This is an optimization exercise on Yosys and OpenROAD, whose aim is small area, not a production implementation.
Where RTL was checked, it was by simulation tests only, not by an equivalence proof against the original.
Not every run is shown, and edits may drop behaviour that the tests do not exercise.
For run 9, only the layout was checked, not whether the RTL still works.
The clock cells of runs 7 and 8 come from the design's own scripts or RTL, not from TritonCTS.
No driver is modelled on the clock port, so clock power and skew are understated where the tree is cut down; a real chip needs a root buffer or a tree.
Power figures rest on the tool's default switching activity, not on a simulated workload.

===== flow/design.v =====
`timescale 1 ns / 1 ps
module irig_read_2 (clk, ce, state, en, irig_data, cal, hrd_rst, ind, write, dir, start, rst_reg, cont, in_frame, terminate, issue, aux_out);
output [3:0] aux_out;
output [4:0] state;
output write;
output [3:0] dir;
output start;
output rst_reg;
output cont;
output in_frame;
output terminate;
output issue;
input clk;
input ce;
input en;
input [2:0] irig_data;
input cal;
input hrd_rst;
input [7:0] ind;
localparam S  = 5'd0,  A  = 5'd1,  B  = 5'd2,  AA = 5'd3,  C  = 5'd4,  CS = 5'd5,  DC = 5'd6,  DZ = 5'd7,
           E  = 5'd8,  EX = 5'd9,  F  = 5'd10, Y  = 5'd11, G  = 5'd12, H  = 5'd13, I  = 5'd14, J  = 5'd15,
           K  = 5'd16, L1 = 5'd17, L  = 5'd18, M  = 5'd19, N  = 5'd20, O  = 5'd21, P  = 5'd22, Q  = 5'd23,
           QU = 5'd24, R  = 5'd25, SS = 5'd26, T  = 5'd27, U  = 5'd28, V  = 5'd29, X  = 5'd30, Z  = 5'd31;
reg [3:0] dir_dic;
always @(*) begin
	case (ind)
		8'd1, 8'd2, 8'd3, 8'd4:			dir_dic = 4'b0000;
		8'd6, 8'd7, 8'd8:			dir_dic = 4'b0001;
		8'd9, 8'd19, 8'd29, 8'd39, 8'd49:	dir_dic = 4'b1100;
		8'd10, 8'd11, 8'd12, 8'd13:		dir_dic = 4'b0010;
		8'd15, 8'd16, 8'd17:			dir_dic = 4'b0011;
		8'd20, 8'd21, 8'd22, 8'd23:		dir_dic = 4'b0100;
		8'd24:					dir_dic = 4'b0111;
		8'd25, 8'd26:				dir_dic = 4'b0101;
		8'd30, 8'd31, 8'd32, 8'd33:		dir_dic = 4'b0110;
		8'd35, 8'd36, 8'd37, 8'd38:		dir_dic = 4'b0111;
		8'd40, 8'd41:				dir_dic = 4'b1000;
		default:				dir_dic = 4'b1111;
	endcase
end
reg [4:0] st, nx;
reg [1:0] cnt;       
reg [3:0] aux;
reg start_r, write_r, term_r;
always @(posedge clk, posedge hrd_rst)
	if (hrd_rst) st <= S;
	else st <= nx;
always @(*) begin
	case (st)
		S:      nx = A;
		A:      nx = B;
		B:      nx = cal ? C : B;
		C, CS:  nx = DC;
		DC, DZ: nx = E;
		E, EX:  nx = en ? F : E;
		F:      nx = Y;
		Y:      nx = G;
		G:      nx = H;
		H:      nx = (irig_data == 3'b111) ? I : Z;
		I:      nx = J;
		J:      nx = cnt[1] ? K : X;
		K:      nx = L1;
		L1, L:  nx = en ? M : L;
		M:      nx = (ind == 8'd100) ? N : AA;
		N:      nx = (cnt == 2'd3) ? O : N;
		O:      nx = B;
		AA:     nx = P;
		P:      nx = (aux == 4'b1100) ? R : (aux == 4'b1111) ? Q : T;
		Q, QU:  nx = L1;
		R:      nx = (irig_data == 3'b111) ? Q : SS;
		SS:     nx = CS;
		T:      nx = (irig_data == 3'b011) ? U : (irig_data == 3'b001) ? V : SS;
		U, V:   nx = QU;
		X:      nx = EX;
		default: nx = DZ;  
	endcase
end
always @(posedge clk, posedge hrd_rst)
	if (hrd_rst) begin
		start_r <= 1'b0;
		write_r <= 1'b0;
		term_r <= 1'b0;
		aux <= 4'b1111;
	end else begin
		case (st)
			K: start_r <= 1'b1;
			S, C, CS: start_r <= 1'b0;
			default: ;
		endcase
		case (st)
			U: write_r <= 1'b1;
			S, V: write_r <= 1'b0;
			default: ;
		endcase
		term_r <= (st == O);
		if (st == AA) aux <= dir_dic;
	end
always @(posedge clk)
	case (st)
		DC, DZ, L1, L: cnt <= 2'd0;
		I, N: cnt <= cnt + 2'd1;
		default: ;
	endcase
assign start = start_r;
assign write = write_r;
assign terminate = term_r;
assign rst_reg = (st == A) | (st == DC);
assign issue = (st == CS) | (st == DZ);
assign cont = (st == EX);
assign in_frame = (st == L1);
assign dir = (st == QU) ? aux : 4'b1111;
assign aux_out = aux;
assign state = st;
endmodule
`timescale 1 ns / 1 ps
module parse_inputs (clk, ce, hard_rst, rst, gpio, cal, in_frame, terminate, cont, en_ind, rst_ind, data_ready, en_cbh, rst_cbh, state_out, reg_wait);
output en_ind;
output rst_ind;
output data_ready;
output en_cbh;
output rst_cbh;
output [3:0] state_out;
input clk;
input ce;
input hard_rst;
input rst;
input gpio;
input cal;
input in_frame;
input terminate;
input cont;
input [15:0] reg_wait;
localparam START = 4'd0, A = 4'd1, B = 4'd2, C = 4'd3, D = 4'd4, E1 = 4'd5, E2 = 4'd6, F = 4'd7,
           G1 = 4'd8, G = 4'd9, H = 4'd10, I = 4'd11, J = 4'd12, K = 4'd13, L = 4'd14, M = 4'd15;
reg [3:0] st, nx;
reg [15:0] aux, counter;
reg rst_ind_r, rst_cbh_r;
reg gt;     
always @(posedge clk, posedge hard_rst)
	if (hard_rst) st <= START;
	else st <= nx;
always @(*) begin
	case (st)
		START: nx = A;
		A: nx = B;
		B: nx = cal ? C : B;
		C: nx = H;
		H: nx = D;
		D: nx = gpio ? E1 : D;
		E1, E2: nx = gpio ? E2 : M;
		M: nx = gt ? F : C;
		F: nx = G1;
		G1, G: nx = terminate ? A : rst ? K : in_frame ? I : cont ? C : G;
		I: nx = J;
		J: nx = C;
		K: nx = L;
		default: nx = C;  
	endcase
end
always @(posedge clk, posedge hard_rst)
	if (hard_rst) begin
		rst_ind_r <= 1'b0;
		rst_cbh_r <= 1'b0;
	end else begin
		case (st)
			START, A, K: rst_ind_r <= 1'b1;
			B, L: rst_ind_r <= 1'b0;
			default: ;
		endcase
		case (st)
			START, C: rst_cbh_r <= 1'b1;
			H: rst_cbh_r <= 1'b0;
			default: ;
		endcase
	end
always @(posedge clk) begin
	if (st == START) aux <= reg_wait;
	if (st == E1 || st == E2) begin
		counter <= counter + 16'd1;
		gt <= (counter != 16'hffff) && (gt || counter == aux);
	end else begin
		counter <= 16'd0;
		gt <= 1'b0;
	end
end
assign data_ready = (st == G1);
assign en_ind = (st == J);
assign en_cbh = (st == E2) | (st == M);
assign rst_ind = rst_ind_r;
assign rst_cbh = rst_cbh_r;
assign state_out = st;
endmodule
`timescale 1 ns / 1 ps
module fsm_frac_sec (clk, ce, hard_rst, gpio, new_count, waiting, threshold, state);
output new_count;
output [2:0] state;
input clk;
input ce;
input hard_rst;
input gpio;
input [15:0] threshold;
input [15:0] waiting;
localparam S0 = 3'd0, ST = 3'd1, A = 3'd2, B = 3'd3, C = 3'd4, D = 3'd5, E = 3'd6, F = 3'd7;
reg [2:0] st, nx;
reg [15:0] aux, aux_wait, counter;
reg nc;
reg d_exit;    
always @(posedge clk, posedge hard_rst)
	if (hard_rst) st <= S0;
	else st <= nx;
always @(*) begin
	case (st)
		S0, ST: nx = A;
		A: nx = gpio ? B : A;
		B: nx = (counter > aux) ? C : (~gpio ? ST : B);
		C: nx = D;
		D: nx = d_exit ? E : D;
		E: nx = ~gpio ? F : E;
		default: nx = A;  
	endcase
end
always @(posedge clk, posedge hard_rst)
	if (hard_rst) nc <= 1'b0;
	else nc <= (st == C);
always @(posedge clk) begin
	if (st == S0 || st == C || st == F) counter <= 16'd0;
	else counter <= counter + {15'd0, (st == B || st == D)};
	d_exit <= (st == D) && (counter == aux_wait) && (counter != 16'hffff);
end
always @(posedge clk)
	if (st == S0 || st == ST) begin
		aux <= threshold;
		aux_wait <= waiting;
	end
assign new_count = nc;
assign state = st;
endmodule
`timescale 1 ns / 1 ps
module irig_ctrl (
    input         clk,
    input         rst,
    input         ir_en,
    input         ir_cal,
    input  [2:0]  ir_irig_data,
    input  [7:0]  ir_ind,
    output        ir_write,
    output [3:0]  ir_dir,
    output        ir_start,
    output        ir_rst_reg,
    output        ir_cont,
    output        ir_in_frame,
    output        ir_terminate,
    output        ir_issue,
    output [3:0]  ir_aux_out,
    input         pi_rst,
    input         pi_gpio,
    input         pi_cal,
    input         pi_in_frame,
    input         pi_terminate,
    input         pi_cont,
    input  [15:0] pi_reg_wait,
    output        pi_en_ind,
    output        pi_rst_ind,
    output        pi_data_ready,
    output        pi_en_cbh,
    output        pi_rst_cbh,
    input         fs_gpio,
    input  [15:0] fs_threshold,
    input  [15:0] fs_waiting,
    output        fs_new_count
);
    wire [4:0] ir_state;
    wire [3:0] pi_state;
    wire [2:0] fs_state;
    irig_read_2 u_irig (
        .clk(clk), .ce(1'b1), .state(ir_state), .en(ir_en),
        .irig_data(ir_irig_data), .cal(ir_cal), .hrd_rst(rst), .ind(ir_ind),
        .write(ir_write), .dir(ir_dir), .start(ir_start), .rst_reg(ir_rst_reg),
        .cont(ir_cont), .in_frame(ir_in_frame), .terminate(ir_terminate),
        .issue(ir_issue), .aux_out(ir_aux_out)
    );
    parse_inputs u_parse (
        .clk(clk), .ce(1'b1), .hard_rst(rst), .rst(pi_rst), .gpio(pi_gpio),
        .cal(pi_cal), .in_frame(pi_in_frame), .terminate(pi_terminate),
        .cont(pi_cont), .en_ind(pi_en_ind), .rst_ind(pi_rst_ind),
        .data_ready(pi_data_ready), .en_cbh(pi_en_cbh), .rst_cbh(pi_rst_cbh),
        .state_out(pi_state), .reg_wait(pi_reg_wait)
    );
    fsm_frac_sec u_frac (
        .clk(clk), .ce(1'b1), .hard_rst(rst), .gpio(fs_gpio),
        .new_count(fs_new_count), .waiting(fs_waiting),
        .threshold(fs_threshold), .state(fs_state)
    );
endmodule

===== flow/run.sh =====
#!/bin/bash
# synth_recipe.tcl (not shown) runs the flow's synth.tcl, then flattens the netlist and writes it again
# the make line also repeats each setting of config.mk as NAME=value (left out here)
make -C /OpenROAD-flow-scripts/flow DESIGN_CONFIG=/design/flow/config.mk WORK_HOME=/design/flow/orfs CLKGATE_MAP_FILE= SYNTH_SCRIPT=/design/flow/synth_recipe.tcl finish

===== flow/config.mk =====
export PLATFORM = sky130hd
export DESIGN_NAME = irig_ctrl
export DESIGN_NICKNAME = irig_ctrl
export VERILOG_FILES = /design/flow/design.v
export SDC_FILE = /design/flow/constraint.sdc
export NUM_CORES = 4
export LEC_CHECK = 0
export CAP_MARGIN = 20
export CORE_MARGIN = 2
export CORE_UTILIZATION = 40
export SLEW_MARGIN = 20

===== flow/constraint.sdc =====
create_clock -name core_clock -period 5.0 [get_ports {clk}]
set_input_delay 1.0000 -clock core_clock [delete_from_list [all_inputs] [get_ports {clk}]]
set_output_delay 1.0000 -clock core_clock [all_outputs]
set_load 0.01 [all_outputs]

**Run 1: congestion heat map**

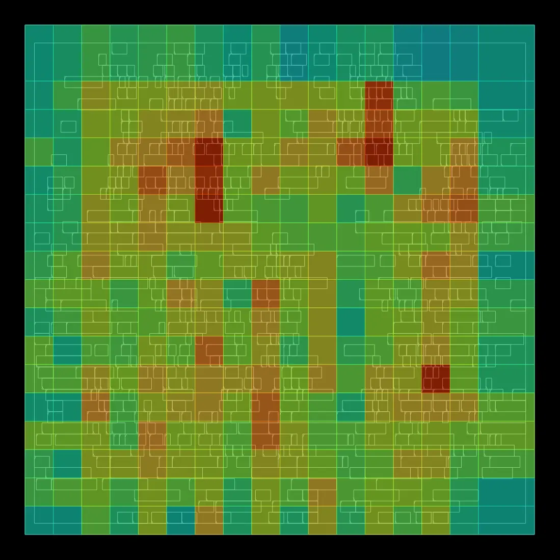
global routing usage on met2: 0.275
gr usage total: 0.170

**Run 1: placed cells, one color a class**

Scale bar: 20 um.
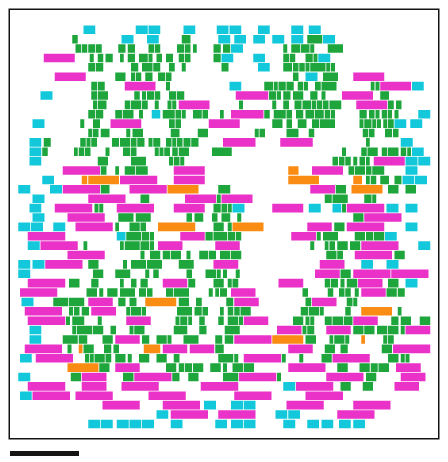
color	class	cells	share of their area
green	remaining logic cells	458	42%
cyan	remaining buffers and delay cells	93	13%
orange	clock drivers and dummy loads	16	4.3%
magenta	sequential cells	106	40%

**Run 1: hierarchy map of the flops**

Scale bar: 20 um.
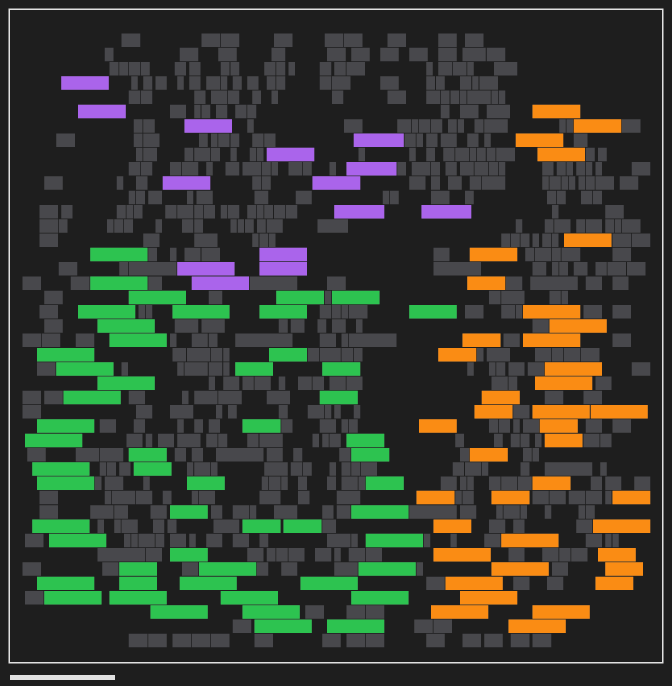
color	scope	flops
purple	u_irig	14
green	u_frac	53
orange	u_parse	39
Die ar.: 15,400 um2
end-of-flow core utilization: 0.507
fin cells: 853

==> results.yml, run 1 <==
outcome:
  outcome: "no timing/DRC/antenna violations"
final_layout:
  regArea_um2: 2740
  signal_buffers: 93
  clkbuf_count: 12
  drive_gt1_frac: 0.0461
cts:
  clock_path_buffers: 2
  cts_hold_buf: 0
  clk_latency_ns: 0.35
floorplanning:
  start_util: 0.412
  ioPinCount: 91
  num_rows: 43
  die-height_um: 124
route:
  wl_per_cell_um: 14.8
  ant_nets: 0
  drt_iter0_drc: 323
  via_per_inst: 5.34
sta:
  fin_ws_ns: 1.59
global_route:
  antenna_found_initial: 0
  grt_max_degree: 30
critical_path:
  ff2ff_path_depth: 5
  critPathLaunchType: "register"
  crit_chain: "nand2b_1, nor3_1, nand2b_1, clkdlybuf4s50_1"
  cp_slowest_stage_delay_ns: 0.84
synth:
  synth_top_area_share: 0.260
  synth_top_family_by_area: "simple AND/OR/NAND/NOR gates"
  syn_inst: 594
  synth_fa_ha_area_frac: 0.0564
  synth.distinct_cells: 66
power:
  power_density_nw_per_um2: 420
  power_frac_comb: 0.300
  pg_clk_uw: 709
min_path:
  hold_class: "reg2reg"
run 1: layout by cell type (no fill, tap or decap), types with 3 or more instances in the layout:
cell type | netlist | routed
clkdlybuf4s50_1 | 0 | 90
nor2_1 | 57 | 56
edfxtp_1 | 50 | 50
xor2_1 | 49 | 49
nand2_1 | 37 | 37
dfxtp_1 | 34 | 34
a21oi_1 | 33 | 33
inv_1 | 28 | 28
o21ai_0 | 28 | 28
nand3_1 | 26 | 26
ha_1 | 26 | 26
nand2b_1 | 18 | 18
nor3_1 | 18 | 18
dfrtp_1 | 18 | 18
nor2b_1 | 14 | 14
nand4_1 | 11 | 11
nor4_1 | 11 | 10
and3_1 | 9 | 9
xnor2_1 | 9 | 9
clkbuf_16 | 0 | 9
or3_1 | 6 | 6
and4_1 | 6 | 6
a31oi_1 | 5 | 5
o211ai_1 | 4 | 4
a21o_1 | 4 | 4
dfstp_2 | 4 | 4
a211oi_1 | 3 | 3
o22ai_1 | 3 | 3
nor3b_1 | 3 | 3
o32ai_1 | 3 | 3
o21a_1 | 3 | 3
buf_4 | 1 | 3
==> inputs of run 2 (changes only) <==
==> flow/flow/run.sh (new file) <==
#!/bin/bash
# Own layout flow: the standard ORFS flow with
#  - synthesis mapped by an area-oriented ABC script and without the
#    half/full-adder extraction (registers are mapped as in the standard
#    synthesis, so they keep their names and cells),
#  - the smallest buffer on each port,
#  - a clock tree of small clock buffers without dummy loads.
# Each step's full output goes to its own log file in the work folder.
set -euo pipefail
W=$(pwd)
F=$W/flow
export FLOW_ABC_SCRIPT=$F/area.abc
bash standard.sh SYNTH_SCRIPT=$F/synth.tcl ADDER_MAP_FILE= synth > $W/log_synth.txt 2>&1
bash standard.sh SYNTH_SCRIPT=$F/synth.tcl ADDER_MAP_FILE= \
  "BUFFER_PORTS_ARGS=-buffer_cell sky130_fd_sc_hd__buf_1" \
  "CTS_ARGS=-sink_clustering_enable -repair_clock_nets -dont_use_dummy_load -buf_list {sky130_fd_sc_hd__clkbuf_4 sky130_fd_sc_hd__clkbuf_8}" \
  finish > $W/log_layout.txt 2>&1
==> flow/flow/area.abc (new file) <==
strash
&get -n
&deepsyn -T 40
&put
dch -f
amap
topo
stime -c
buffer -c
==> flow/flow/synth.tcl (new file) <==
proc synth {args} { yosys synth -nofsm -noshare {*}$args }
proc abc {args} {
  set i [lsearch -exact $args -script]
  if { $i >= 0 } {
    set args [lreplace $args $i [expr { $i + 1 }] -script $::env(FLOW_ABC_SCRIPT)]
  }
  yosys abc {*}$args
}
source $::env(SCRIPTS_DIR)/synth.tcl
# left out here: clear keep_hierarchy, flatten, clean up, hide names made inside functions, write 1_2_yosys.v
==> flow/standard.sh (new file) <==
#!/bin/bash
# synth_recipe.tcl (not shown) runs the flow's synth.tcl, then flattens the netlist and writes it again
# the make line also repeats each setting of config.mk as NAME=value (left out here)
make -C /OpenROAD-flow-scripts/flow DESIGN_CONFIG=/design/flow/config.mk WORK_HOME=/design/flow/orfs CLKGATE_MAP_FILE= SYNTH_SCRIPT=/design/flow/synth_recipe.tcl "${@:-finish}"
removed: flow/run.sh
**Run 2: M2 wires**

Scale bar: 20 um.
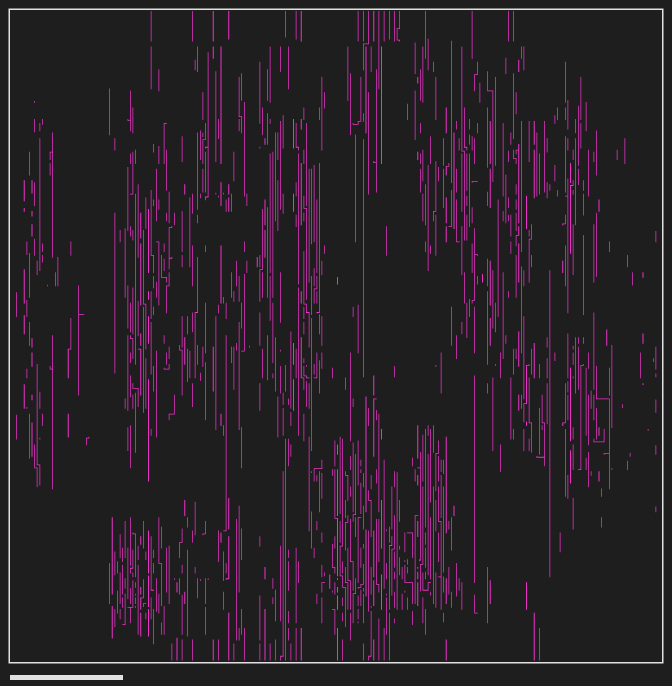
main direction	vertical
wire length on this layer	5,290 um
nets with wire on the layer	602
share of all routed wire	48%

**Run 2: cell sizes after repair**

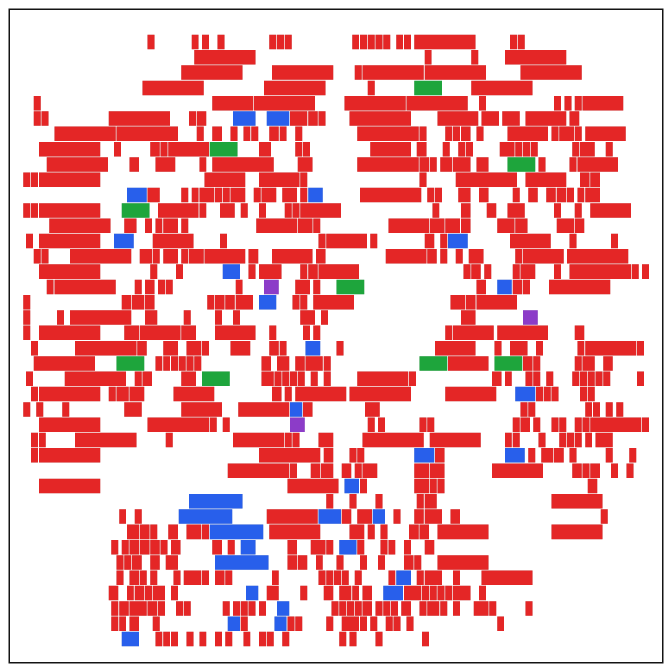
color	size	cells	share	most used
red	x1 and smaller	597	93%	nor2_1
green	x6 and larger	9	1.4%	clkbuf_8
purple	x3 and x4	3	0.47%	buf_4
blue	x2	30	4.7%	or2_2
cell area after layout: 5600 um2
final worst slack: 1.60 ns
Area growth, synth to finish: 11.9%
non-clock buffer count: 93

**Run 2: congestion heat map**

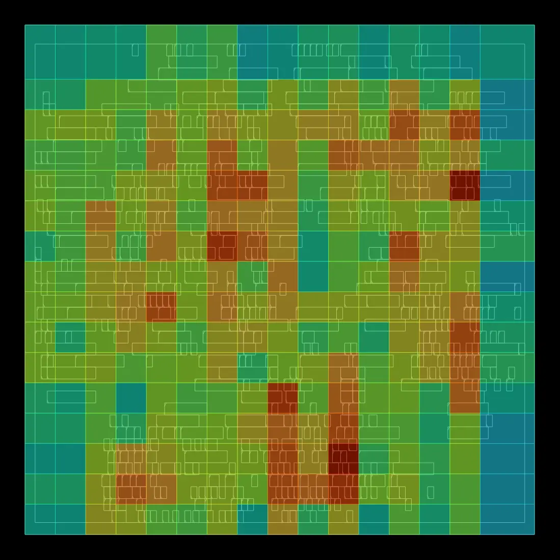
end-of-flow core utilization: 0.462
met1 Track Usage GR: 0.224
M3 GR Usage: 0.0413
global routing usage on met2: 0.283
WL/cell: 13.5 um

**Run 2: hierarchy map of the flops**

Scale bar: 20 um.
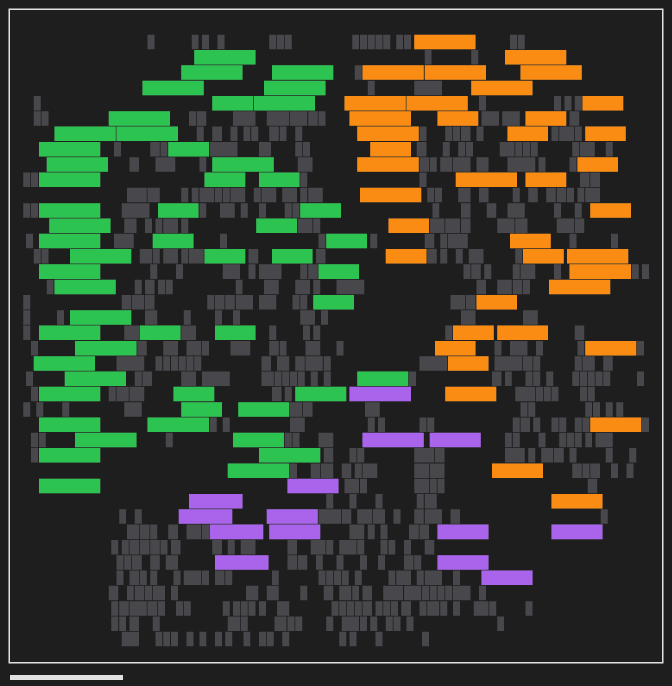
color	scope	flops
purple	u_irig	14
green	u_frac	53
orange	u_parse	39
Die ar.: 13,400 um2
fin cells: 807

==> run 2 against run 1 <==
Net effect: still clean on timing, DRC and antenna; routed wire length is 13% lower; count of clock-buffer cells in the layout is 3 lower; clock power is 42% lower; critical endpoint is now u_frac.d_exit; highest routed layer unchanged.
==> results.yml, run 2 <==
placement:
  place_hpwl_mm: 8.38
critical_path:
  cp_slowest_stage_delay_ns: 0.45
  crit_chain: "nand2_1, o21ai_0, nand2_1, nor2_1, nand2_1, nor2_1, nand2_1, nor2_1, nand2_1, nor2_1, nand2_1, nor2_1, nand2_1, nor2_1, nand2_1, nor2_1, and2_2, nor2_1, o2111a_1"
  ff2ff_path_depth: 19
  critPathLaunchType: "register"
floorplanning:
  num_rows: 40
  start_util: 0.413
  die-height_um: 116
global_route:
  grt_use_total: 0.171
  antenna_found_initial: 0
  grt_max_degree: 33
min_path:
  hold_class: "reg2reg"
power:
  power_density_nw_per_um2: 468
  power_frac_comb: 0.341
cts:
  clk_latency_ns: 0.36
  clock_path_buffers: 2
  cts_hold_buf: 0
  cts_buffers: 9
  root_buffer: "clkbuf_8"
outcome:
  outcome: "no timing/DRC/antenna violations"
synth:
  synth_top_area_share: 0.300
  synth.distinct_cells: 48
  syn_inst: 545
  netlist_top_cells_area: "edfxtp_1 (30%), dfxtp_1 (14%), dfrtp_1 (9.0%)"
  ys_seq_elements: 106
final_layout:
  drive_gt1_frac: 0.0657
  final_cell_mix: "nor2_1 (115), buf_1 (90), inv_1 (76), edfxtp_1 (50), nand2_1 (45)"
  regArea_um2: 2740
  antenna_cells: 0
route:
  via_per_inst: 5.10
  ant_nets: 0
  drt_iter0_drc: 234
==> run 2: power by group through the flow <==
stage	clock, uW	combinational [uW]	sequential, uW
global route	464	1020	1340
detailed placement	0	891	1330
floorplan	0	740	1270
finish	409	895	1320
CTS	434	897	1310
global placement	0	877	1330
==> run 2: cell families (layout without fill, tap and decap cells) <==
kind of cell,after synthesis,in the layout,share of synthesized area
AO/OA/AOI/OAI,145,145,0.193
buffers and inverters,85,179,0.0793
flip-flops,106,106,0.547
AND/OR/NAND/NOR,209,209,0.181
==> run 2: final cells by class <==
type,instances,share of cell area
clock buffer,9,0.0221
inverter,77,0.0516
timing repair buffer,93,0.0644
tap,168,0.0376
multi-input combinational,354,0.335
sequential,106,0.489
==> run 2: metrics by stage <==
step | power, uW | utilization
2_1_floorplan | 2010 | -
3_3_place_gp | 2210 | 0.452
3_5_place_dp | 2220 | 0.452
4_1_cts | 2640 | 0.462
5_1_grt | 2830 | 0.462
6_report | 2620 | 0.462
==> run 2: worst max-delay path, delay by kind of cell, from the launching register on <==
family	cells	cell delay (ns)
DFF	1	0.45
AOI/OAI and AO/OA	2	0.48
and+or+nand+nor	17	2.39
**Run 2: static IR drop**

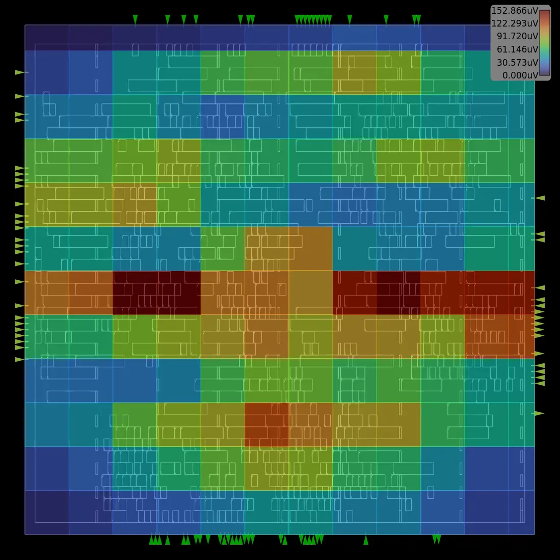

==> inputs of run 3 (changes only) <==
--- a/flow/design.v
+++ b/flow/design.v
@@ -65,7 +65,7 @@
 		N:      nx = (cnt == 2'd3) ? O : N;
 		O:      nx = B;
 		AA:     nx = P;
-		P:      nx = (aux == 4'b1100) ? R : (aux == 4'b1111) ? Q : T;
+		P:      nx = (aux[3] & aux[2]) ? (aux[0] ? Q : R) : T;
 		Q, QU:  nx = L1;
 		R:      nx = (irig_data == 3'b111) ? Q : SS;
 		SS:     nx = CS;
@@ -96,11 +96,8 @@
 		if (st == AA) aux <= dir_dic;
 	end
 always @(posedge clk)
-	case (st)
-		DC, DZ, L1, L: cnt <= 2'd0;
-		I, N: cnt <= cnt + 2'd1;
-		default: ;
-	endcase
+	if (st == DC || st == DZ || st == L1 || st == L) cnt <= 2'd0;
+	else cnt <= cnt + {1'b0, (st == I || st == N)};
 assign start = start_r;
 assign write = write_r;
 assign terminate = term_r;
--- a/flow/flow/run.sh
+++ b/flow/flow/run.sh
@@ -10,8 +10,9 @@
 W=$(pwd)
 F=$W/flow
 export FLOW_ABC_SCRIPT=$F/area.abc
+CTS='-sink_clustering_enable -repair_clock_nets -dont_use_dummy_load -buf_list {sky130_fd_sc_hd__clkbuf_4 sky130_fd_sc_hd__clkbuf_8}'
 bash standard.sh SYNTH_SCRIPT=$F/synth.tcl ADDER_MAP_FILE= synth > $W/log_synth.txt 2>&1
 bash standard.sh SYNTH_SCRIPT=$F/synth.tcl ADDER_MAP_FILE= \
   "BUFFER_PORTS_ARGS=-buffer_cell sky130_fd_sc_hd__buf_1" \
-  "CTS_ARGS=-sink_clustering_enable -repair_clock_nets -dont_use_dummy_load -buf_list {sky130_fd_sc_hd__clkbuf_4 sky130_fd_sc_hd__clkbuf_8}" \
+  "CTS_ARGS=$CTS" \
   finish > $W/log_layout.txt 2>&1
==> flow/flow/area.abc (replaced) <==
strash
&get -n
&deepsyn -T 40
&put
dch -f
amap
**Run 3: static IR drop**

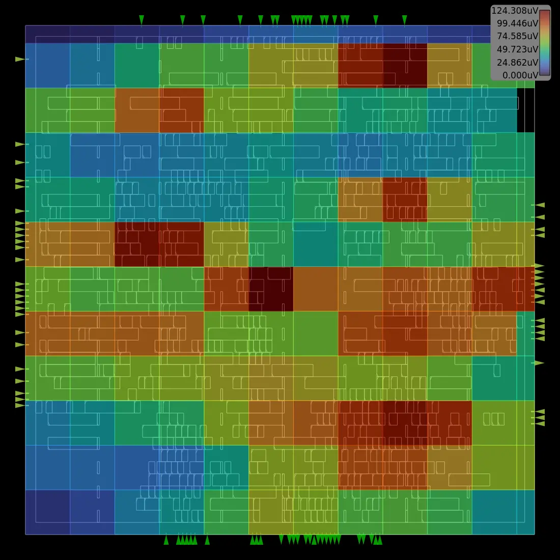
Final Power: 2490 uW
Switch Pwr: 952 uW
Pint: 1540 uW
Power Dens Cells: 453 nW/um2

**Run 3: congestion heat map**

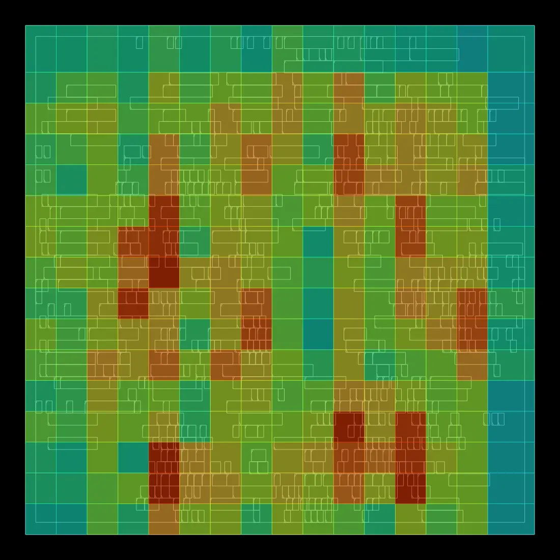
global routing usage on met2: 0.283
global route hottest layer: met2

==> run 3 against run 2 <==
Net effect: utilization about the same; combinational power is 7.5% lower; largest power group unchanged; non-clock buffer count decreased by 1.
==> results.yml, run 3 <==
cts:
  cts_hold_buf: 0
  clock_path_buffers: 2
  cts_buffers: 9
  root_buffer: "clkbuf_8"
  clk_latency_ns: 0.37
critical_path:
  ff2ff_path_depth: 22
  cp_slowest_stage_delay_ns: 0.41
  crit_chain: "clkinv_1, nor2_1, a211oi_1, nor2_1, clkinv_1, nor2_1, nand2_1, nor2_1, nand2_1, nor2_1, nand2_1, nor2_1, nand2_1, nor2_1, nand2_1, nor2_1, nand2_1, nor2_1, nand2_1, nor2_1, o21a_1, nor4b_1"
route:
  ant_nets: 0
  via_per_inst: 5.32
  firstDrtPassIters: 4
  wl_per_cell_um: 14.0
synth:
  synthMuxAreaShare: 0
  synth_xor_area_frac: 0
  synth_top_family_by_area: "compound AO/OA/AOI/OAI gates"
  synth_fa_ha_area_frac: 0
  synth_compound_area_frac: 0.205
  synth-simple-area-share: 0.176
  syn_inst: 529
  netlist_top_cells_area: "edfxtp_1 (30%), dfxtp_1 (15%), dfrtp_1 (9.3%)"
  synth_top_area_share: 0.298
outcome:
  outcome: "no timing/DRC/antenna violations"
final_layout:
  antenna_cells: 0
  syn2layout_area_growth_pct: 13.7
  design_area_um2: 5500
  fin_util: 0.462
  fin_cells: 777
global_route:
  grt_use_total: 0.176
  antenna_found_initial: 0
  grt_max_degree: 33
placement:
  place_hpwl_mm: 8.23
floorplanning:
  num_rows: 40
  die-height_um: 114
  start_util: 0.406
  die-area_um2: 13000
min_path:
  hold_class: "reg2reg"
power:
  top_power_group: "sequential cells"
  power_frac_comb: 0.332
  pg_clk_uw: 420
**Run 3: M2 wires**

Scale bar: 20 um.
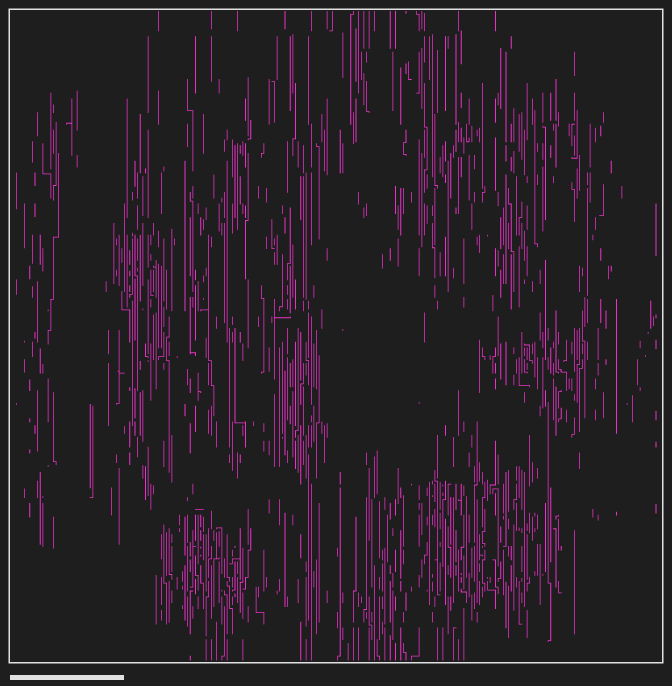
wire length on this layer	4,990 um
main direction	vertical
share of all routed wire	46%
final WL: 10.9 mm
via count: 4,130

**Run 3: cell sizes after repair**

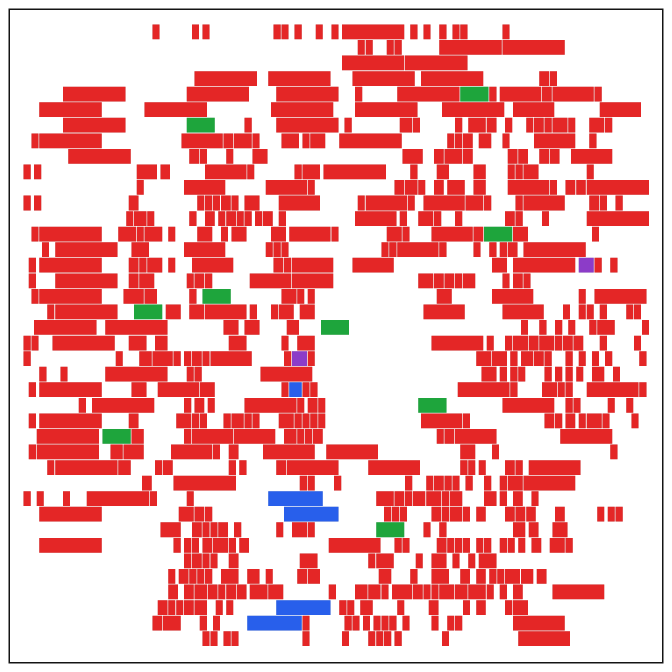
color	size	cells	share	most used
red	x1 and smaller	614	97%	nor2_1
purple	x3 and x4	2	0.32%	buf_4
blue	x2	5	0.79%	dfstp_2
green	x6 and larger	9	1.4%	clkbuf_8

-- run 3: worst max-delay path by stage --
stage	from	to	depth (start not counted)
detailed placement	u_frac.st[1]	u_frac.d_exit	22
global route	u_frac.st[1]	u_frac.d_exit	22
global placement	u_frac.st[1]	u_frac.d_exit	22
CTS	u_frac.st[1]	u_frac.d_exit	22
floorplan	u_frac.st[1]	u_frac.d_exit	22
finish	u_frac.st[1]	u_frac.d_exit	22
-- run 3: worst max-delay path: cells and delay by family (launching register included) --
family | cells | cell delay, ns
compound gates | 2 | 0.24
flops | 1 | 0.41
buf+inv | 2 | 0.22
simple gates | 18 | 2.50
-- run 3: area by class of cell --
| type | instances | area, um2 | area share |
|---|---|---|---|
| clock buffer | 9 | 124 | 0.0225 |
| inverter | 74 | 278 | 0.0505 |
| multi-input combinational | 349 | 1850 | 0.335 |
| sequential | 106 | 2720 | 0.494 |
| tap | 147 | 184 | 0.0334 |
| timing repair buffer | 92 | 353 | 0.0641 |
-- run 3: logic make-up after synthesis --
| kind of cell | count (synthesis) |
|---|---|
| simple gates | 200 |
| compound gates | 149 |
| buf+inv | 74 |
| flops | 106 |
==> inputs of run 4 (changes only) <==
--- a/flow/design.v
+++ b/flow/design.v
@@ -132,7 +132,6 @@
 reg [3:0] st, nx;
 reg [15:0] aux, counter;
 reg rst_ind_r, rst_cbh_r;
-reg gt;     
 always @(posedge clk, posedge hard_rst)
 	if (hard_rst) st <= START;
 	else st <= nx;
@@ -145,7 +144,7 @@
 		H: nx = D;
 		D: nx = gpio ? E1 : D;
 		E1, E2: nx = gpio ? E2 : M;
-		M: nx = gt ? F : C;
+		M: nx = (aux < counter) ? F : C;
 		F: nx = G1;
 		G1, G: nx = terminate ? A : rst ? K : in_frame ? I : cont ? C : G;
 		I: nx = J;
@@ -172,13 +171,8 @@
 	end
 always @(posedge clk) begin
 	if (st == START) aux <= reg_wait;
-	if (st == E1 || st == E2) begin
-		counter <= counter + 16'd1;
-		gt <= (counter != 16'hffff) && (gt || counter == aux);
-	end else begin
-		counter <= 16'd0;
-		gt <= 1'b0;
-	end
+	if (st == E1 || st == E2) counter <= counter + 16'd1;
+	else counter <= 16'd0;
 end
 assign data_ready = (st == G1);
 assign en_ind = (st == J);
@@ -201,7 +195,6 @@
 reg [2:0] st, nx;
 reg [15:0] aux, aux_wait, counter;
 reg nc;
-reg d_exit;    
 always @(posedge clk, posedge hard_rst)
 	if (hard_rst) st <= S0;
 	else st <= nx;
@@ -209,9 +202,9 @@
 	case (st)
 		S0, ST: nx = A;
 		A: nx = gpio ? B : A;
-		B: nx = (counter > aux) ? C : (~gpio ? ST : B);
+		B: nx = gt ? C : (~gpio ? ST : B);
 		C: nx = D;
-		D: nx = d_exit ? E : D;
+		D: nx = gt ? E : D;
 		E: nx = ~gpio ? F : E;
 		default: nx = A;  
 	endcase
@@ -219,11 +212,10 @@
 always @(posedge clk, posedge hard_rst)
 	if (hard_rst) nc <= 1'b0;
 	else nc <= (st == C);
-always @(posedge clk) begin
+wire gt = counter > ((st == D) ? aux_wait : aux);
+always @(posedge clk)
 	if (st == S0 || st == C || st == F) counter <= 16'd0;
 	else counter <= counter + {15'd0, (st == B || st == D)};
-	d_exit <= (st == D) && (counter == aux_wait) && (counter != 16'hffff);
-end
 always @(posedge clk)
 	if (st == S0 || st == ST) begin
 		aux <= threshold;
**Run 4: cell sizes after repair**

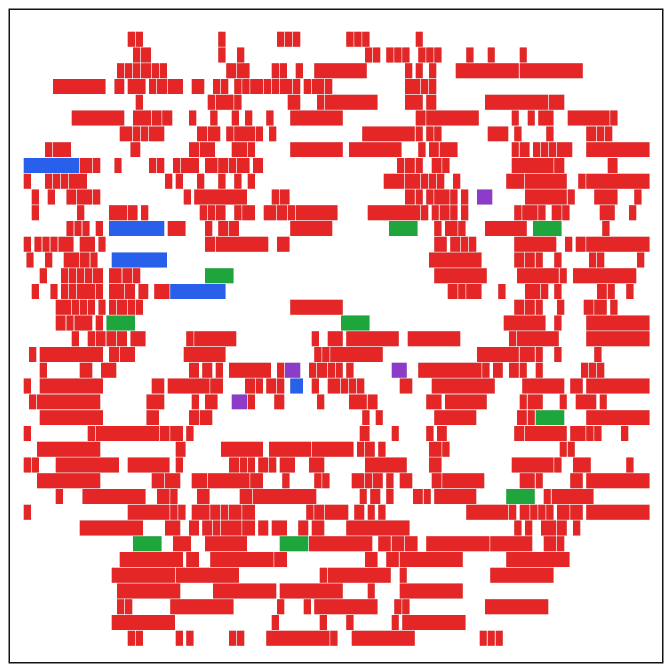
color	size	cells	share	most used
purple	x3 and x4	4	0.65%	buf_4
blue	x2	5	0.82%	dfstp_2
red	x1 and smaller	594	97%	nor2_1
green	x6 and larger	9	1.5%	clkbuf_8
Area growth, synth to finish: 14.4%
non-clock buffer count: 94

**Run 4: M2 wires**

Scale bar: 20 um.
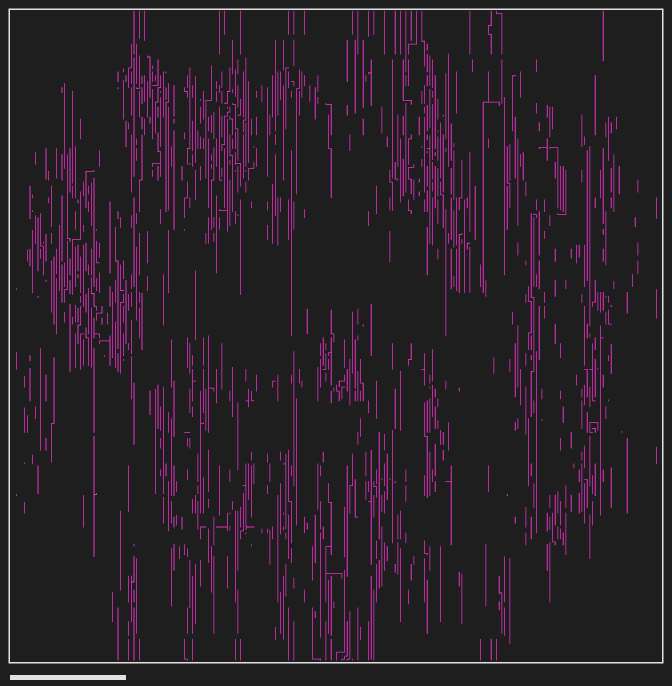
longest straight run	32.8 um
nets with wire on the layer	583
main direction	vertical

==> run 4 against run 3 <==
Net effect: first-iteration DRC count increased by 7.0%; final area shrank 2.1%; clock skew increased by 0.011 ns; maximum frequency fell by 5.0%; count of clock-buffer cells in the layout stayed put.
==> results.yml, run 4 <==
synth:
  synth.distinct_cells: 46
  syn_inst: 509
  netlist_top_cells_area: "edfxtp_1 (31%), dfxtp_1 (14%), dfrtp_1 (9.6%)"
route:
  wirelength_mm: 10.5
  ant_nets: 0
  via_per_inst: 5.42
  vias: 4101
  firstDrtPassIters: 5
floorplanning:
  ioPinCount: 91
  start_util: 0.411
  n_tap_cell: 143
  num_rows: 39
  die-height_um: 112
power:
  pg_clk_uw: 412
  intPower_uw: 1530
final_layout:
  buf_share: 0.0683
  clkbuf_count: 9
  top_area_cell_class: "registers"
  seq_cell_count: 104
  drive_gt1_frac: 0.0294
  inverters: 61
  multi_input_area_share: 0.335
  clk_share: 0.0230
global_route:
  met3_usage: 0.0432
  antenna_found_initial: 1
  grt_use_total: 0.167
  busiest_layer: "met2"
  grt_max_degree: 33
placement:
  place_hpwl_mm: 7.78
cts:
  clock_path_buffers: 2
  cts_buffers: 9
  root_buffer: "clkbuf_8"
outcome:
  outcome: "no timing/DRC/antenna violations"
critical_path:
  cp_slowest_stage_delay_ns: 0.49
**Run 4: static IR drop**

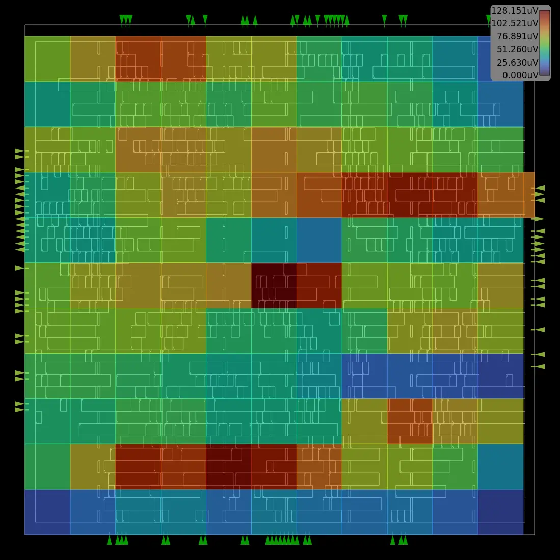
Final Power: 2430 uW
Switch Pwr: 906 uW

**Run 4: hierarchy map of the flops**

Scale bar: 20 um.
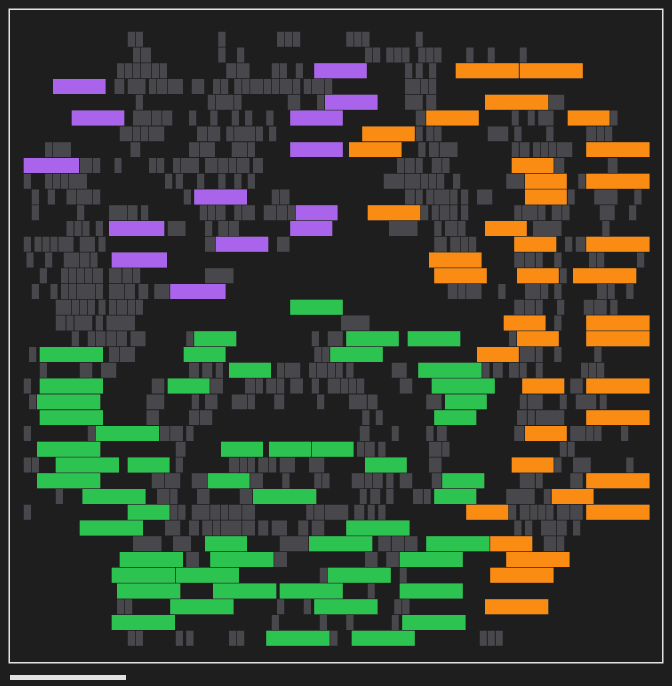
color	scope	flops
green	u_frac	52
purple	u_irig	14
orange	u_parse	38
fin cells: 756
Die ar.: 12,700 um2
end-of-flow core utilization: 0.470

## run 4: kinds of logic (layout without fill, tap and decap cells)
| group | Yosys count | count (layout) | synth area share |
|---|---|---|---|
| AOI/OAI and AO/OA | 139 | 139 | 0.194 |
| buffers and inverters | 61 | 164 | 0.0486 |
| and+or+nand+nor | 205 | 205 | 0.189 |
| DFF | 104 | 104 | 0.569 |
| other | 0 | 1 | 0 |
## run 4: metrics by stage
step / hold WS (ns) / instance area [um2] / total power, uW / std cells
finish: 0.422 / 5380 / 2430 / 756
global route: 0.433 / 5380 / 2600 / 755
CTS: 0.424 / 5380 / 2450 / 755
detailed placement: 0.412 / 5260 / 2030 / 746
global placement: 0.411 / 5260 / 2020 / 746
floorplan: 0.401 / 4710 / 1770 / 509
## run 4: final timing paths
| check | cells past startpoint | to | startpoint |
|---|---|---|---|
| setup / recovery | 25 | u_frac.st[1] | u_frac.st[1] |
| max in group asynchronous | 2 | u_irig.st[3] | rst |
| hold / removal | 1 | u_parse.counter[0] | u_parse.counter[0] |
| hold reg to reg | 1 | u_parse.counter[0] | u_parse.counter[0] |
| setup reg to reg | 25 | u_frac.st[1] | u_frac.st[1] |
| min in group asynchronous | 2 | u_irig.write_r | rst |
==> inputs of run 5 (changes only) <==
--- a/flow/design.v
+++ b/flow/design.v
@@ -96,7 +96,7 @@
 		if (st == AA) aux <= dir_dic;
 	end
 always @(posedge clk)
-	if (st == DC || st == DZ || st == L1 || st == L) cnt <= 2'd0;
+	if (st == DC || st == DZ || st == M) cnt <= 2'd0;
 	else cnt <= cnt + {1'b0, (st == I || st == N)};
 assign start = start_r;
 assign write = write_r;
==> run 5 against run 4 <==
Net effect: combinational power up 8.5%; die area increased by 1.2%; worst hold slack improved by 0.0061 ns; register-to-register slack lost 0.40 ns; sequential cell count unchanged; maximum frequency fell by 9.9%; critical path type unchanged; critical endpoint unchanged; largest power group unchanged; highest routed layer unchanged.
==> results.yml, run 5 <==
sta:
  holdWs_ns: 0.428
final_layout:
  clk_share: 0.0228
  mostFrequentLayoutCell: "nor2_1"
  multi_input_area_um2: 1840
  seq_share: 0.492
  final_cell_mix: "nor2_1 (117), buf_1 (90), clkinv_1 (67), edfxtp_1 (48), nand2_1 (43)"
  signal_buffers: 94
  buf_share: 0.0676
  regArea_um2: 2680
  design_area_um2: 5440
  syn2layout_area_growth_pct: 14.1
  seq_cell_count: 104
  antenna_cells: 0
  multi_input_cells: 348
  inverters: 67
synth:
  netlist_top_cells_area: "edfxtp_1 (30%), dfxtp_1 (14%), dfrtp_1 (9.4%)"
  ys_seq_elements: 104
  synth.distinct_cells: 43
  synth_top_area_share: 0.302
min_path:
  hp-start: "u_parse.counter[0]"
  hold_class: "reg2reg"
  whs_endpoint: "u_parse.counter[0]"
  hold_depth: 1
outcome:
  outcome: "no timing/DRC/antenna violations"
route:
  via_per_inst: 5.22
  firstDrtPassIters: 16
  ant_nets: 0
  drt_iter0_drc: 491
  vias: 3993
  wirelength_mm: 9.89
floorplanning:
  ioPinCount: 91
  n_tap_cell: 143
  die-height_um: 113
  die-area_um2: 12800
  start_util: 0.414
  num_rows: 39
critical_path:
  cp_top_family: "compound AO/OA/AOI/OAI gates"
  rr_endpoint: "u_frac.st[1]"
  cp_slowest_stage_delay_ns: 0.75
placement:
  placed_area_um2: 5320
  place_hpwl_mm: 7.58
cts:
  cts_buffers: 9
  clock_path_buffers: 2
  clk_latency_ns: 0.37
  root_buffer: "clkbuf_8"
global_route:
  busiest_layer: "met2"
  antenna_found_initial: 0
  met1_usage: 0.222
-- run 5: through the flow --
stage | setup slack, ns | std cells | utilization
after floorplan | 1.25 | 519 | -
after global placement | 1.10 | 756 | 0.462
after detailed placement | 0.970 | 756 | 0.462
after CTS | 0.956 | 765 | 0.472
after global routing | 0.322 | 765 | 0.472
final | 0.918 | 765 | 0.472
-- run 5: cells by family (layout without fill, tap and decap cells) --
kind of cell / Yosys count / count (layout) / synth area share
flops: 104 / 104 / 0.562
compound gates: 135 / 135 / 0.195
simple gates: 213 / 213 / 0.191
buf+inv: 67 / 170 / 0.0528
-- run 5: worst max-delay path by stage --
| stage | start | depth (start not counted) | end |
|---|---|---|---|
| final | u_frac.st[2] | 29 | u_frac.st[1] |
| after global routing | u_frac.st[2] | 29 | u_frac.st[1] |
| after CTS | u_frac.st[2] | 29 | u_frac.st[1] |
| after detailed placement | u_frac.st[2] | 29 | u_frac.st[1] |
| after global placement | u_frac.st[2] | 29 | u_frac.st[1] |
| after floorplan | u_frac.st[2] | 28 | u_frac.st[1] |
-- run 5: power breakdown --
group	switching [uW]	leakage, uW	internal [uW]
clock	240	0.0000647	162
sequential	158	0.000985	1130
combinational	564	0.000721	303
**Run 5: hierarchy map of the flops**

Scale bar: 20 um.
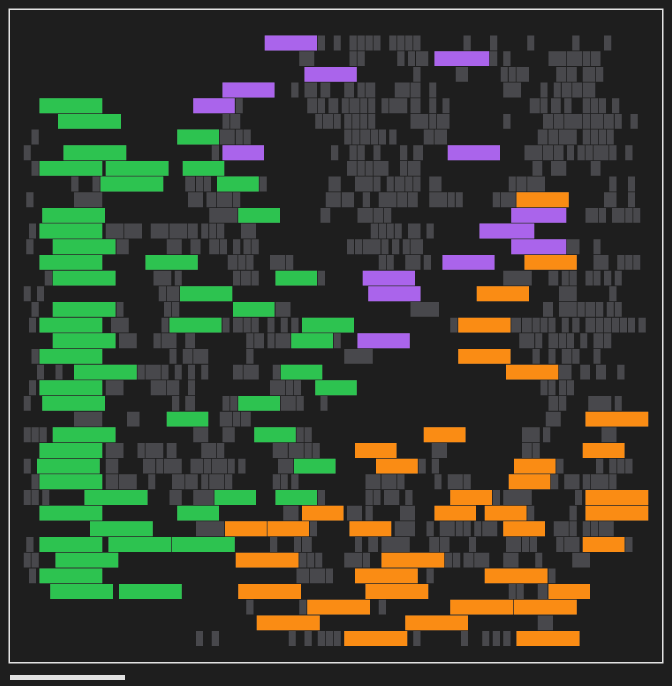
color	scope	flops
green	u_frac	52
orange	u_parse	38
purple	u_irig	14

**Run 5: congestion heat map**

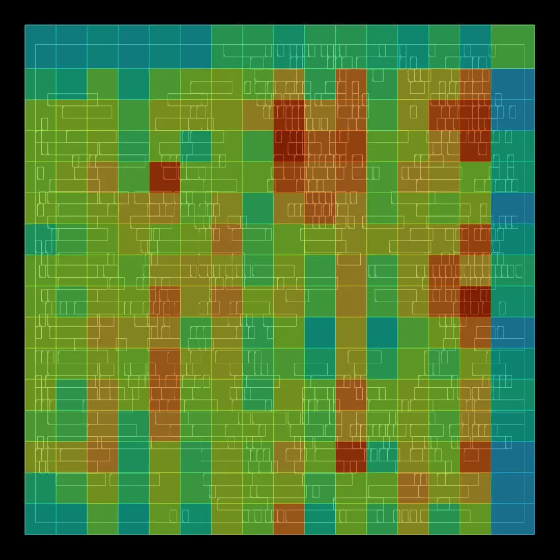
WL/cell: 12.9 um
M3 GR Usage: 0.0466
global routing usage on met2: 0.256
gr usage total: 0.164

**Run 5: static IR drop**

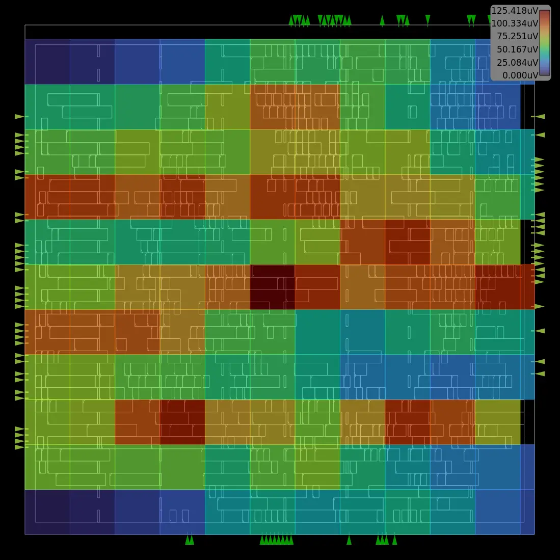
Pint: 1590 uW
Final Power: 2550 uW
Power Dens Cells: 469 nW/um2
Switch Pwr: 962 uW

**Run 5: cell sizes after repair**

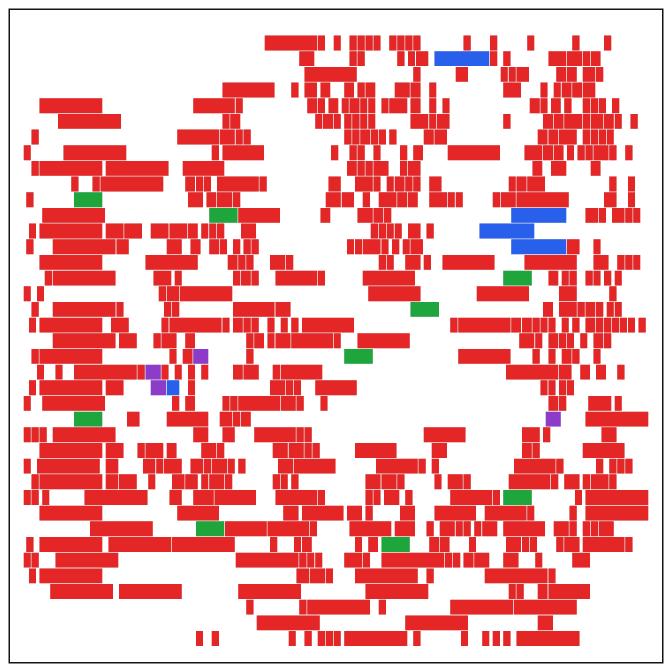
color	size	cells	share	most used
red	x1 and smaller	604	97%	nor2_1
blue	x2	5	0.80%	dfstp_2
green	x6 and larger	9	1.4%	clkbuf_8
purple	x3 and x4	4	0.64%	buf_4

**Run 5: M2 wires**

Scale bar: 20 um.
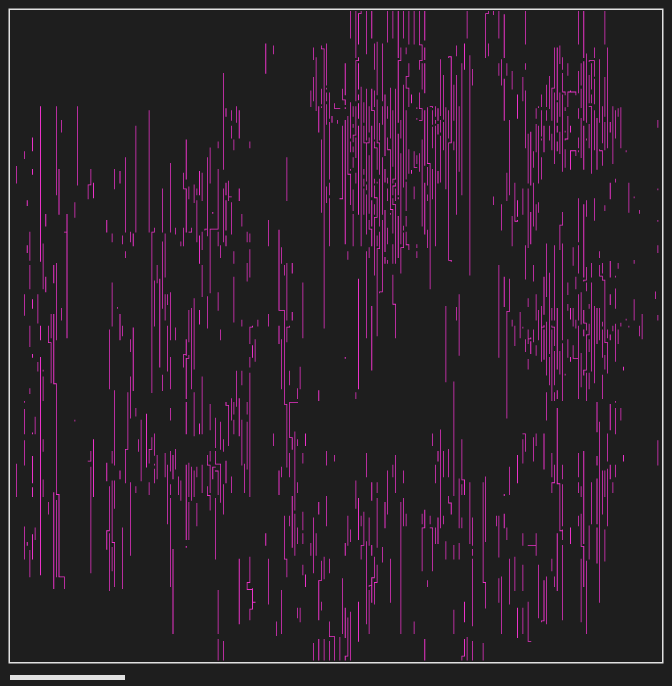

==> inputs of run 6 (changes only) <==
==> flow/flow/area.abc (replaced) <==
strash
&get -n
&deepsyn -J 300
&put
dch -f
amap
**Run 6: M2 wires**

Scale bar: 20 um.
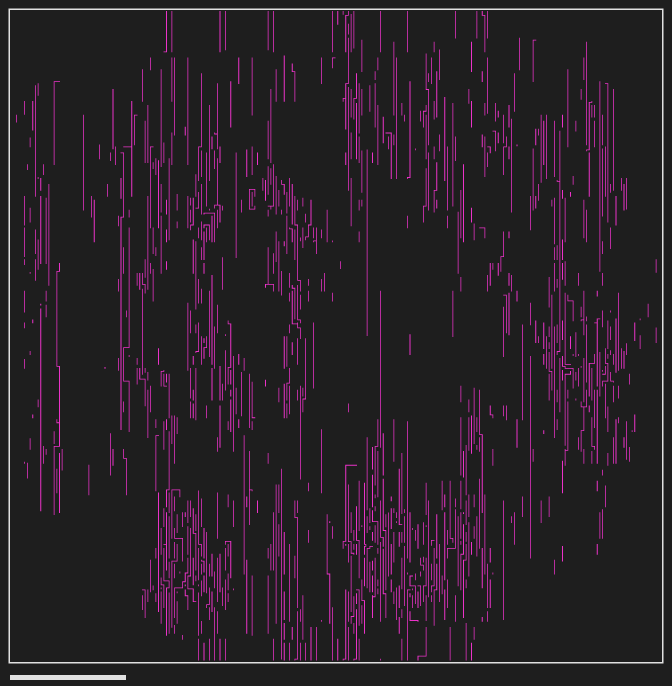
main direction	vertical
nets with wire on the layer	563
share of all routed wire	47%

**Run 6: cell sizes after repair**

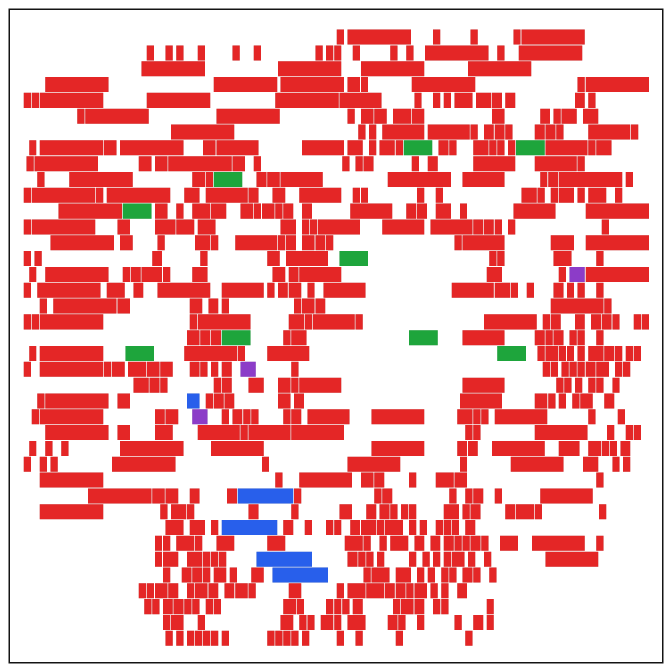
color	size	cells	share	most used
red	x1 and smaller	584	97%	nor2_1
blue	x2	5	0.83%	dfstp_2
purple	x3 and x4	3	0.50%	buf_4
green	x6 and larger	9	1.5%	clkbuf_8
non-clock buffer count: 93
Area growth, synth to finish: 14.2%
cell area after layout: 5340 um2
final worst slack: 1.22 ns

**Run 6: hierarchy map of the flops**

Scale bar: 20 um.
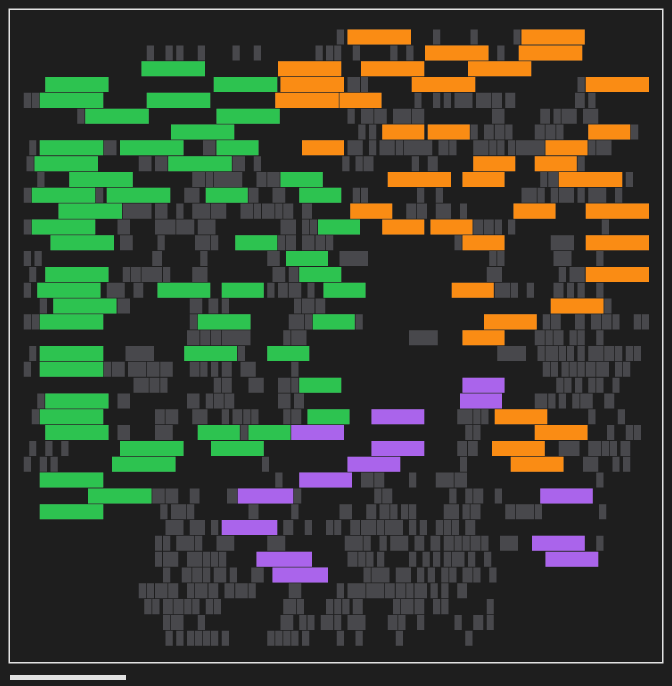
color	scope	flops
orange	u_parse	38
purple	u_irig	14
green	u_frac	52
Die ar.: 12,600 um2
fin cells: 744
end-of-flow core utilization: 0.468

**Run 6: placed cells, one color a class**

Scale bar: 20 um.
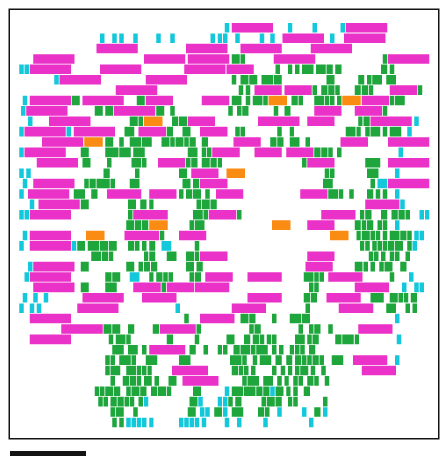
color	class	cells	share of their area
cyan	remaining buffers and delay cells	93	7.0%
green	remaining logic cells	395	39%
magenta	sequential cells	104	52%
orange	clock-net drivers	9	2.4%

==> run 6 against run 5 <==
Net effect: maximum frequency is 7.9% higher; cell count fell by 2.7%; sequential share of layout area rose by 0.92 points; largest cell class unchanged; final area decreased by 1.8%; first-iteration DRC count decreased by 49%; critical path type unchanged; clock skew shrank 0.0099 ns; sequential power is 5% lower; die area is 1.9% lower.
==> results.yml, run 6 <==
critical_path:
  critPathLaunchType: "register"
  cp_slowest_stage_delay_ns: 0.81
floorplanning:
  num_rows: 39
  start_util: 0.409
global_route:
  met3_usage: 0.0491
  antenna_found_initial: 0
final_layout:
  drive_gt1_frac: 0.0283
  final_cell_mix: "nor2_1 (96), buf_1 (90), clkinv_1 (58), edfxtp_1 (48), nand2_1 (37)"
  antenna_cells: 0
  regArea_um2: 2680
  multi_input_area_um2: 1780
outcome:
  outcome: "no timing/DRC/antenna violations"
route:
  via_per_inst: 5.39
  wl_per_cell_um: 13.1
  wirelength_mm: 9.76
  drt_iter0_drc: 250
  ant_nets: 0
  firstDrtPassIters: 5
  vias: 4013
synth:
  synth_compound_area_frac: 0.198
  synth.distinct_cells: 40
  synth_xor_area_frac: 0
  ys_seq_elements: 104
  synth-simple-area-share: 0.183
placement:
  place_hpwl_mm: 7.38
  dp_slack_ns: 1.20
  placed_area_um2: 5220
cts:
  clock_path_buffers: 2
  cts_hold_buf: 0
  clk_latency_ns: 0.36
power:
  power_density_nw_per_um2: 442
min_path:
  hold_class: "reg2reg"
sta:
  holdWs_ns: 0.425
## run 6: final timing paths
kind / start / endpoint / slack, ns / depth (start not counted)
worst min register to register: u_parse.counter[0] / u_parse.counter[0] / 0.43 / 1
worst max register to register: u_frac.st[2] / u_frac.st[1] / 1.22 / 19
worst min-delay path: u_parse.counter[0] / u_parse.counter[0] / 0.43 / 1
max in group asynchronous: rst / u_irig.st[2] / 3.91 / 2
worst max-delay path: u_frac.st[2] / u_frac.st[1] / 1.22 / 19
min in group asynchronous: rst / u_frac.st[0] / 0.67 / 2
## run 6: cell families after synthesis
| kind of cell | after synthesis |
|---|---|
| flip-flops | 104 |
| AO/OA/AOI/OAI | 140 |
| buffers and inverters | 58 |
| AND/OR/NAND/NOR | 197 |
## run 6: layout make-up
type | count | share of cell area
clock buffer | 9 | 0.0232
inverter | 58 | 0.0408
multi-input combinational | 337 | 0.334
sequential | 104 | 0.501
tap | 143 | 0.0335
timing repair buffer | 93 | 0.0675
## run 6: power by group
part,internal [uW],switching (uW)
combinational,266,479
clock,162,237
sequential,1070,146
total,1500,863
==> inputs of run 7 (changes only) <==
==> flow/flow/run.sh (replaced) <==
#!/bin/bash
# Own layout flow: the standard ORFS flow with
#  - synthesis mapped by an area-oriented ABC script (flow/area.abc) and
#    without the half/full-adder extraction; registers are mapped as in the
#    standard synthesis, so they keep their names and cells,
#  - the smallest buffer on each port,
#  - a small balanced clock tree built by flow/cts_pre.tcl: the clock port
#    drives one root buffer, which drives four leaf buffers, each driving
#    the registers of one quarter of the core.
# Each step's full output goes to its own log file in the work folder.
set -euo pipefail
W=$(pwd)
F=$W/flow
export FLOW_ABC_SCRIPT=$F/area.abc
export FLOW_CLOCK_PORT=clk
export FLOW_CTS_LEAVES=4
export FLOW_CTS_LEAF_CELL=sky130_fd_sc_hd__clkbuf_16
export FLOW_CTS_ROOT_CELL=sky130_fd_sc_hd__clkbuf_4
bash standard.sh SYNTH_SCRIPT=$F/synth.tcl ADDER_MAP_FILE= synth > $W/log_synth.txt 2>&1
bash standard.sh SYNTH_SCRIPT=$F/synth.tcl ADDER_MAP_FILE= \
  "BUFFER_PORTS_ARGS=-buffer_cell sky130_fd_sc_hd__buf_1" \
  PRE_CTS_TCL=$F/cts_pre.tcl \
  finish > $W/log_layout.txt 2>&1
==> flow/flow/cts_pre.tcl (new file) <==
# Sourced before ORFS's CTS step (PRE_CTS_TCL): replaces clock_tree_synthesis
# with a small two-level tree: the clock port drives one root buffer, which
# drives FLOW_CTS_LEAVES leaf buffers, each driving one group of registers
# (groups split by position, buffers placed at their group's centre).
proc clock_tree_synthesis { args } {
  set leaves $::env(FLOW_CTS_LEAVES)
  set leaf_cell $::env(FLOW_CTS_LEAF_CELL)
  set root_cell $::env(FLOW_CTS_ROOT_CELL)
  set block [ord::get_db_block]
  set clk_net [$block findNet $::env(FLOW_CLOCK_PORT)]
  set sinks {}
  foreach it [$clk_net getITerms] {
    set inst [$it getInst]
    set box [$inst getBBox]
    set x [expr { ([$box xMin] + [$box xMax]) / 2 }]
    set y [expr { ([$box yMin] + [$box yMax]) / 2 }]
    lappend sinks [list $x $y "[$inst getName]/[[$it getMTerm] getName]"]
  }
  set n [llength $sinks]
  puts "flow cts: $n sinks, $leaves leaves of $leaf_cell, root $root_cell"
  # split into groups: sort by x into columns, then by y within a column
  set cols [expr { $leaves >= 4 ? 2 : 1 }]
  set rows [expr { $leaves / $cols }]
  set byx [lsort -integer -index 0 $sinks]
  set groups {}
  for { set c 0 } { $c < $cols } { incr c } {
    set a [expr { $c * $n / $cols }]
    set b [expr { ($c + 1) * $n / $cols - 1 }]
    set col [lsort -integer -index 1 [lrange $byx $a $b]]
    set m [llength $col]
    for { set r 0 } { $r < $rows } { incr r } {
      lappend groups [lrange $col [expr { $r * $m / $rows }] [expr { ($r + 1) * $m / $rows - 1 }]]
    }
  }
  set dbu [$block getDbUnitsPerMicron]
  set leaf_pins {}
  set sx 0; set sy 0
  set i 0
  foreach g $groups {
    set gx 0; set gy 0; set pins {}
    foreach s $g {
      set gx [expr { $gx + [lindex $s 0] }]
      set gy [expr { $gy + [lindex $s 1] }]
      lappend pins [get_pins [lindex $s 2]]
    }
    set gx [expr { double($gx) / [llength $g] / $dbu }]
    set gy [expr { double($gy) / [llength $g] / $dbu }]
    set sx [expr { $sx + $gx }]; set sy [expr { $sy + $gy }]
    set b [insert_buffer -buffer_cell $leaf_cell -net [get_nets $::env(FLOW_CLOCK_PORT)] -load_pins $pins \
      -location [list $gx $gy] -buffer_name clkbuf_leaf_$i -net_name clknet_leaf_$i]
    puts "leaf $i: [llength $g] sinks, buffer $b"
    foreach it [[$block findNet $::env(FLOW_CLOCK_PORT)] getITerms] {
      if { [[$it getInst] getMaster] == [[ord::get_db] findMaster $leaf_cell] } {
        lappend leaf_pins [get_pins "[[$it getInst] getName]/[[$it getMTerm] getName]"]
      }
    }
    incr i
  }
  set sx [expr { $sx / [llength $groups] }]
  set sy [expr { $sy / [llength $groups] }]
  set leaf_pins [lsort -unique $leaf_pins]
  puts "root drives [llength $leaf_pins] leaves"
  insert_buffer -buffer_cell $root_cell -net [get_nets $::env(FLOW_CLOCK_PORT)] -load_pins $leaf_pins \
    -location [list $sx $sy] -buffer_name clkbuf_root -net_name clknet_root
  foreach net [$block getNets] {
    if { [string match clknet_* [$net getName]] } { $net setSigType CLOCK }
  }
  set_propagated_clock [all_clocks]
}
==> run 7 against run 6 <==
Net effect: still clean on timing, DRC and antenna; routed wire length is 0.90% lower; via count is 1.2% lower; final area down 0.30%; critical path depth unchanged; sequential cell count is the same; utilization is 0.14 points lower.
==> results.yml, run 7 <==
final_layout:
  drive_gt1_frac: 0.0218
  design_area_um2: 5320
  antenna_cells: 0
  final_cell_mix: "nor2_1 (96), buf_1 (90), clkinv_1 (58), edfxtp_1 (48), nand2_1 (37)"
  mostFrequentLayoutCell: "nor2_1"
floorplanning:
  die-area_um2: 12600
  start_util: 0.409
  num_rows: 39
  die-height_um: 112
sta:
  fin_ws_ns: 1.22
  holdWs_ns: 0.431
synth:
  ys_seq_elements: 104
  synth_top_area_share: 0.308
  syn_inst: 499
  synth.distinct_cells: 40
placement:
  dp_slack_ns: 1.20
  dp.cells: 735
  place_hpwl_mm: 7.38
power:
  p_total_uw: 2350
  power_density_nw_per_um2: 441
critical_path:
  cp_top_family: "compound AO/OA/AOI/OAI gates"
  critPathLaunchType: "register"
  r2r_start: "u_frac.st[2]"
  crit_chain: "clkinv_1, a221oi_1, a21oi_1, o21ai_0, o21a_1, o22ai_1, o21ai_0, a222oi_1, nor3_1, a221o_1, o221ai_1, nand2_1, o221ai_1, nand2_1, o221ai_1, nand2_1, o211ai_1, a21oi_1, a31oi_1"
  startpoint: "u_frac.st[2]"
  ff2ff_path_depth: 19
  rr_endpoint: "u_frac.st[1]"
route:
  wirelength_mm: 9.67
  firstDrtPassIters: 5
  ant_nets: 0
outcome:
  outcome: "no timing/DRC/antenna violations"
[run 7: cell counts after synthesis]
Identical to the previous run, type by type.
[run 7: where the power goes]
| group | internal, uW | total [uW] | leakage (uW) | switching (uW) |
|---|---|---|---|---|
| Combinational | 266 | 745 | 0.000730 | 479 |
| Sequential | 1070 | 1220 | 0.000983 | 146 |
| Clock | 153 | 385 | 0.0000539 | 232 |
| Total | 1490 | 2350 | 0.00177 | 858 |
[run 7: layout make-up, clock buffers not listed]
class                      instances  area [um2]
sequential                       104        2680
timing repair buffer              93         360
fill                            1103        6090
inverter                          58         218
tap                              143         179
multi-input combinational        337        1780
[run 7: kinds of logic after synthesis]
family          share of synthesized area
compound gates                      0.198
buf+inv                            0.0466
flops                               0.573
simple gates                        0.183
[run 7: per-layer routing]
metal / track usage / routed length (um) / vias to the layer above
met3: 0.0167 / 526 / 17
met1: 0.207 / 4440 / 1804
met5: 0 / 0 / -
met2: 0.255 / 4540 / 127
met4: 0.0260 / 173 / 0
li1: - / - / 2016
**Run 7: hierarchy map of the flops**

Scale bar: 20 um.
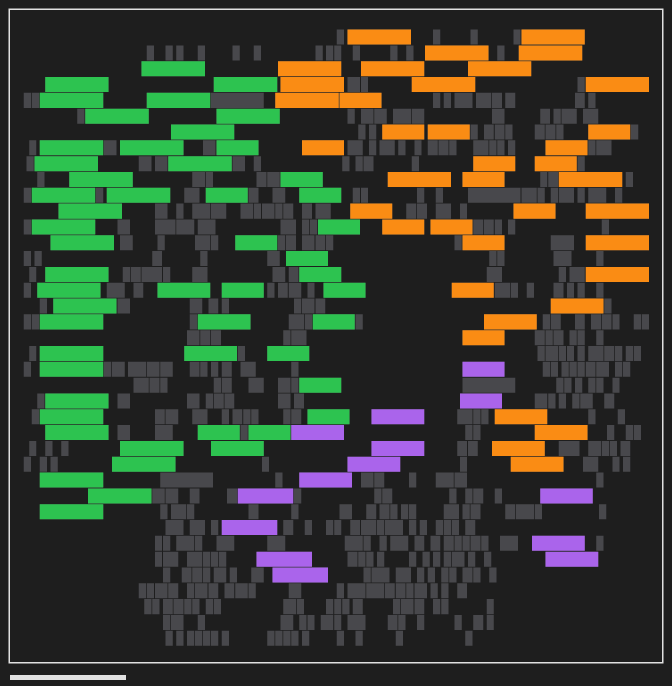
color	scope	flops
purple	u_irig	14
green	u_frac	52
orange	u_parse	38
fin cells: 740
end-of-flow core utilization: 0.466

**Run 7: M2 wires**

Scale bar: 20 um.
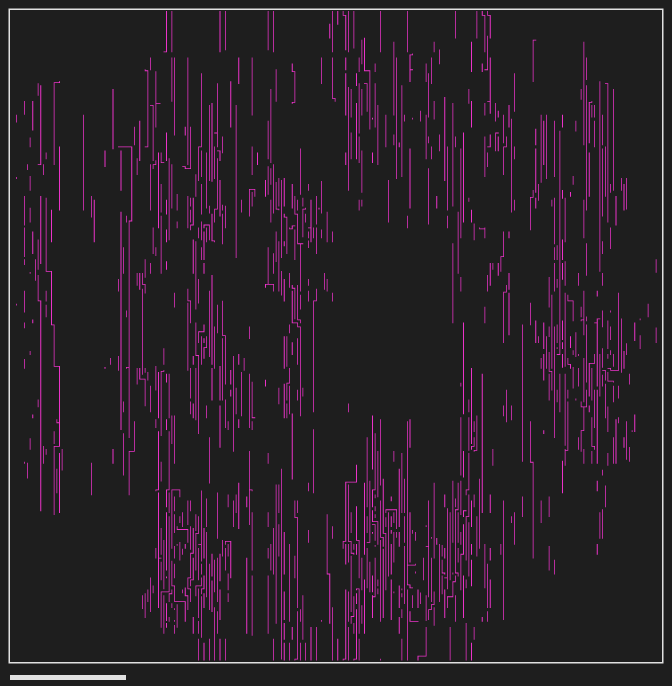
main direction	vertical
share of all routed wire	47%
wire length on this layer	4,540 um
nets with wire on the layer	557
longest straight run	38.4 um

**Run 7: static IR drop**

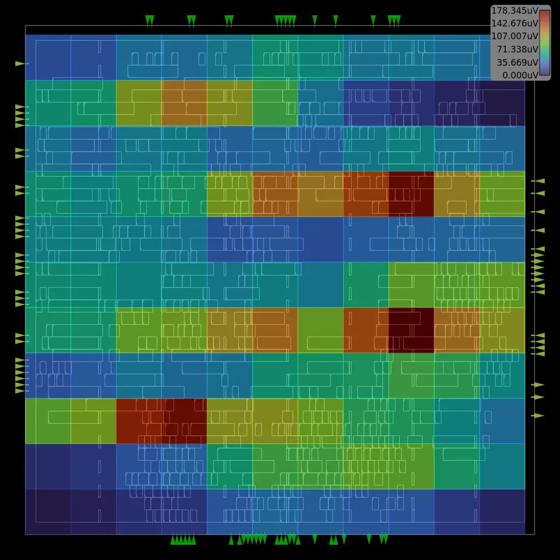
Pint: 1490 uW
Switch Pwr: 858 uW

**Run 7: congestion heat map**

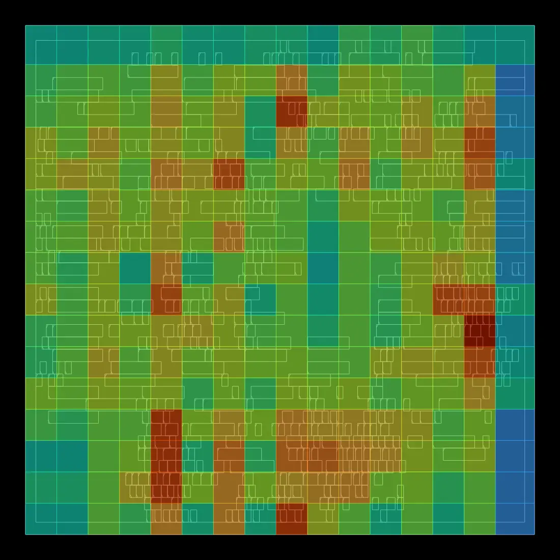
WL/cell: 13.1 um
gr usage total: 0.149

==> inputs of run 8 (changes only) <==
--- a/flow/design.v
+++ b/flow/design.v
@@ -195,6 +195,7 @@
 reg [2:0] st, nx;
 reg [15:0] aux, aux_wait, counter;
 reg nc;
+wire gt;    
 always @(posedge clk, posedge hard_rst)
 	if (hard_rst) st <= S0;
 	else st <= nx;
@@ -212,7 +213,7 @@
 always @(posedge clk, posedge hard_rst)
 	if (hard_rst) nc <= 1'b0;
 	else nc <= (st == C);
-wire gt = counter > ((st == D) ? aux_wait : aux);
+assign gt = counter > ((st == D) ? aux_wait : aux);
 always @(posedge clk)
 	if (st == S0 || st == C || st == F) counter <= 16'd0;
 	else counter <= counter + {15'd0, (st == B || st == D)};
**Run 8: cell sizes after repair**

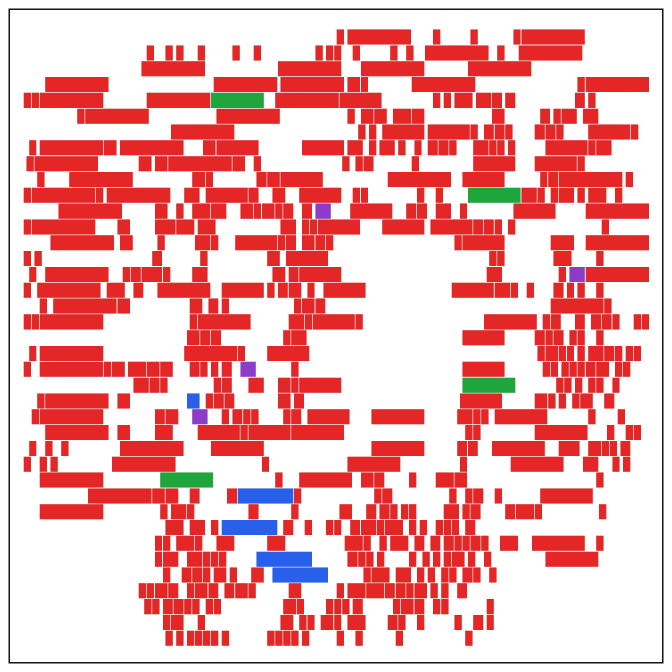
color	size	cells	share	most used
blue	x2	5	0.84%	dfstp_2
purple	x3 and x4	4	0.67%	buf_4
green	x6 and larger	4	0.67%	clkbuf_16
red	x1 and smaller	584	98%	nor2_1

**Run 8: placed cells, one color a class**

Scale bar: 20 um.
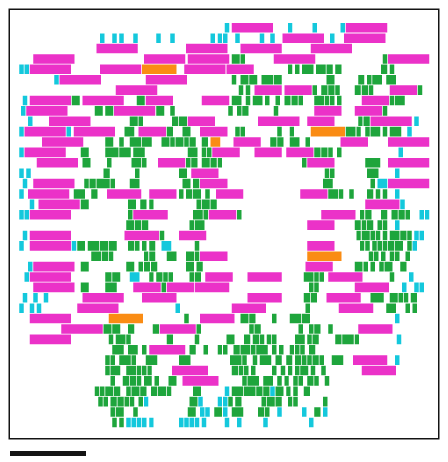
color	class	cells	share of their area
magenta	sequential cells	104	52%
green	remaining logic cells	395	39%
cyan	remaining buffers and delay cells	93	7.0%
orange	clock-net drivers	5	2.1%

==> run 8 against run 7 <==
Net effect: synthesized cell count did not move; global-route usage did not move; clock skew stayed put; worst hold slack stayed put; utilization unchanged; critical path type unchanged.
==> results.yml, run 8 <==
critical_path:
  r2r_start: "u_frac.st[2]"
  critPathLaunchType: "register"
  cp.depth: 19
  cp_top_family: "compound AO/OA/AOI/OAI gates"
  rr_endpoint: "u_frac.st[1]"
  ff2ff_path_depth: 19
  reg2reg_slack_ns: 1.22
synth:
  netlist_top_cells_area: "edfxtp_1 (31%), dfxtp_1 (15%), dfrtp_1 (9.6%)"
  synth.distinct_cells: 40
  synthMuxAreaShare: 0
  ys_seq_elements: 104
  synth_xor_area_frac: 0
final_layout:
  drive_gt1_frac: 0.0218
  top_area_cell_class: "registers"
  fin_cells: 740
  nFillCells: 1103
  seq_share: 0.503
  final_cell_mix: "nor2_1 (96), buf_1 (90), clkinv_1 (58), edfxtp_1 (48), nand2_1 (37)"
  multi_input_cells: 337
  inverters: 58
  syn2layout_area_growth_pct: 13.9
global_route:
  grt_use_met2: 0.255
  antenna_found_initial: 0
  met3_usage: 0.0167
  met1_usage: 0.207
  grt_max_degree: 33
route:
  wirelength_mm: 9.67
  via_per_inst: 5.36
  drt_iter0_drc: 259
  firstDrtPassIters: 5
  vias: 3964
power:
  intPower_uw: 1490
  power_frac_comb: 0.318
  power_switching_uw: 858
  p_total_uw: 2350
min_path:
  hold_depth: 1
  whs_endpoint: "u_parse.counter[0]"
  hold_class: "reg2reg"
  hp-start: "u_parse.counter[0]"
floorplanning:
  ioPinCount: 91
  die-height_um: 112
  num_rows: 39
  n_tap_cell: 143
  start_util: 0.409
  die-area_um2: 12600
outcome:
  outcome: "no timing/DRC/antenna violations"
placement:
  dp.cells: 735
  dp_slack_ns: 1.20
sta:
  holdWs_ns: 0.431
  fin_ws_ns: 1.22
## run 8: through the flow
stage / area [um2] / util
after detailed placement: 5220 / 0.457
after global placement: 5220 / 0.457
after global routing: 5320 / 0.466
final: 5320 / 0.466
after floorplan: 4670 / -
after CTS: 5320 / 0.466
## run 8: power groups by stage
| stage | logic, uW | registers [uW] | clock network [uW] |
|---|---|---|---|
| floorplan | 523 | 1210 | 0 |
| global placement | 729 | 1230 | 0 |
| detailed placement | 740 | 1230 | 0 |
| CTS | 743 | 1220 | 409 |
| global route | 846 | 1240 | 435 |
| finish | 745 | 1220 | 385 |
## run 8: worst max path at each step
| stage | endpoint | from | slack, ns |
|---|---|---|---|
| global route | u_frac.st[1] | u_frac.st[2] | 0.70 |
| floorplan | u_frac.counter[15] | u_frac.st[1] | 1.68 |
| finish | u_frac.st[1] | u_frac.st[2] | 1.22 |
| CTS | u_frac.st[1] | u_frac.st[2] | 1.19 |
| global placement | u_frac.st[1] | u_frac.st[2] | 1.42 |
| detailed placement | u_frac.st[1] | u_frac.st[2] | 1.20 |
## run 8: layer usage
metal / up-vias / wire length, um
li1: 2016 / -
met3: 17 / 526
met2: 127 / 4540
met5: - / 0
met4: 0 / 173
met1: 1804 / 4440
## Run 9: files that changed since run 8, shown whole
removed: flow/flow/run.sh
removed: flow/flow/area.abc
removed: flow/flow/cts_pre.tcl
removed: flow/flow/synth.tcl
removed: flow/standard.sh
==> flow/design.v <==
`timescale 1 ns / 1 ps
module irig_read_2 ( clk ,ce ,state ,en ,irig_data ,cal ,hrd_rst ,ind ,write ,dir ,start ,rst_reg ,cont ,in_frame ,terminate ,issue, aux_out );
output [3:0] aux_out;
wire [3:0] aux_out;
output [4:0] state ;
wire [4:0] state ;
output write ;
wire write ;
output [3:0] dir ;
wire [3:0] dir ;
output start ;
wire start ;
output rst_reg ;
wire rst_reg ;
output cont ;
wire cont ;
output in_frame ;
wire in_frame ;
output terminate ;
wire terminate ;
output issue ;
wire issue ;
input clk ;
wire clk ;
input ce ;
wire ce ;
input en ;
wire en ;
input [2:0] irig_data ;
wire [2:0] irig_data ;
input cal ;
wire cal ;
input hrd_rst ;
wire hrd_rst ;
input [7:0] ind ;
wire [7:0] ind ;
reg[1:0] count;
reg[7:0] count_fin;
reg[3:0] aux;
reg[4:0] next_state;
parameter start_state = 5'b01111;
parameter a = 5'b01110;
parameter b = 5'b01100;
parameter c = 5'b01101;
parameter d = 5'b11101;
parameter e = 5'b11001;
parameter f = 5'b01001;
parameter g = 5'b10111;
parameter h = 5'b10101;
parameter i = 5'b10011;
parameter j = 5'b10010;
parameter k = 5'b00110;
parameter l = 5'b00010;
parameter m = 5'b10100;
parameter n = 5'b10110;
parameter o = 5'b11110;
parameter p = 5'b10000;
parameter q = 5'b00000;
parameter r = 5'b00100;
parameter s = 5'b00101;
parameter t = 5'b10001;
parameter u = 5'b00001;
parameter v = 5'b01000;
parameter x = 5'b11100;
parameter y = 5'b01011;
parameter z = 5'b11111;
parameter aa = 5'b11000;
parameter [7:0]val = 8'b00000011;
reg[3:0] dir_dic;
always@(*)begin
	case(ind)
		8'd1, 8'd2, 8'd3, 8'd4:			dir_dic = 4'b0000;
		8'd6, 8'd7, 8'd8:			dir_dic = 4'b0001;
		8'd9, 8'd19, 8'd29, 8'd39, 8'd49:	dir_dic = 4'b1100;
		8'd10, 8'd11, 8'd12, 8'd13:		dir_dic = 4'b0010;
		8'd15, 8'd16, 8'd17:			dir_dic = 4'b0011;
		8'd20, 8'd21, 8'd22, 8'd23:		dir_dic = 4'b0100;
		8'd24:					dir_dic = 4'b0111;
		8'd25, 8'd26:				dir_dic = 4'b0101;
		8'd30, 8'd31, 8'd32, 8'd33:		dir_dic = 4'b0110;
		8'd35, 8'd36, 8'd37, 8'd38:		dir_dic = 4'b0111;
		8'd40, 8'd41:				dir_dic = 4'b1000;
		default:				dir_dic = 4'b1111;
	endcase
end
reg terminate_, cont_, in_frame_, issue_, rst_reg_, start_, write_;
reg[3:0] dir_;
reg[4:0] actual_state;
always@(posedge clk, posedge hrd_rst)begin
	if(hrd_rst)
		actual_state <= start_state;
	else
		actual_state <= next_state;
end
always@(*)begin
	case(actual_state)
	   	start_state:
	   		next_state = a;
	   	a:
	   		next_state = b;
	   	b:
	   		if(~cal)		next_state = b;
		   	else			next_state = c;
	   	c:
	   		next_state = d;
	   	d:
	   		next_state = e;
	   	e:
	   		if(~en)			next_state = e;
	   		else			next_state = f;
	   	f:
	   		next_state = y;
	   	g:
			next_state = h;
		h:
			if(irig_data == 3'b111)	next_state = i;
			else 			next_state = z;
		i:
			next_state = j;
		j:
			if(count == 2)		next_state = k;
			else				next_state = x;
		k:
			next_state = l;
		l:
			if(~en)			next_state = l;
			else			next_state = m;
		m:
			if(ind==100)			next_state = n;
			else 				next_state = aa;
		n:
			if(count_fin==val)	next_state = o;
			else 				next_state = n;
		o:
			next_state = b;
		p:
			if(aux==4'b1100)	next_state = r;
			else if(aux==4'b1111)	next_state = q;
			else if(aux<9)		next_state = t;
			else			next_state = p;
		q:
			next_state = l;
		r:
			if(irig_data == 3'b111)		next_state = q;
			else						next_state = s;
		s:
			next_state = c;
		t:
			if(irig_data == 3'b011)			next_state = u;
			else if(irig_data == 3'b001)	next_state = v;
			else 							next_state = s;
		u:
			next_state = q;
		v:
			next_state = q;
		x:
			next_state = e;
		y:
			next_state = g;
                z:
                        next_state = d;
                aa:
                        next_state = p;
		default:
			next_state = c;
	endcase
end
always@(posedge clk, posedge hrd_rst) begin
	if(hrd_rst) begin
		rst_reg_ <= 0;
		cont_ <= 0;
		dir_ <= 4'b1111;
		start_ <= 0;
		write_ <= 0;
		in_frame_ <= 0;
		terminate_ <= 0;
		issue_ <= 0;
		aux <= 4'b1111;
	end
	else case(actual_state)
		start_state:
			begin
			 	start_ <= 0;
				terminate_ <= 0;
			 	cont_ <= 0;
				in_frame_ <= 0;
				issue_ <= 0;
				rst_reg_ <= 1;
				dir_ <= 4'b1111;
				write_ <= 0;
			end
		a:
		  	begin
				dir_ <= 4'b1111;
				rst_reg_ <= 0;
			end
		b:
			begin
				terminate_ <= 0;
				rst_reg_ <= 0;
			end
		c:
			begin
				start_ <= 0;
				rst_reg_ <= 1;
				issue_ <= 0;
			end
		d:
			begin
				rst_reg_ <= 0;
                                issue_ <= 0;
			end
		e:
                        begin
                            rst_reg_ <= 0;
			    cont_ <= 0;
                        end
                f:
                        begin
                            rst_reg_ <= 0;
                        end
		k:
			begin
				in_frame_ <= 1;
				start_ <= 1;
			end
		l:
			begin
				in_frame_ <= 0;
				terminate_ <= 0;
				issue_ <= 0;
				cont_ <= 0;
			end
		n:
			dir_ <= 4'b1111;
		o:
			terminate_ <= 1;
		aa:
			aux <= dir_dic;
		q:
			begin
				dir_ <= 4'b1111;
				in_frame_ <= 1;
			end
		s:
			begin
				dir_ <= 4'b1111;
				issue_ <= 1;
			end
		u:
			begin
				dir_ <= aux;
				write_ <= 1;
			end
		v:
			begin
				dir_ <= aux;
				write_ <= 0;
			end
		x:
			cont_ <= 1;
                z:
                        issue_ <= 1;
		default: ;
	endcase
end
always@(posedge clk) begin
	case(actual_state)
		d:
			count <= 0;
		i:
			count <= count + 1;
		l:
			count_fin <= 0;
		n:
			count_fin <= count_fin + 1;
		default: ;
	endcase
end
assign start = start_;
assign terminate = terminate_;
assign dir = dir_;
assign write = write_;
assign rst_reg = rst_reg_;
assign cont = cont_;
assign in_frame = in_frame_;
assign state = actual_state;
assign issue = issue_;
assign aux_out = aux;
endmodule
`timescale 1 ns / 1 ps
module parse_inputs ( clk ,ce ,hard_rst ,rst ,gpio ,cal ,in_frame ,terminate ,cont ,en_ind ,rst_ind ,data_ready ,en_cbh ,rst_cbh, state_out, reg_wait);
output en_ind ;
wire en_ind ;
output rst_ind ;
wire rst_ind ;
output data_ready ;
wire data_ready ;
output en_cbh ;
wire en_cbh ;
output rst_cbh ;
wire rst_cbh ;
output [3:0] state_out;
wire  [3:0] state_out;
input clk ;
wire clk ;
input ce ;
wire ce ;
input hard_rst ;
wire hard_rst ;
input rst ;
wire rst ;
input gpio ;
wire gpio ;
input cal ;
wire cal ;
input in_frame ;
wire in_frame ;
input terminate ;
wire terminate ;
input cont ;
wire cont ;
input[15:0] reg_wait;
wire[15:0] reg_wait;
reg[15:0] aux;
reg[15:0] counter;
reg[3:0] next_state;
parameter start = 4'b1011;
parameter a = 4'b1010;
parameter b = 4'b0010;
parameter c = 4'b0000;
parameter d = 4'b1101;
parameter e = 4'b1111;
parameter f = 4'b1110;
parameter g = 4'b1000;
parameter h = 4'b0101;
parameter i = 4'b1100;
parameter j = 4'b0001;
parameter k = 4'b1001;
parameter l = 4'b0100;
parameter m = 4'b0110;
reg[3:0] actual_state;
reg en_ind_r, rst_ind_r, en_cbh_r, rst_cbh_r, data_ready_r;
always@(posedge clk, posedge hard_rst)begin
	if(hard_rst)
		actual_state <= start;
	else
		actual_state <= next_state;
end
always@(*)begin
	case(actual_state)
		start:
			next_state = a;
		a:
			next_state = b;
		b:
			if(~cal)		next_state = b;
			else			next_state = c;
		c:
			next_state = h;
		d:
			if(~gpio)		next_state = d;
			else			next_state = e;
		e:
			if(gpio)		next_state = e;
			else			next_state = m;
		f:
			next_state = g;
		g:
			if(terminate)	next_state = a;
			else if(rst& ~terminate)	next_state = k;
			else if(in_frame & ~rst & ~terminate )	next_state = i;
			else if(cont & ~in_frame & ~rst & ~terminate)	next_state = c;
			else	next_state = g;
		h:
			next_state = d;
		i:
			next_state = j;
		j:
			next_state = c;
		k:
			next_state = l;
		l:
			next_state = c;
		m:
			begin
				if(aux < counter)	next_state = f;
				else              next_state = c;
			end
		default:
			next_state = start;
	endcase
end
always@(posedge clk, posedge hard_rst) begin
	if(hard_rst) begin
		en_ind_r <= 0;
		rst_ind_r <= 0;
		en_cbh_r <= 0;
		rst_cbh_r <= 0;
		data_ready_r <= 0;
	end
	else case(actual_state)
		start:
		begin
			data_ready_r <= 0;
			en_ind_r <= 0;
			rst_ind_r <= 1;
			en_cbh_r <= 0;
			rst_cbh_r <= 1;
		end
		a:
			rst_ind_r <= 1;
		b:
			rst_ind_r <= 0;
		c:
			rst_cbh_r <= 1;
		e:
			en_cbh_r <= 1;
		f:
		begin
			en_cbh_r <= 0;
			data_ready_r <= 1;
		end
		g:
			data_ready_r <= 0;
		h:
			rst_cbh_r <= 0;
		i:
			en_ind_r <= 1;
		j:
			en_ind_r <= 0;
		k:
			begin
			en_ind_r <= 0;
			rst_ind_r <= 1;
			end
		l:
			rst_ind_r <= 0;
		m:
			en_cbh_r <= 0;
		default: ;
	endcase
end
always@(posedge clk) begin
	case(actual_state)
		start:
			aux <= reg_wait;
		c:
			counter <= 0;
		e:
			counter <= counter +1;
		default: ;
	endcase
end
assign data_ready = data_ready_r;
assign en_ind = en_ind_r;
assign rst_ind = rst_ind_r;
assign en_cbh = en_cbh_r;
assign rst_cbh = rst_cbh_r;
assign state_out = actual_state;
endmodule
`timescale 1 ns / 1 ps
module fsm_frac_sec (clk ,ce ,hard_rst, gpio,new_count, waiting, threshold, state );
output new_count;
wire new_count;
output[2:0] state;
wire [2:0]	state;
input clk;
wire clk;
input ce;
wire ce;
input hard_rst;
wire hard_rst;
input gpio;
wire gpio;
input [15:0] threshold;
wire [15:0] threshold;
input [15:0] waiting;
wire [15:0]  waiting;
reg[15:0] aux;
reg[15:0] aux_wait;
reg[15:0] counter;
reg[2:0] actual_state;
reg[2:0] next_state;
reg new_count_r;
parameter start = 3'b000;
parameter a = 3'b100;
parameter b = 3'b101;
parameter c = 3'b001;
parameter d = 3'b011;
parameter e = 3'b111;
parameter f = 3'b110;
always@(posedge clk, posedge hard_rst)begin
	if(hard_rst)
		actual_state <= start;
	else
		actual_state <= next_state;
end
always@(*)begin
	case(actual_state)
		start:
			next_state = a;
		a:
			if(gpio)        next_state = b;
			else            next_state = a;
		b:
         		begin
				if(counter >aux)                 next_state = c;
				else if (~gpio)			 next_state = start;
				else                         	 next_state = b;
         		end
      		c:
			next_state = d;
		d:
			if(counter>aux_wait)			next_state = e;
			else					next_state = d;
		e:
			if(~gpio)				next_state = f;
			else					next_state = e;
		f:
			next_state = a;
		default:
			next_state = start;
	endcase
end
always@(posedge clk, posedge hard_rst) begin
	if(hard_rst) begin
		new_count_r <= 0;
		counter <= 0;
	end
	else case(actual_state)
		start:
				new_count_r <= 0;
		b:
			counter <= counter+1;
		c:
			begin
				new_count_r <= 1;
				counter <= 0;
			end
     		d:
			begin
				counter <= counter+1;
				new_count_r <= 0;
			end
		f:
			counter <= 0;
		default: ;
	endcase
end
always@(posedge clk) begin
	if(actual_state == start) begin
		aux <= threshold;
		aux_wait <= waiting;
	end
end
assign new_count = new_count_r;
assign state = actual_state;
endmodule
`timescale 1 ns / 1 ps
module irig_ctrl (
    input         clk,
    input         rst,
    input         ir_en,
    input         ir_cal,
    input  [2:0]  ir_irig_data,
    input  [7:0]  ir_ind,
    output        ir_write,
    output [3:0]  ir_dir,
    output        ir_start,
    output        ir_rst_reg,
    output        ir_cont,
    output        ir_in_frame,
    output        ir_terminate,
    output        ir_issue,
    output [3:0]  ir_aux_out,
    input         pi_rst,
    input         pi_gpio,
    input         pi_cal,
    input         pi_in_frame,
    input         pi_terminate,
    input         pi_cont,
    input  [15:0] pi_reg_wait,
    output        pi_en_ind,
    output        pi_rst_ind,
    output        pi_data_ready,
    output        pi_en_cbh,
    output        pi_rst_cbh,
    input         fs_gpio,
    input  [15:0] fs_threshold,
    input  [15:0] fs_waiting,
    output        fs_new_count
);
    wire [4:0] ir_state;
    wire [3:0] pi_state;
    wire [2:0] fs_state;
    irig_read_2 u_irig (
        .clk(clk), .ce(1'b1), .state(ir_state), .en(ir_en),
        .irig_data(ir_irig_data), .cal(ir_cal), .hrd_rst(rst), .ind(ir_ind),
        .write(ir_write), .dir(ir_dir), .start(ir_start), .rst_reg(ir_rst_reg),
        .cont(ir_cont), .in_frame(ir_in_frame), .terminate(ir_terminate),
        .issue(ir_issue), .aux_out(ir_aux_out)
    );
    parse_inputs u_parse (
        .clk(clk), .ce(1'b1), .hard_rst(rst), .rst(pi_rst), .gpio(pi_gpio),
        .cal(pi_cal), .in_frame(pi_in_frame), .terminate(pi_terminate),
        .cont(pi_cont), .en_ind(pi_en_ind), .rst_ind(pi_rst_ind),
        .data_ready(pi_data_ready), .en_cbh(pi_en_cbh), .rst_cbh(pi_rst_cbh),
        .state_out(pi_state), .reg_wait(pi_reg_wait)
    );
    fsm_frac_sec u_frac (
        .clk(clk), .ce(1'b1), .hard_rst(rst), .gpio(fs_gpio),
        .new_count(fs_new_count), .waiting(fs_waiting),
        .threshold(fs_threshold), .state(fs_state)
    );
endmodule
==> flow/run.sh <==
#!/bin/bash
# synth_recipe.tcl (not shown) runs the flow's synth.tcl, then flattens the netlist and writes it again
# the make line also repeats each setting of config.mk as NAME=value (left out here)
make -C /OpenROAD-flow-scripts/flow DESIGN_CONFIG=/design/flow/config.mk WORK_HOME=/design/flow/orfs CLKGATE_MAP_FILE= SYNTH_SCRIPT=/design/flow/synth_recipe.tcl finish
==> run 9 against run 8 <==
Net effect: sequential cell count is 19 higher; clock power grew to 3.1 times the previous value; sequential share of layout area is 11 points lower; combinational power is 87% higher; critical endpoint is now u_irig.actual_state[2]; critical path type is now in2reg.
==> results.yml, run 9 <==
outcome:
  outcome: "no timing/DRC/antenna violations"
floorplanning:
  start_util: 0.412
  num_rows: 48
  ioPinCount: 91
synth:
  syn_inst: 728
  synth_top_family_by_area: "simple AND/OR/NAND/NOR gates"
  netlist_top_cells_area: "edfxtp_1 (31%), dfrtp_1 (12%), ha_1 (10%)"
  synth_compound_area_frac: 0.149
  synth-simple-area-share: 0.163
  synth_xor_area_frac: 0.0418
  synth_top_area_share: 0.311
  ys_seq_elements: 123
  synthMuxAreaShare: 0.00718
power:
  power_frac_comb: 0.317
  intPower_uw: 2820
  netSwitchingFraction: 0.358
  pwr-share-clk: 0.271
  p_seq_uw: 1810
  seqPwrFrac: 0.412
  p_comb_uw: 1390
sta:
  holdWs_ns: 0.496
  fin_ws_ns: 1.99
placement:
  dp.cells: 1016
  dp_slack_ns: 1.59
cts:
  cts_hold_buf: 0
  clock_path_buffers: 2
  cts_buffers: 17
  clk_latency_ns: 0.42
global_route:
  grt_max_degree: 50
  antenna_found_initial: 0
route:
  wirelength_mm: 15.6
  firstDrtPassIters: 5
  via_per_inst: 5.35
  ant_nets: 0
  drt_iter0_drc: 511
  vias: 5605
final_layout:
  nFillCells: 1587
  syn2layout_area_growth_pct: 23.0
  final_cell_mix: "clkdlybuf4s50_1 (90), nor2_1 (76), edfxtp_1 (74), inv_1 (64)"
  drive_gt1_frac: 0.0681
critical_path:
  path_buf_inv: 2
  cp_slowest_stage_delay_ns: 0.64
  cp_top_family: "simple AND/OR/NAND/NOR gates"
min_path:
  hold_class: "reg2reg"
run 9: area by class of cell:
| cell class | count | area, um2 | area share |
|---|---|---|---|
| Multi-Input combinational cell | 511 | 3320 | 0.377 |
| Timing Repair Buffer | 91 | 908 | 0.103 |
| Clock buffer | 20 | 437 | 0.0497 |
| Sequential cell | 123 | 3470 | 0.395 |
| Clock inverter | 11 | 128 | 0.0145 |
| Tap cell | 225 | 282 | 0.0320 |
| Inverter | 66 | 249 | 0.0283 |
run 9: worst paths after layout:
kind | start | endpoint | slack (ns) | cells after the start
worst max-delay path | ir_ind[1] | u_irig.actual_state[2] | 1.99 | 8
worst min-delay path | u_frac.new_count_r | u_frac.new_count_r | 0.50 | 1
worst max register to register | u_irig.actual_state[1] | u_irig.count_fin[7] | 2.53 | 2
worst min register to register | u_frac.new_count_r | u_frac.new_count_r | 0.50 | 1
max in group asynchronous | rst | u_frac.counter[7] | 3.39 | 2
min in group asynchronous | rst | u_irig.actual_state[4] | 1.08 | 2
run 9: routing by layer:
metal / up-vias / track usage / wire length, um
li1: 2777 / - / -
met1: 2668 / 0.226 / 7170
met2: 139 / 0.282 / 7520
met3: 21 / 0.0449 / 678
met4: 0 / 0.0578 / 205
met5: - / 0 / 0
**Run 9: placed cells, one color a class**

Scale bar: 50 um.
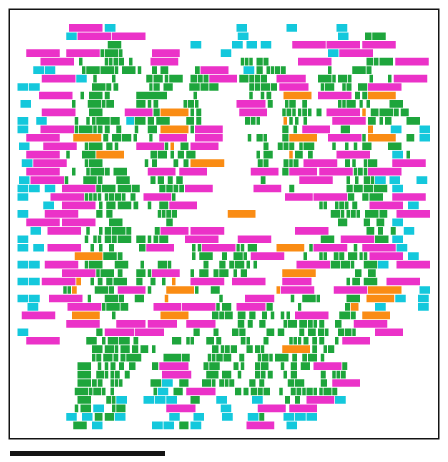
color	class	cells	share of their area
magenta	sequential cells	123	41%
green	remaining logic cells	577	42%
orange	clock drivers and dummy loads	31	6.6%
cyan	remaining buffers and delay cells	91	11%

**Run 9: hierarchy map of the flops**

Scale bar: 50 um.
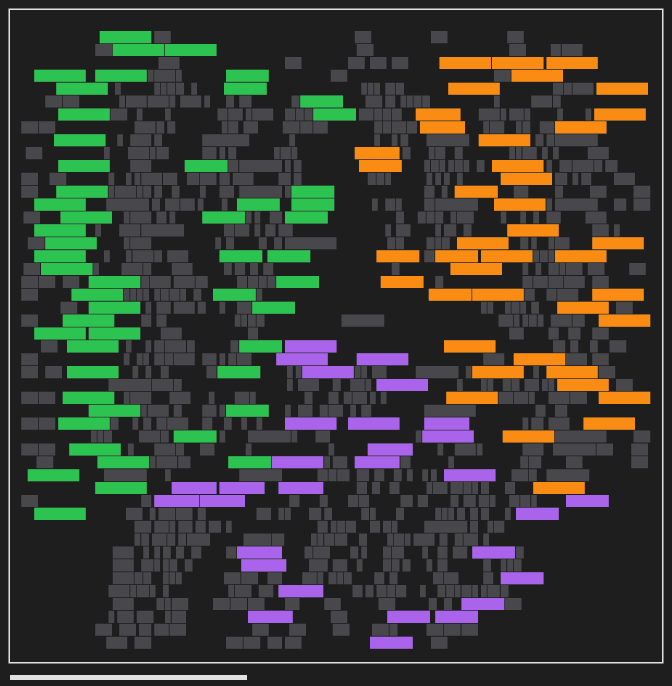
color	scope	flops
orange	u_parse	41
purple	u_irig	30
green	u_frac	52
fin cells: 1,047
end-of-flow core utilization: 0.506

**Run 9: congestion heat map**

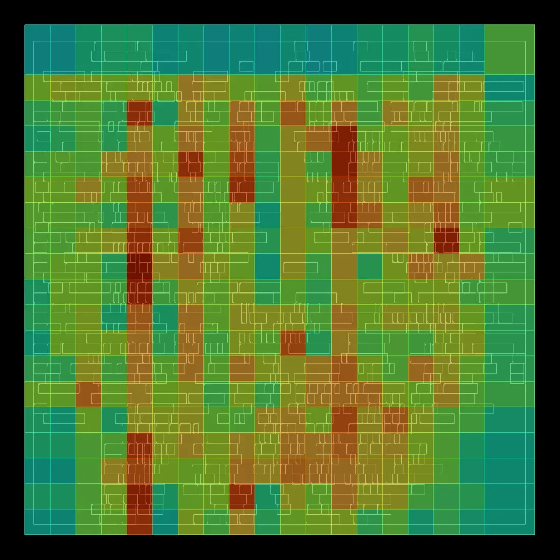
gr usage total: 0.174
WL/cell: 14.9 um
global routing usage on met2: 0.282

**Run 9: static IR drop**

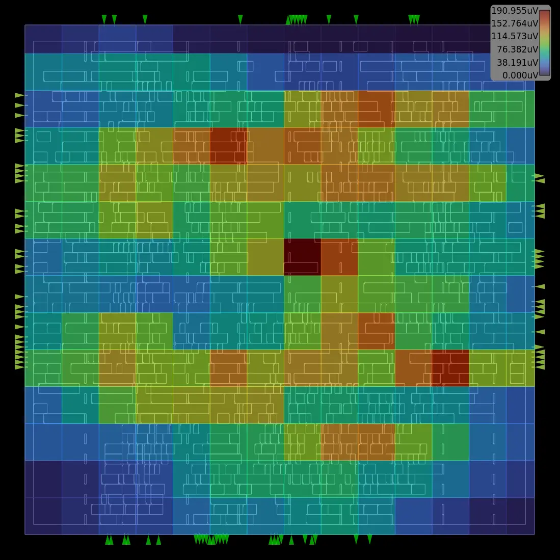
Power Dens Cells: 500 nW/um2
Switch Pwr: 1580 uW
Final Power: 4400 uW


==> screenshots <==
Placed cells, one color a class.
Scale bar: 20 um.
shot_01.png
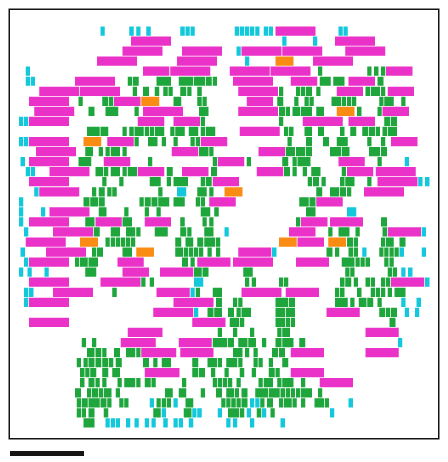
shot_02.png
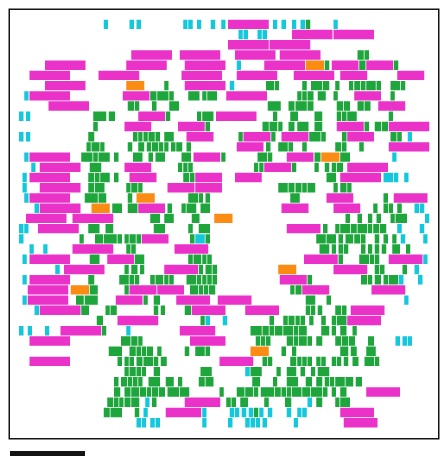
shot_03.png
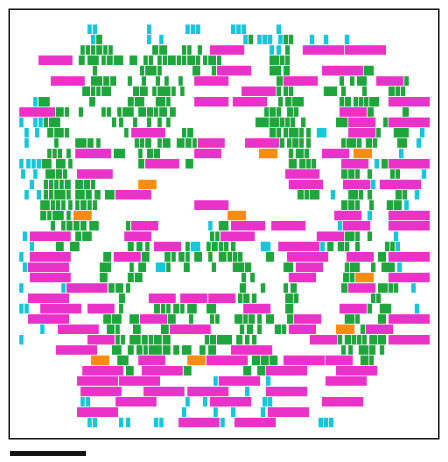
shot_04.png
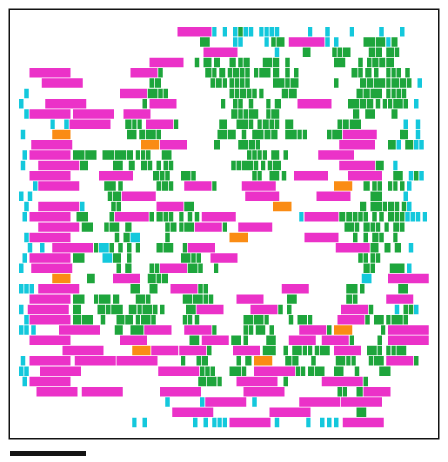
For run 2, see shot_01.png.
For run 4, see shot_03.png.
For run 3, see shot_02.png.
For run 5, see shot_04.png.

Key to shot_03.png:
color	class	cells	share of their area
orange	clock-net drivers	9	2.4%
magenta	sequential cells	104	51%
cyan	remaining buffers and delay cells	94	7.1%
green	remaining logic cells	405	39%

afterwards: timing with drivers on the ports:
The flow's constraints put no driver on any port. The routed layouts listed below were extracted and timed again, unchanged, in two steps. Step 1, drivers: a clkbuf_16 drives clk and a buf_2 each remaining input, both assumed. Step 2 adds t to the input delays and takes it off the output delays; t is the mean of the earliest and latest rising clock arrival at the registers after step 1. Input paths then give back, and output paths get back, about the clock's delay inside the block. Slacks: ideal / step 1 / step 2; pairs: ideal / step 1.
| run | shift t [ns] | setup WS [ns] | hold WS [ns] |
|---|---|---|---|
| run 1 | 0.384 | 1.588 / 1.546 / 1.930 | 0.509 / 0.509 / 0.509 |
| run 2 | 0.383 | 1.595 / 1.595 / 1.595 | 0.413 / 0.413 / 0.413 |
| run 3 | 0.398 | 1.504 / 1.504 / 1.504 | 0.424 / 0.424 / 0.424 |
| run 4 | 0.395 | 1.320 / 1.320 / 1.320 | 0.422 / 0.422 / 0.422 |
| run 5 | 0.385 | 0.918 / 0.918 / 0.918 | 0.428 / 0.428 / 0.428 |
| run 6 | 0.380 | 1.218 / 1.218 / 1.218 | 0.425 / 0.425 / 0.425 |
| run 7 | 0.455 | 1.223 / 1.223 / 1.223 | 0.431 / 0.431 / 0.431 |
| run 8 | 0.455 | 1.223 / 1.223 / 1.223 | 0.431 / 0.431 / 0.431 |
| run 9 | 0.454 | 1.992 / 2.009 / 1.556 | 0.496 / 0.496 / 0.496 |
After both steps setup and hold are still met in every run listed. For run 9, which loses most, drivers alone change the setup slack by +0.017 ns; drivers and shift together by -0.436 ns.
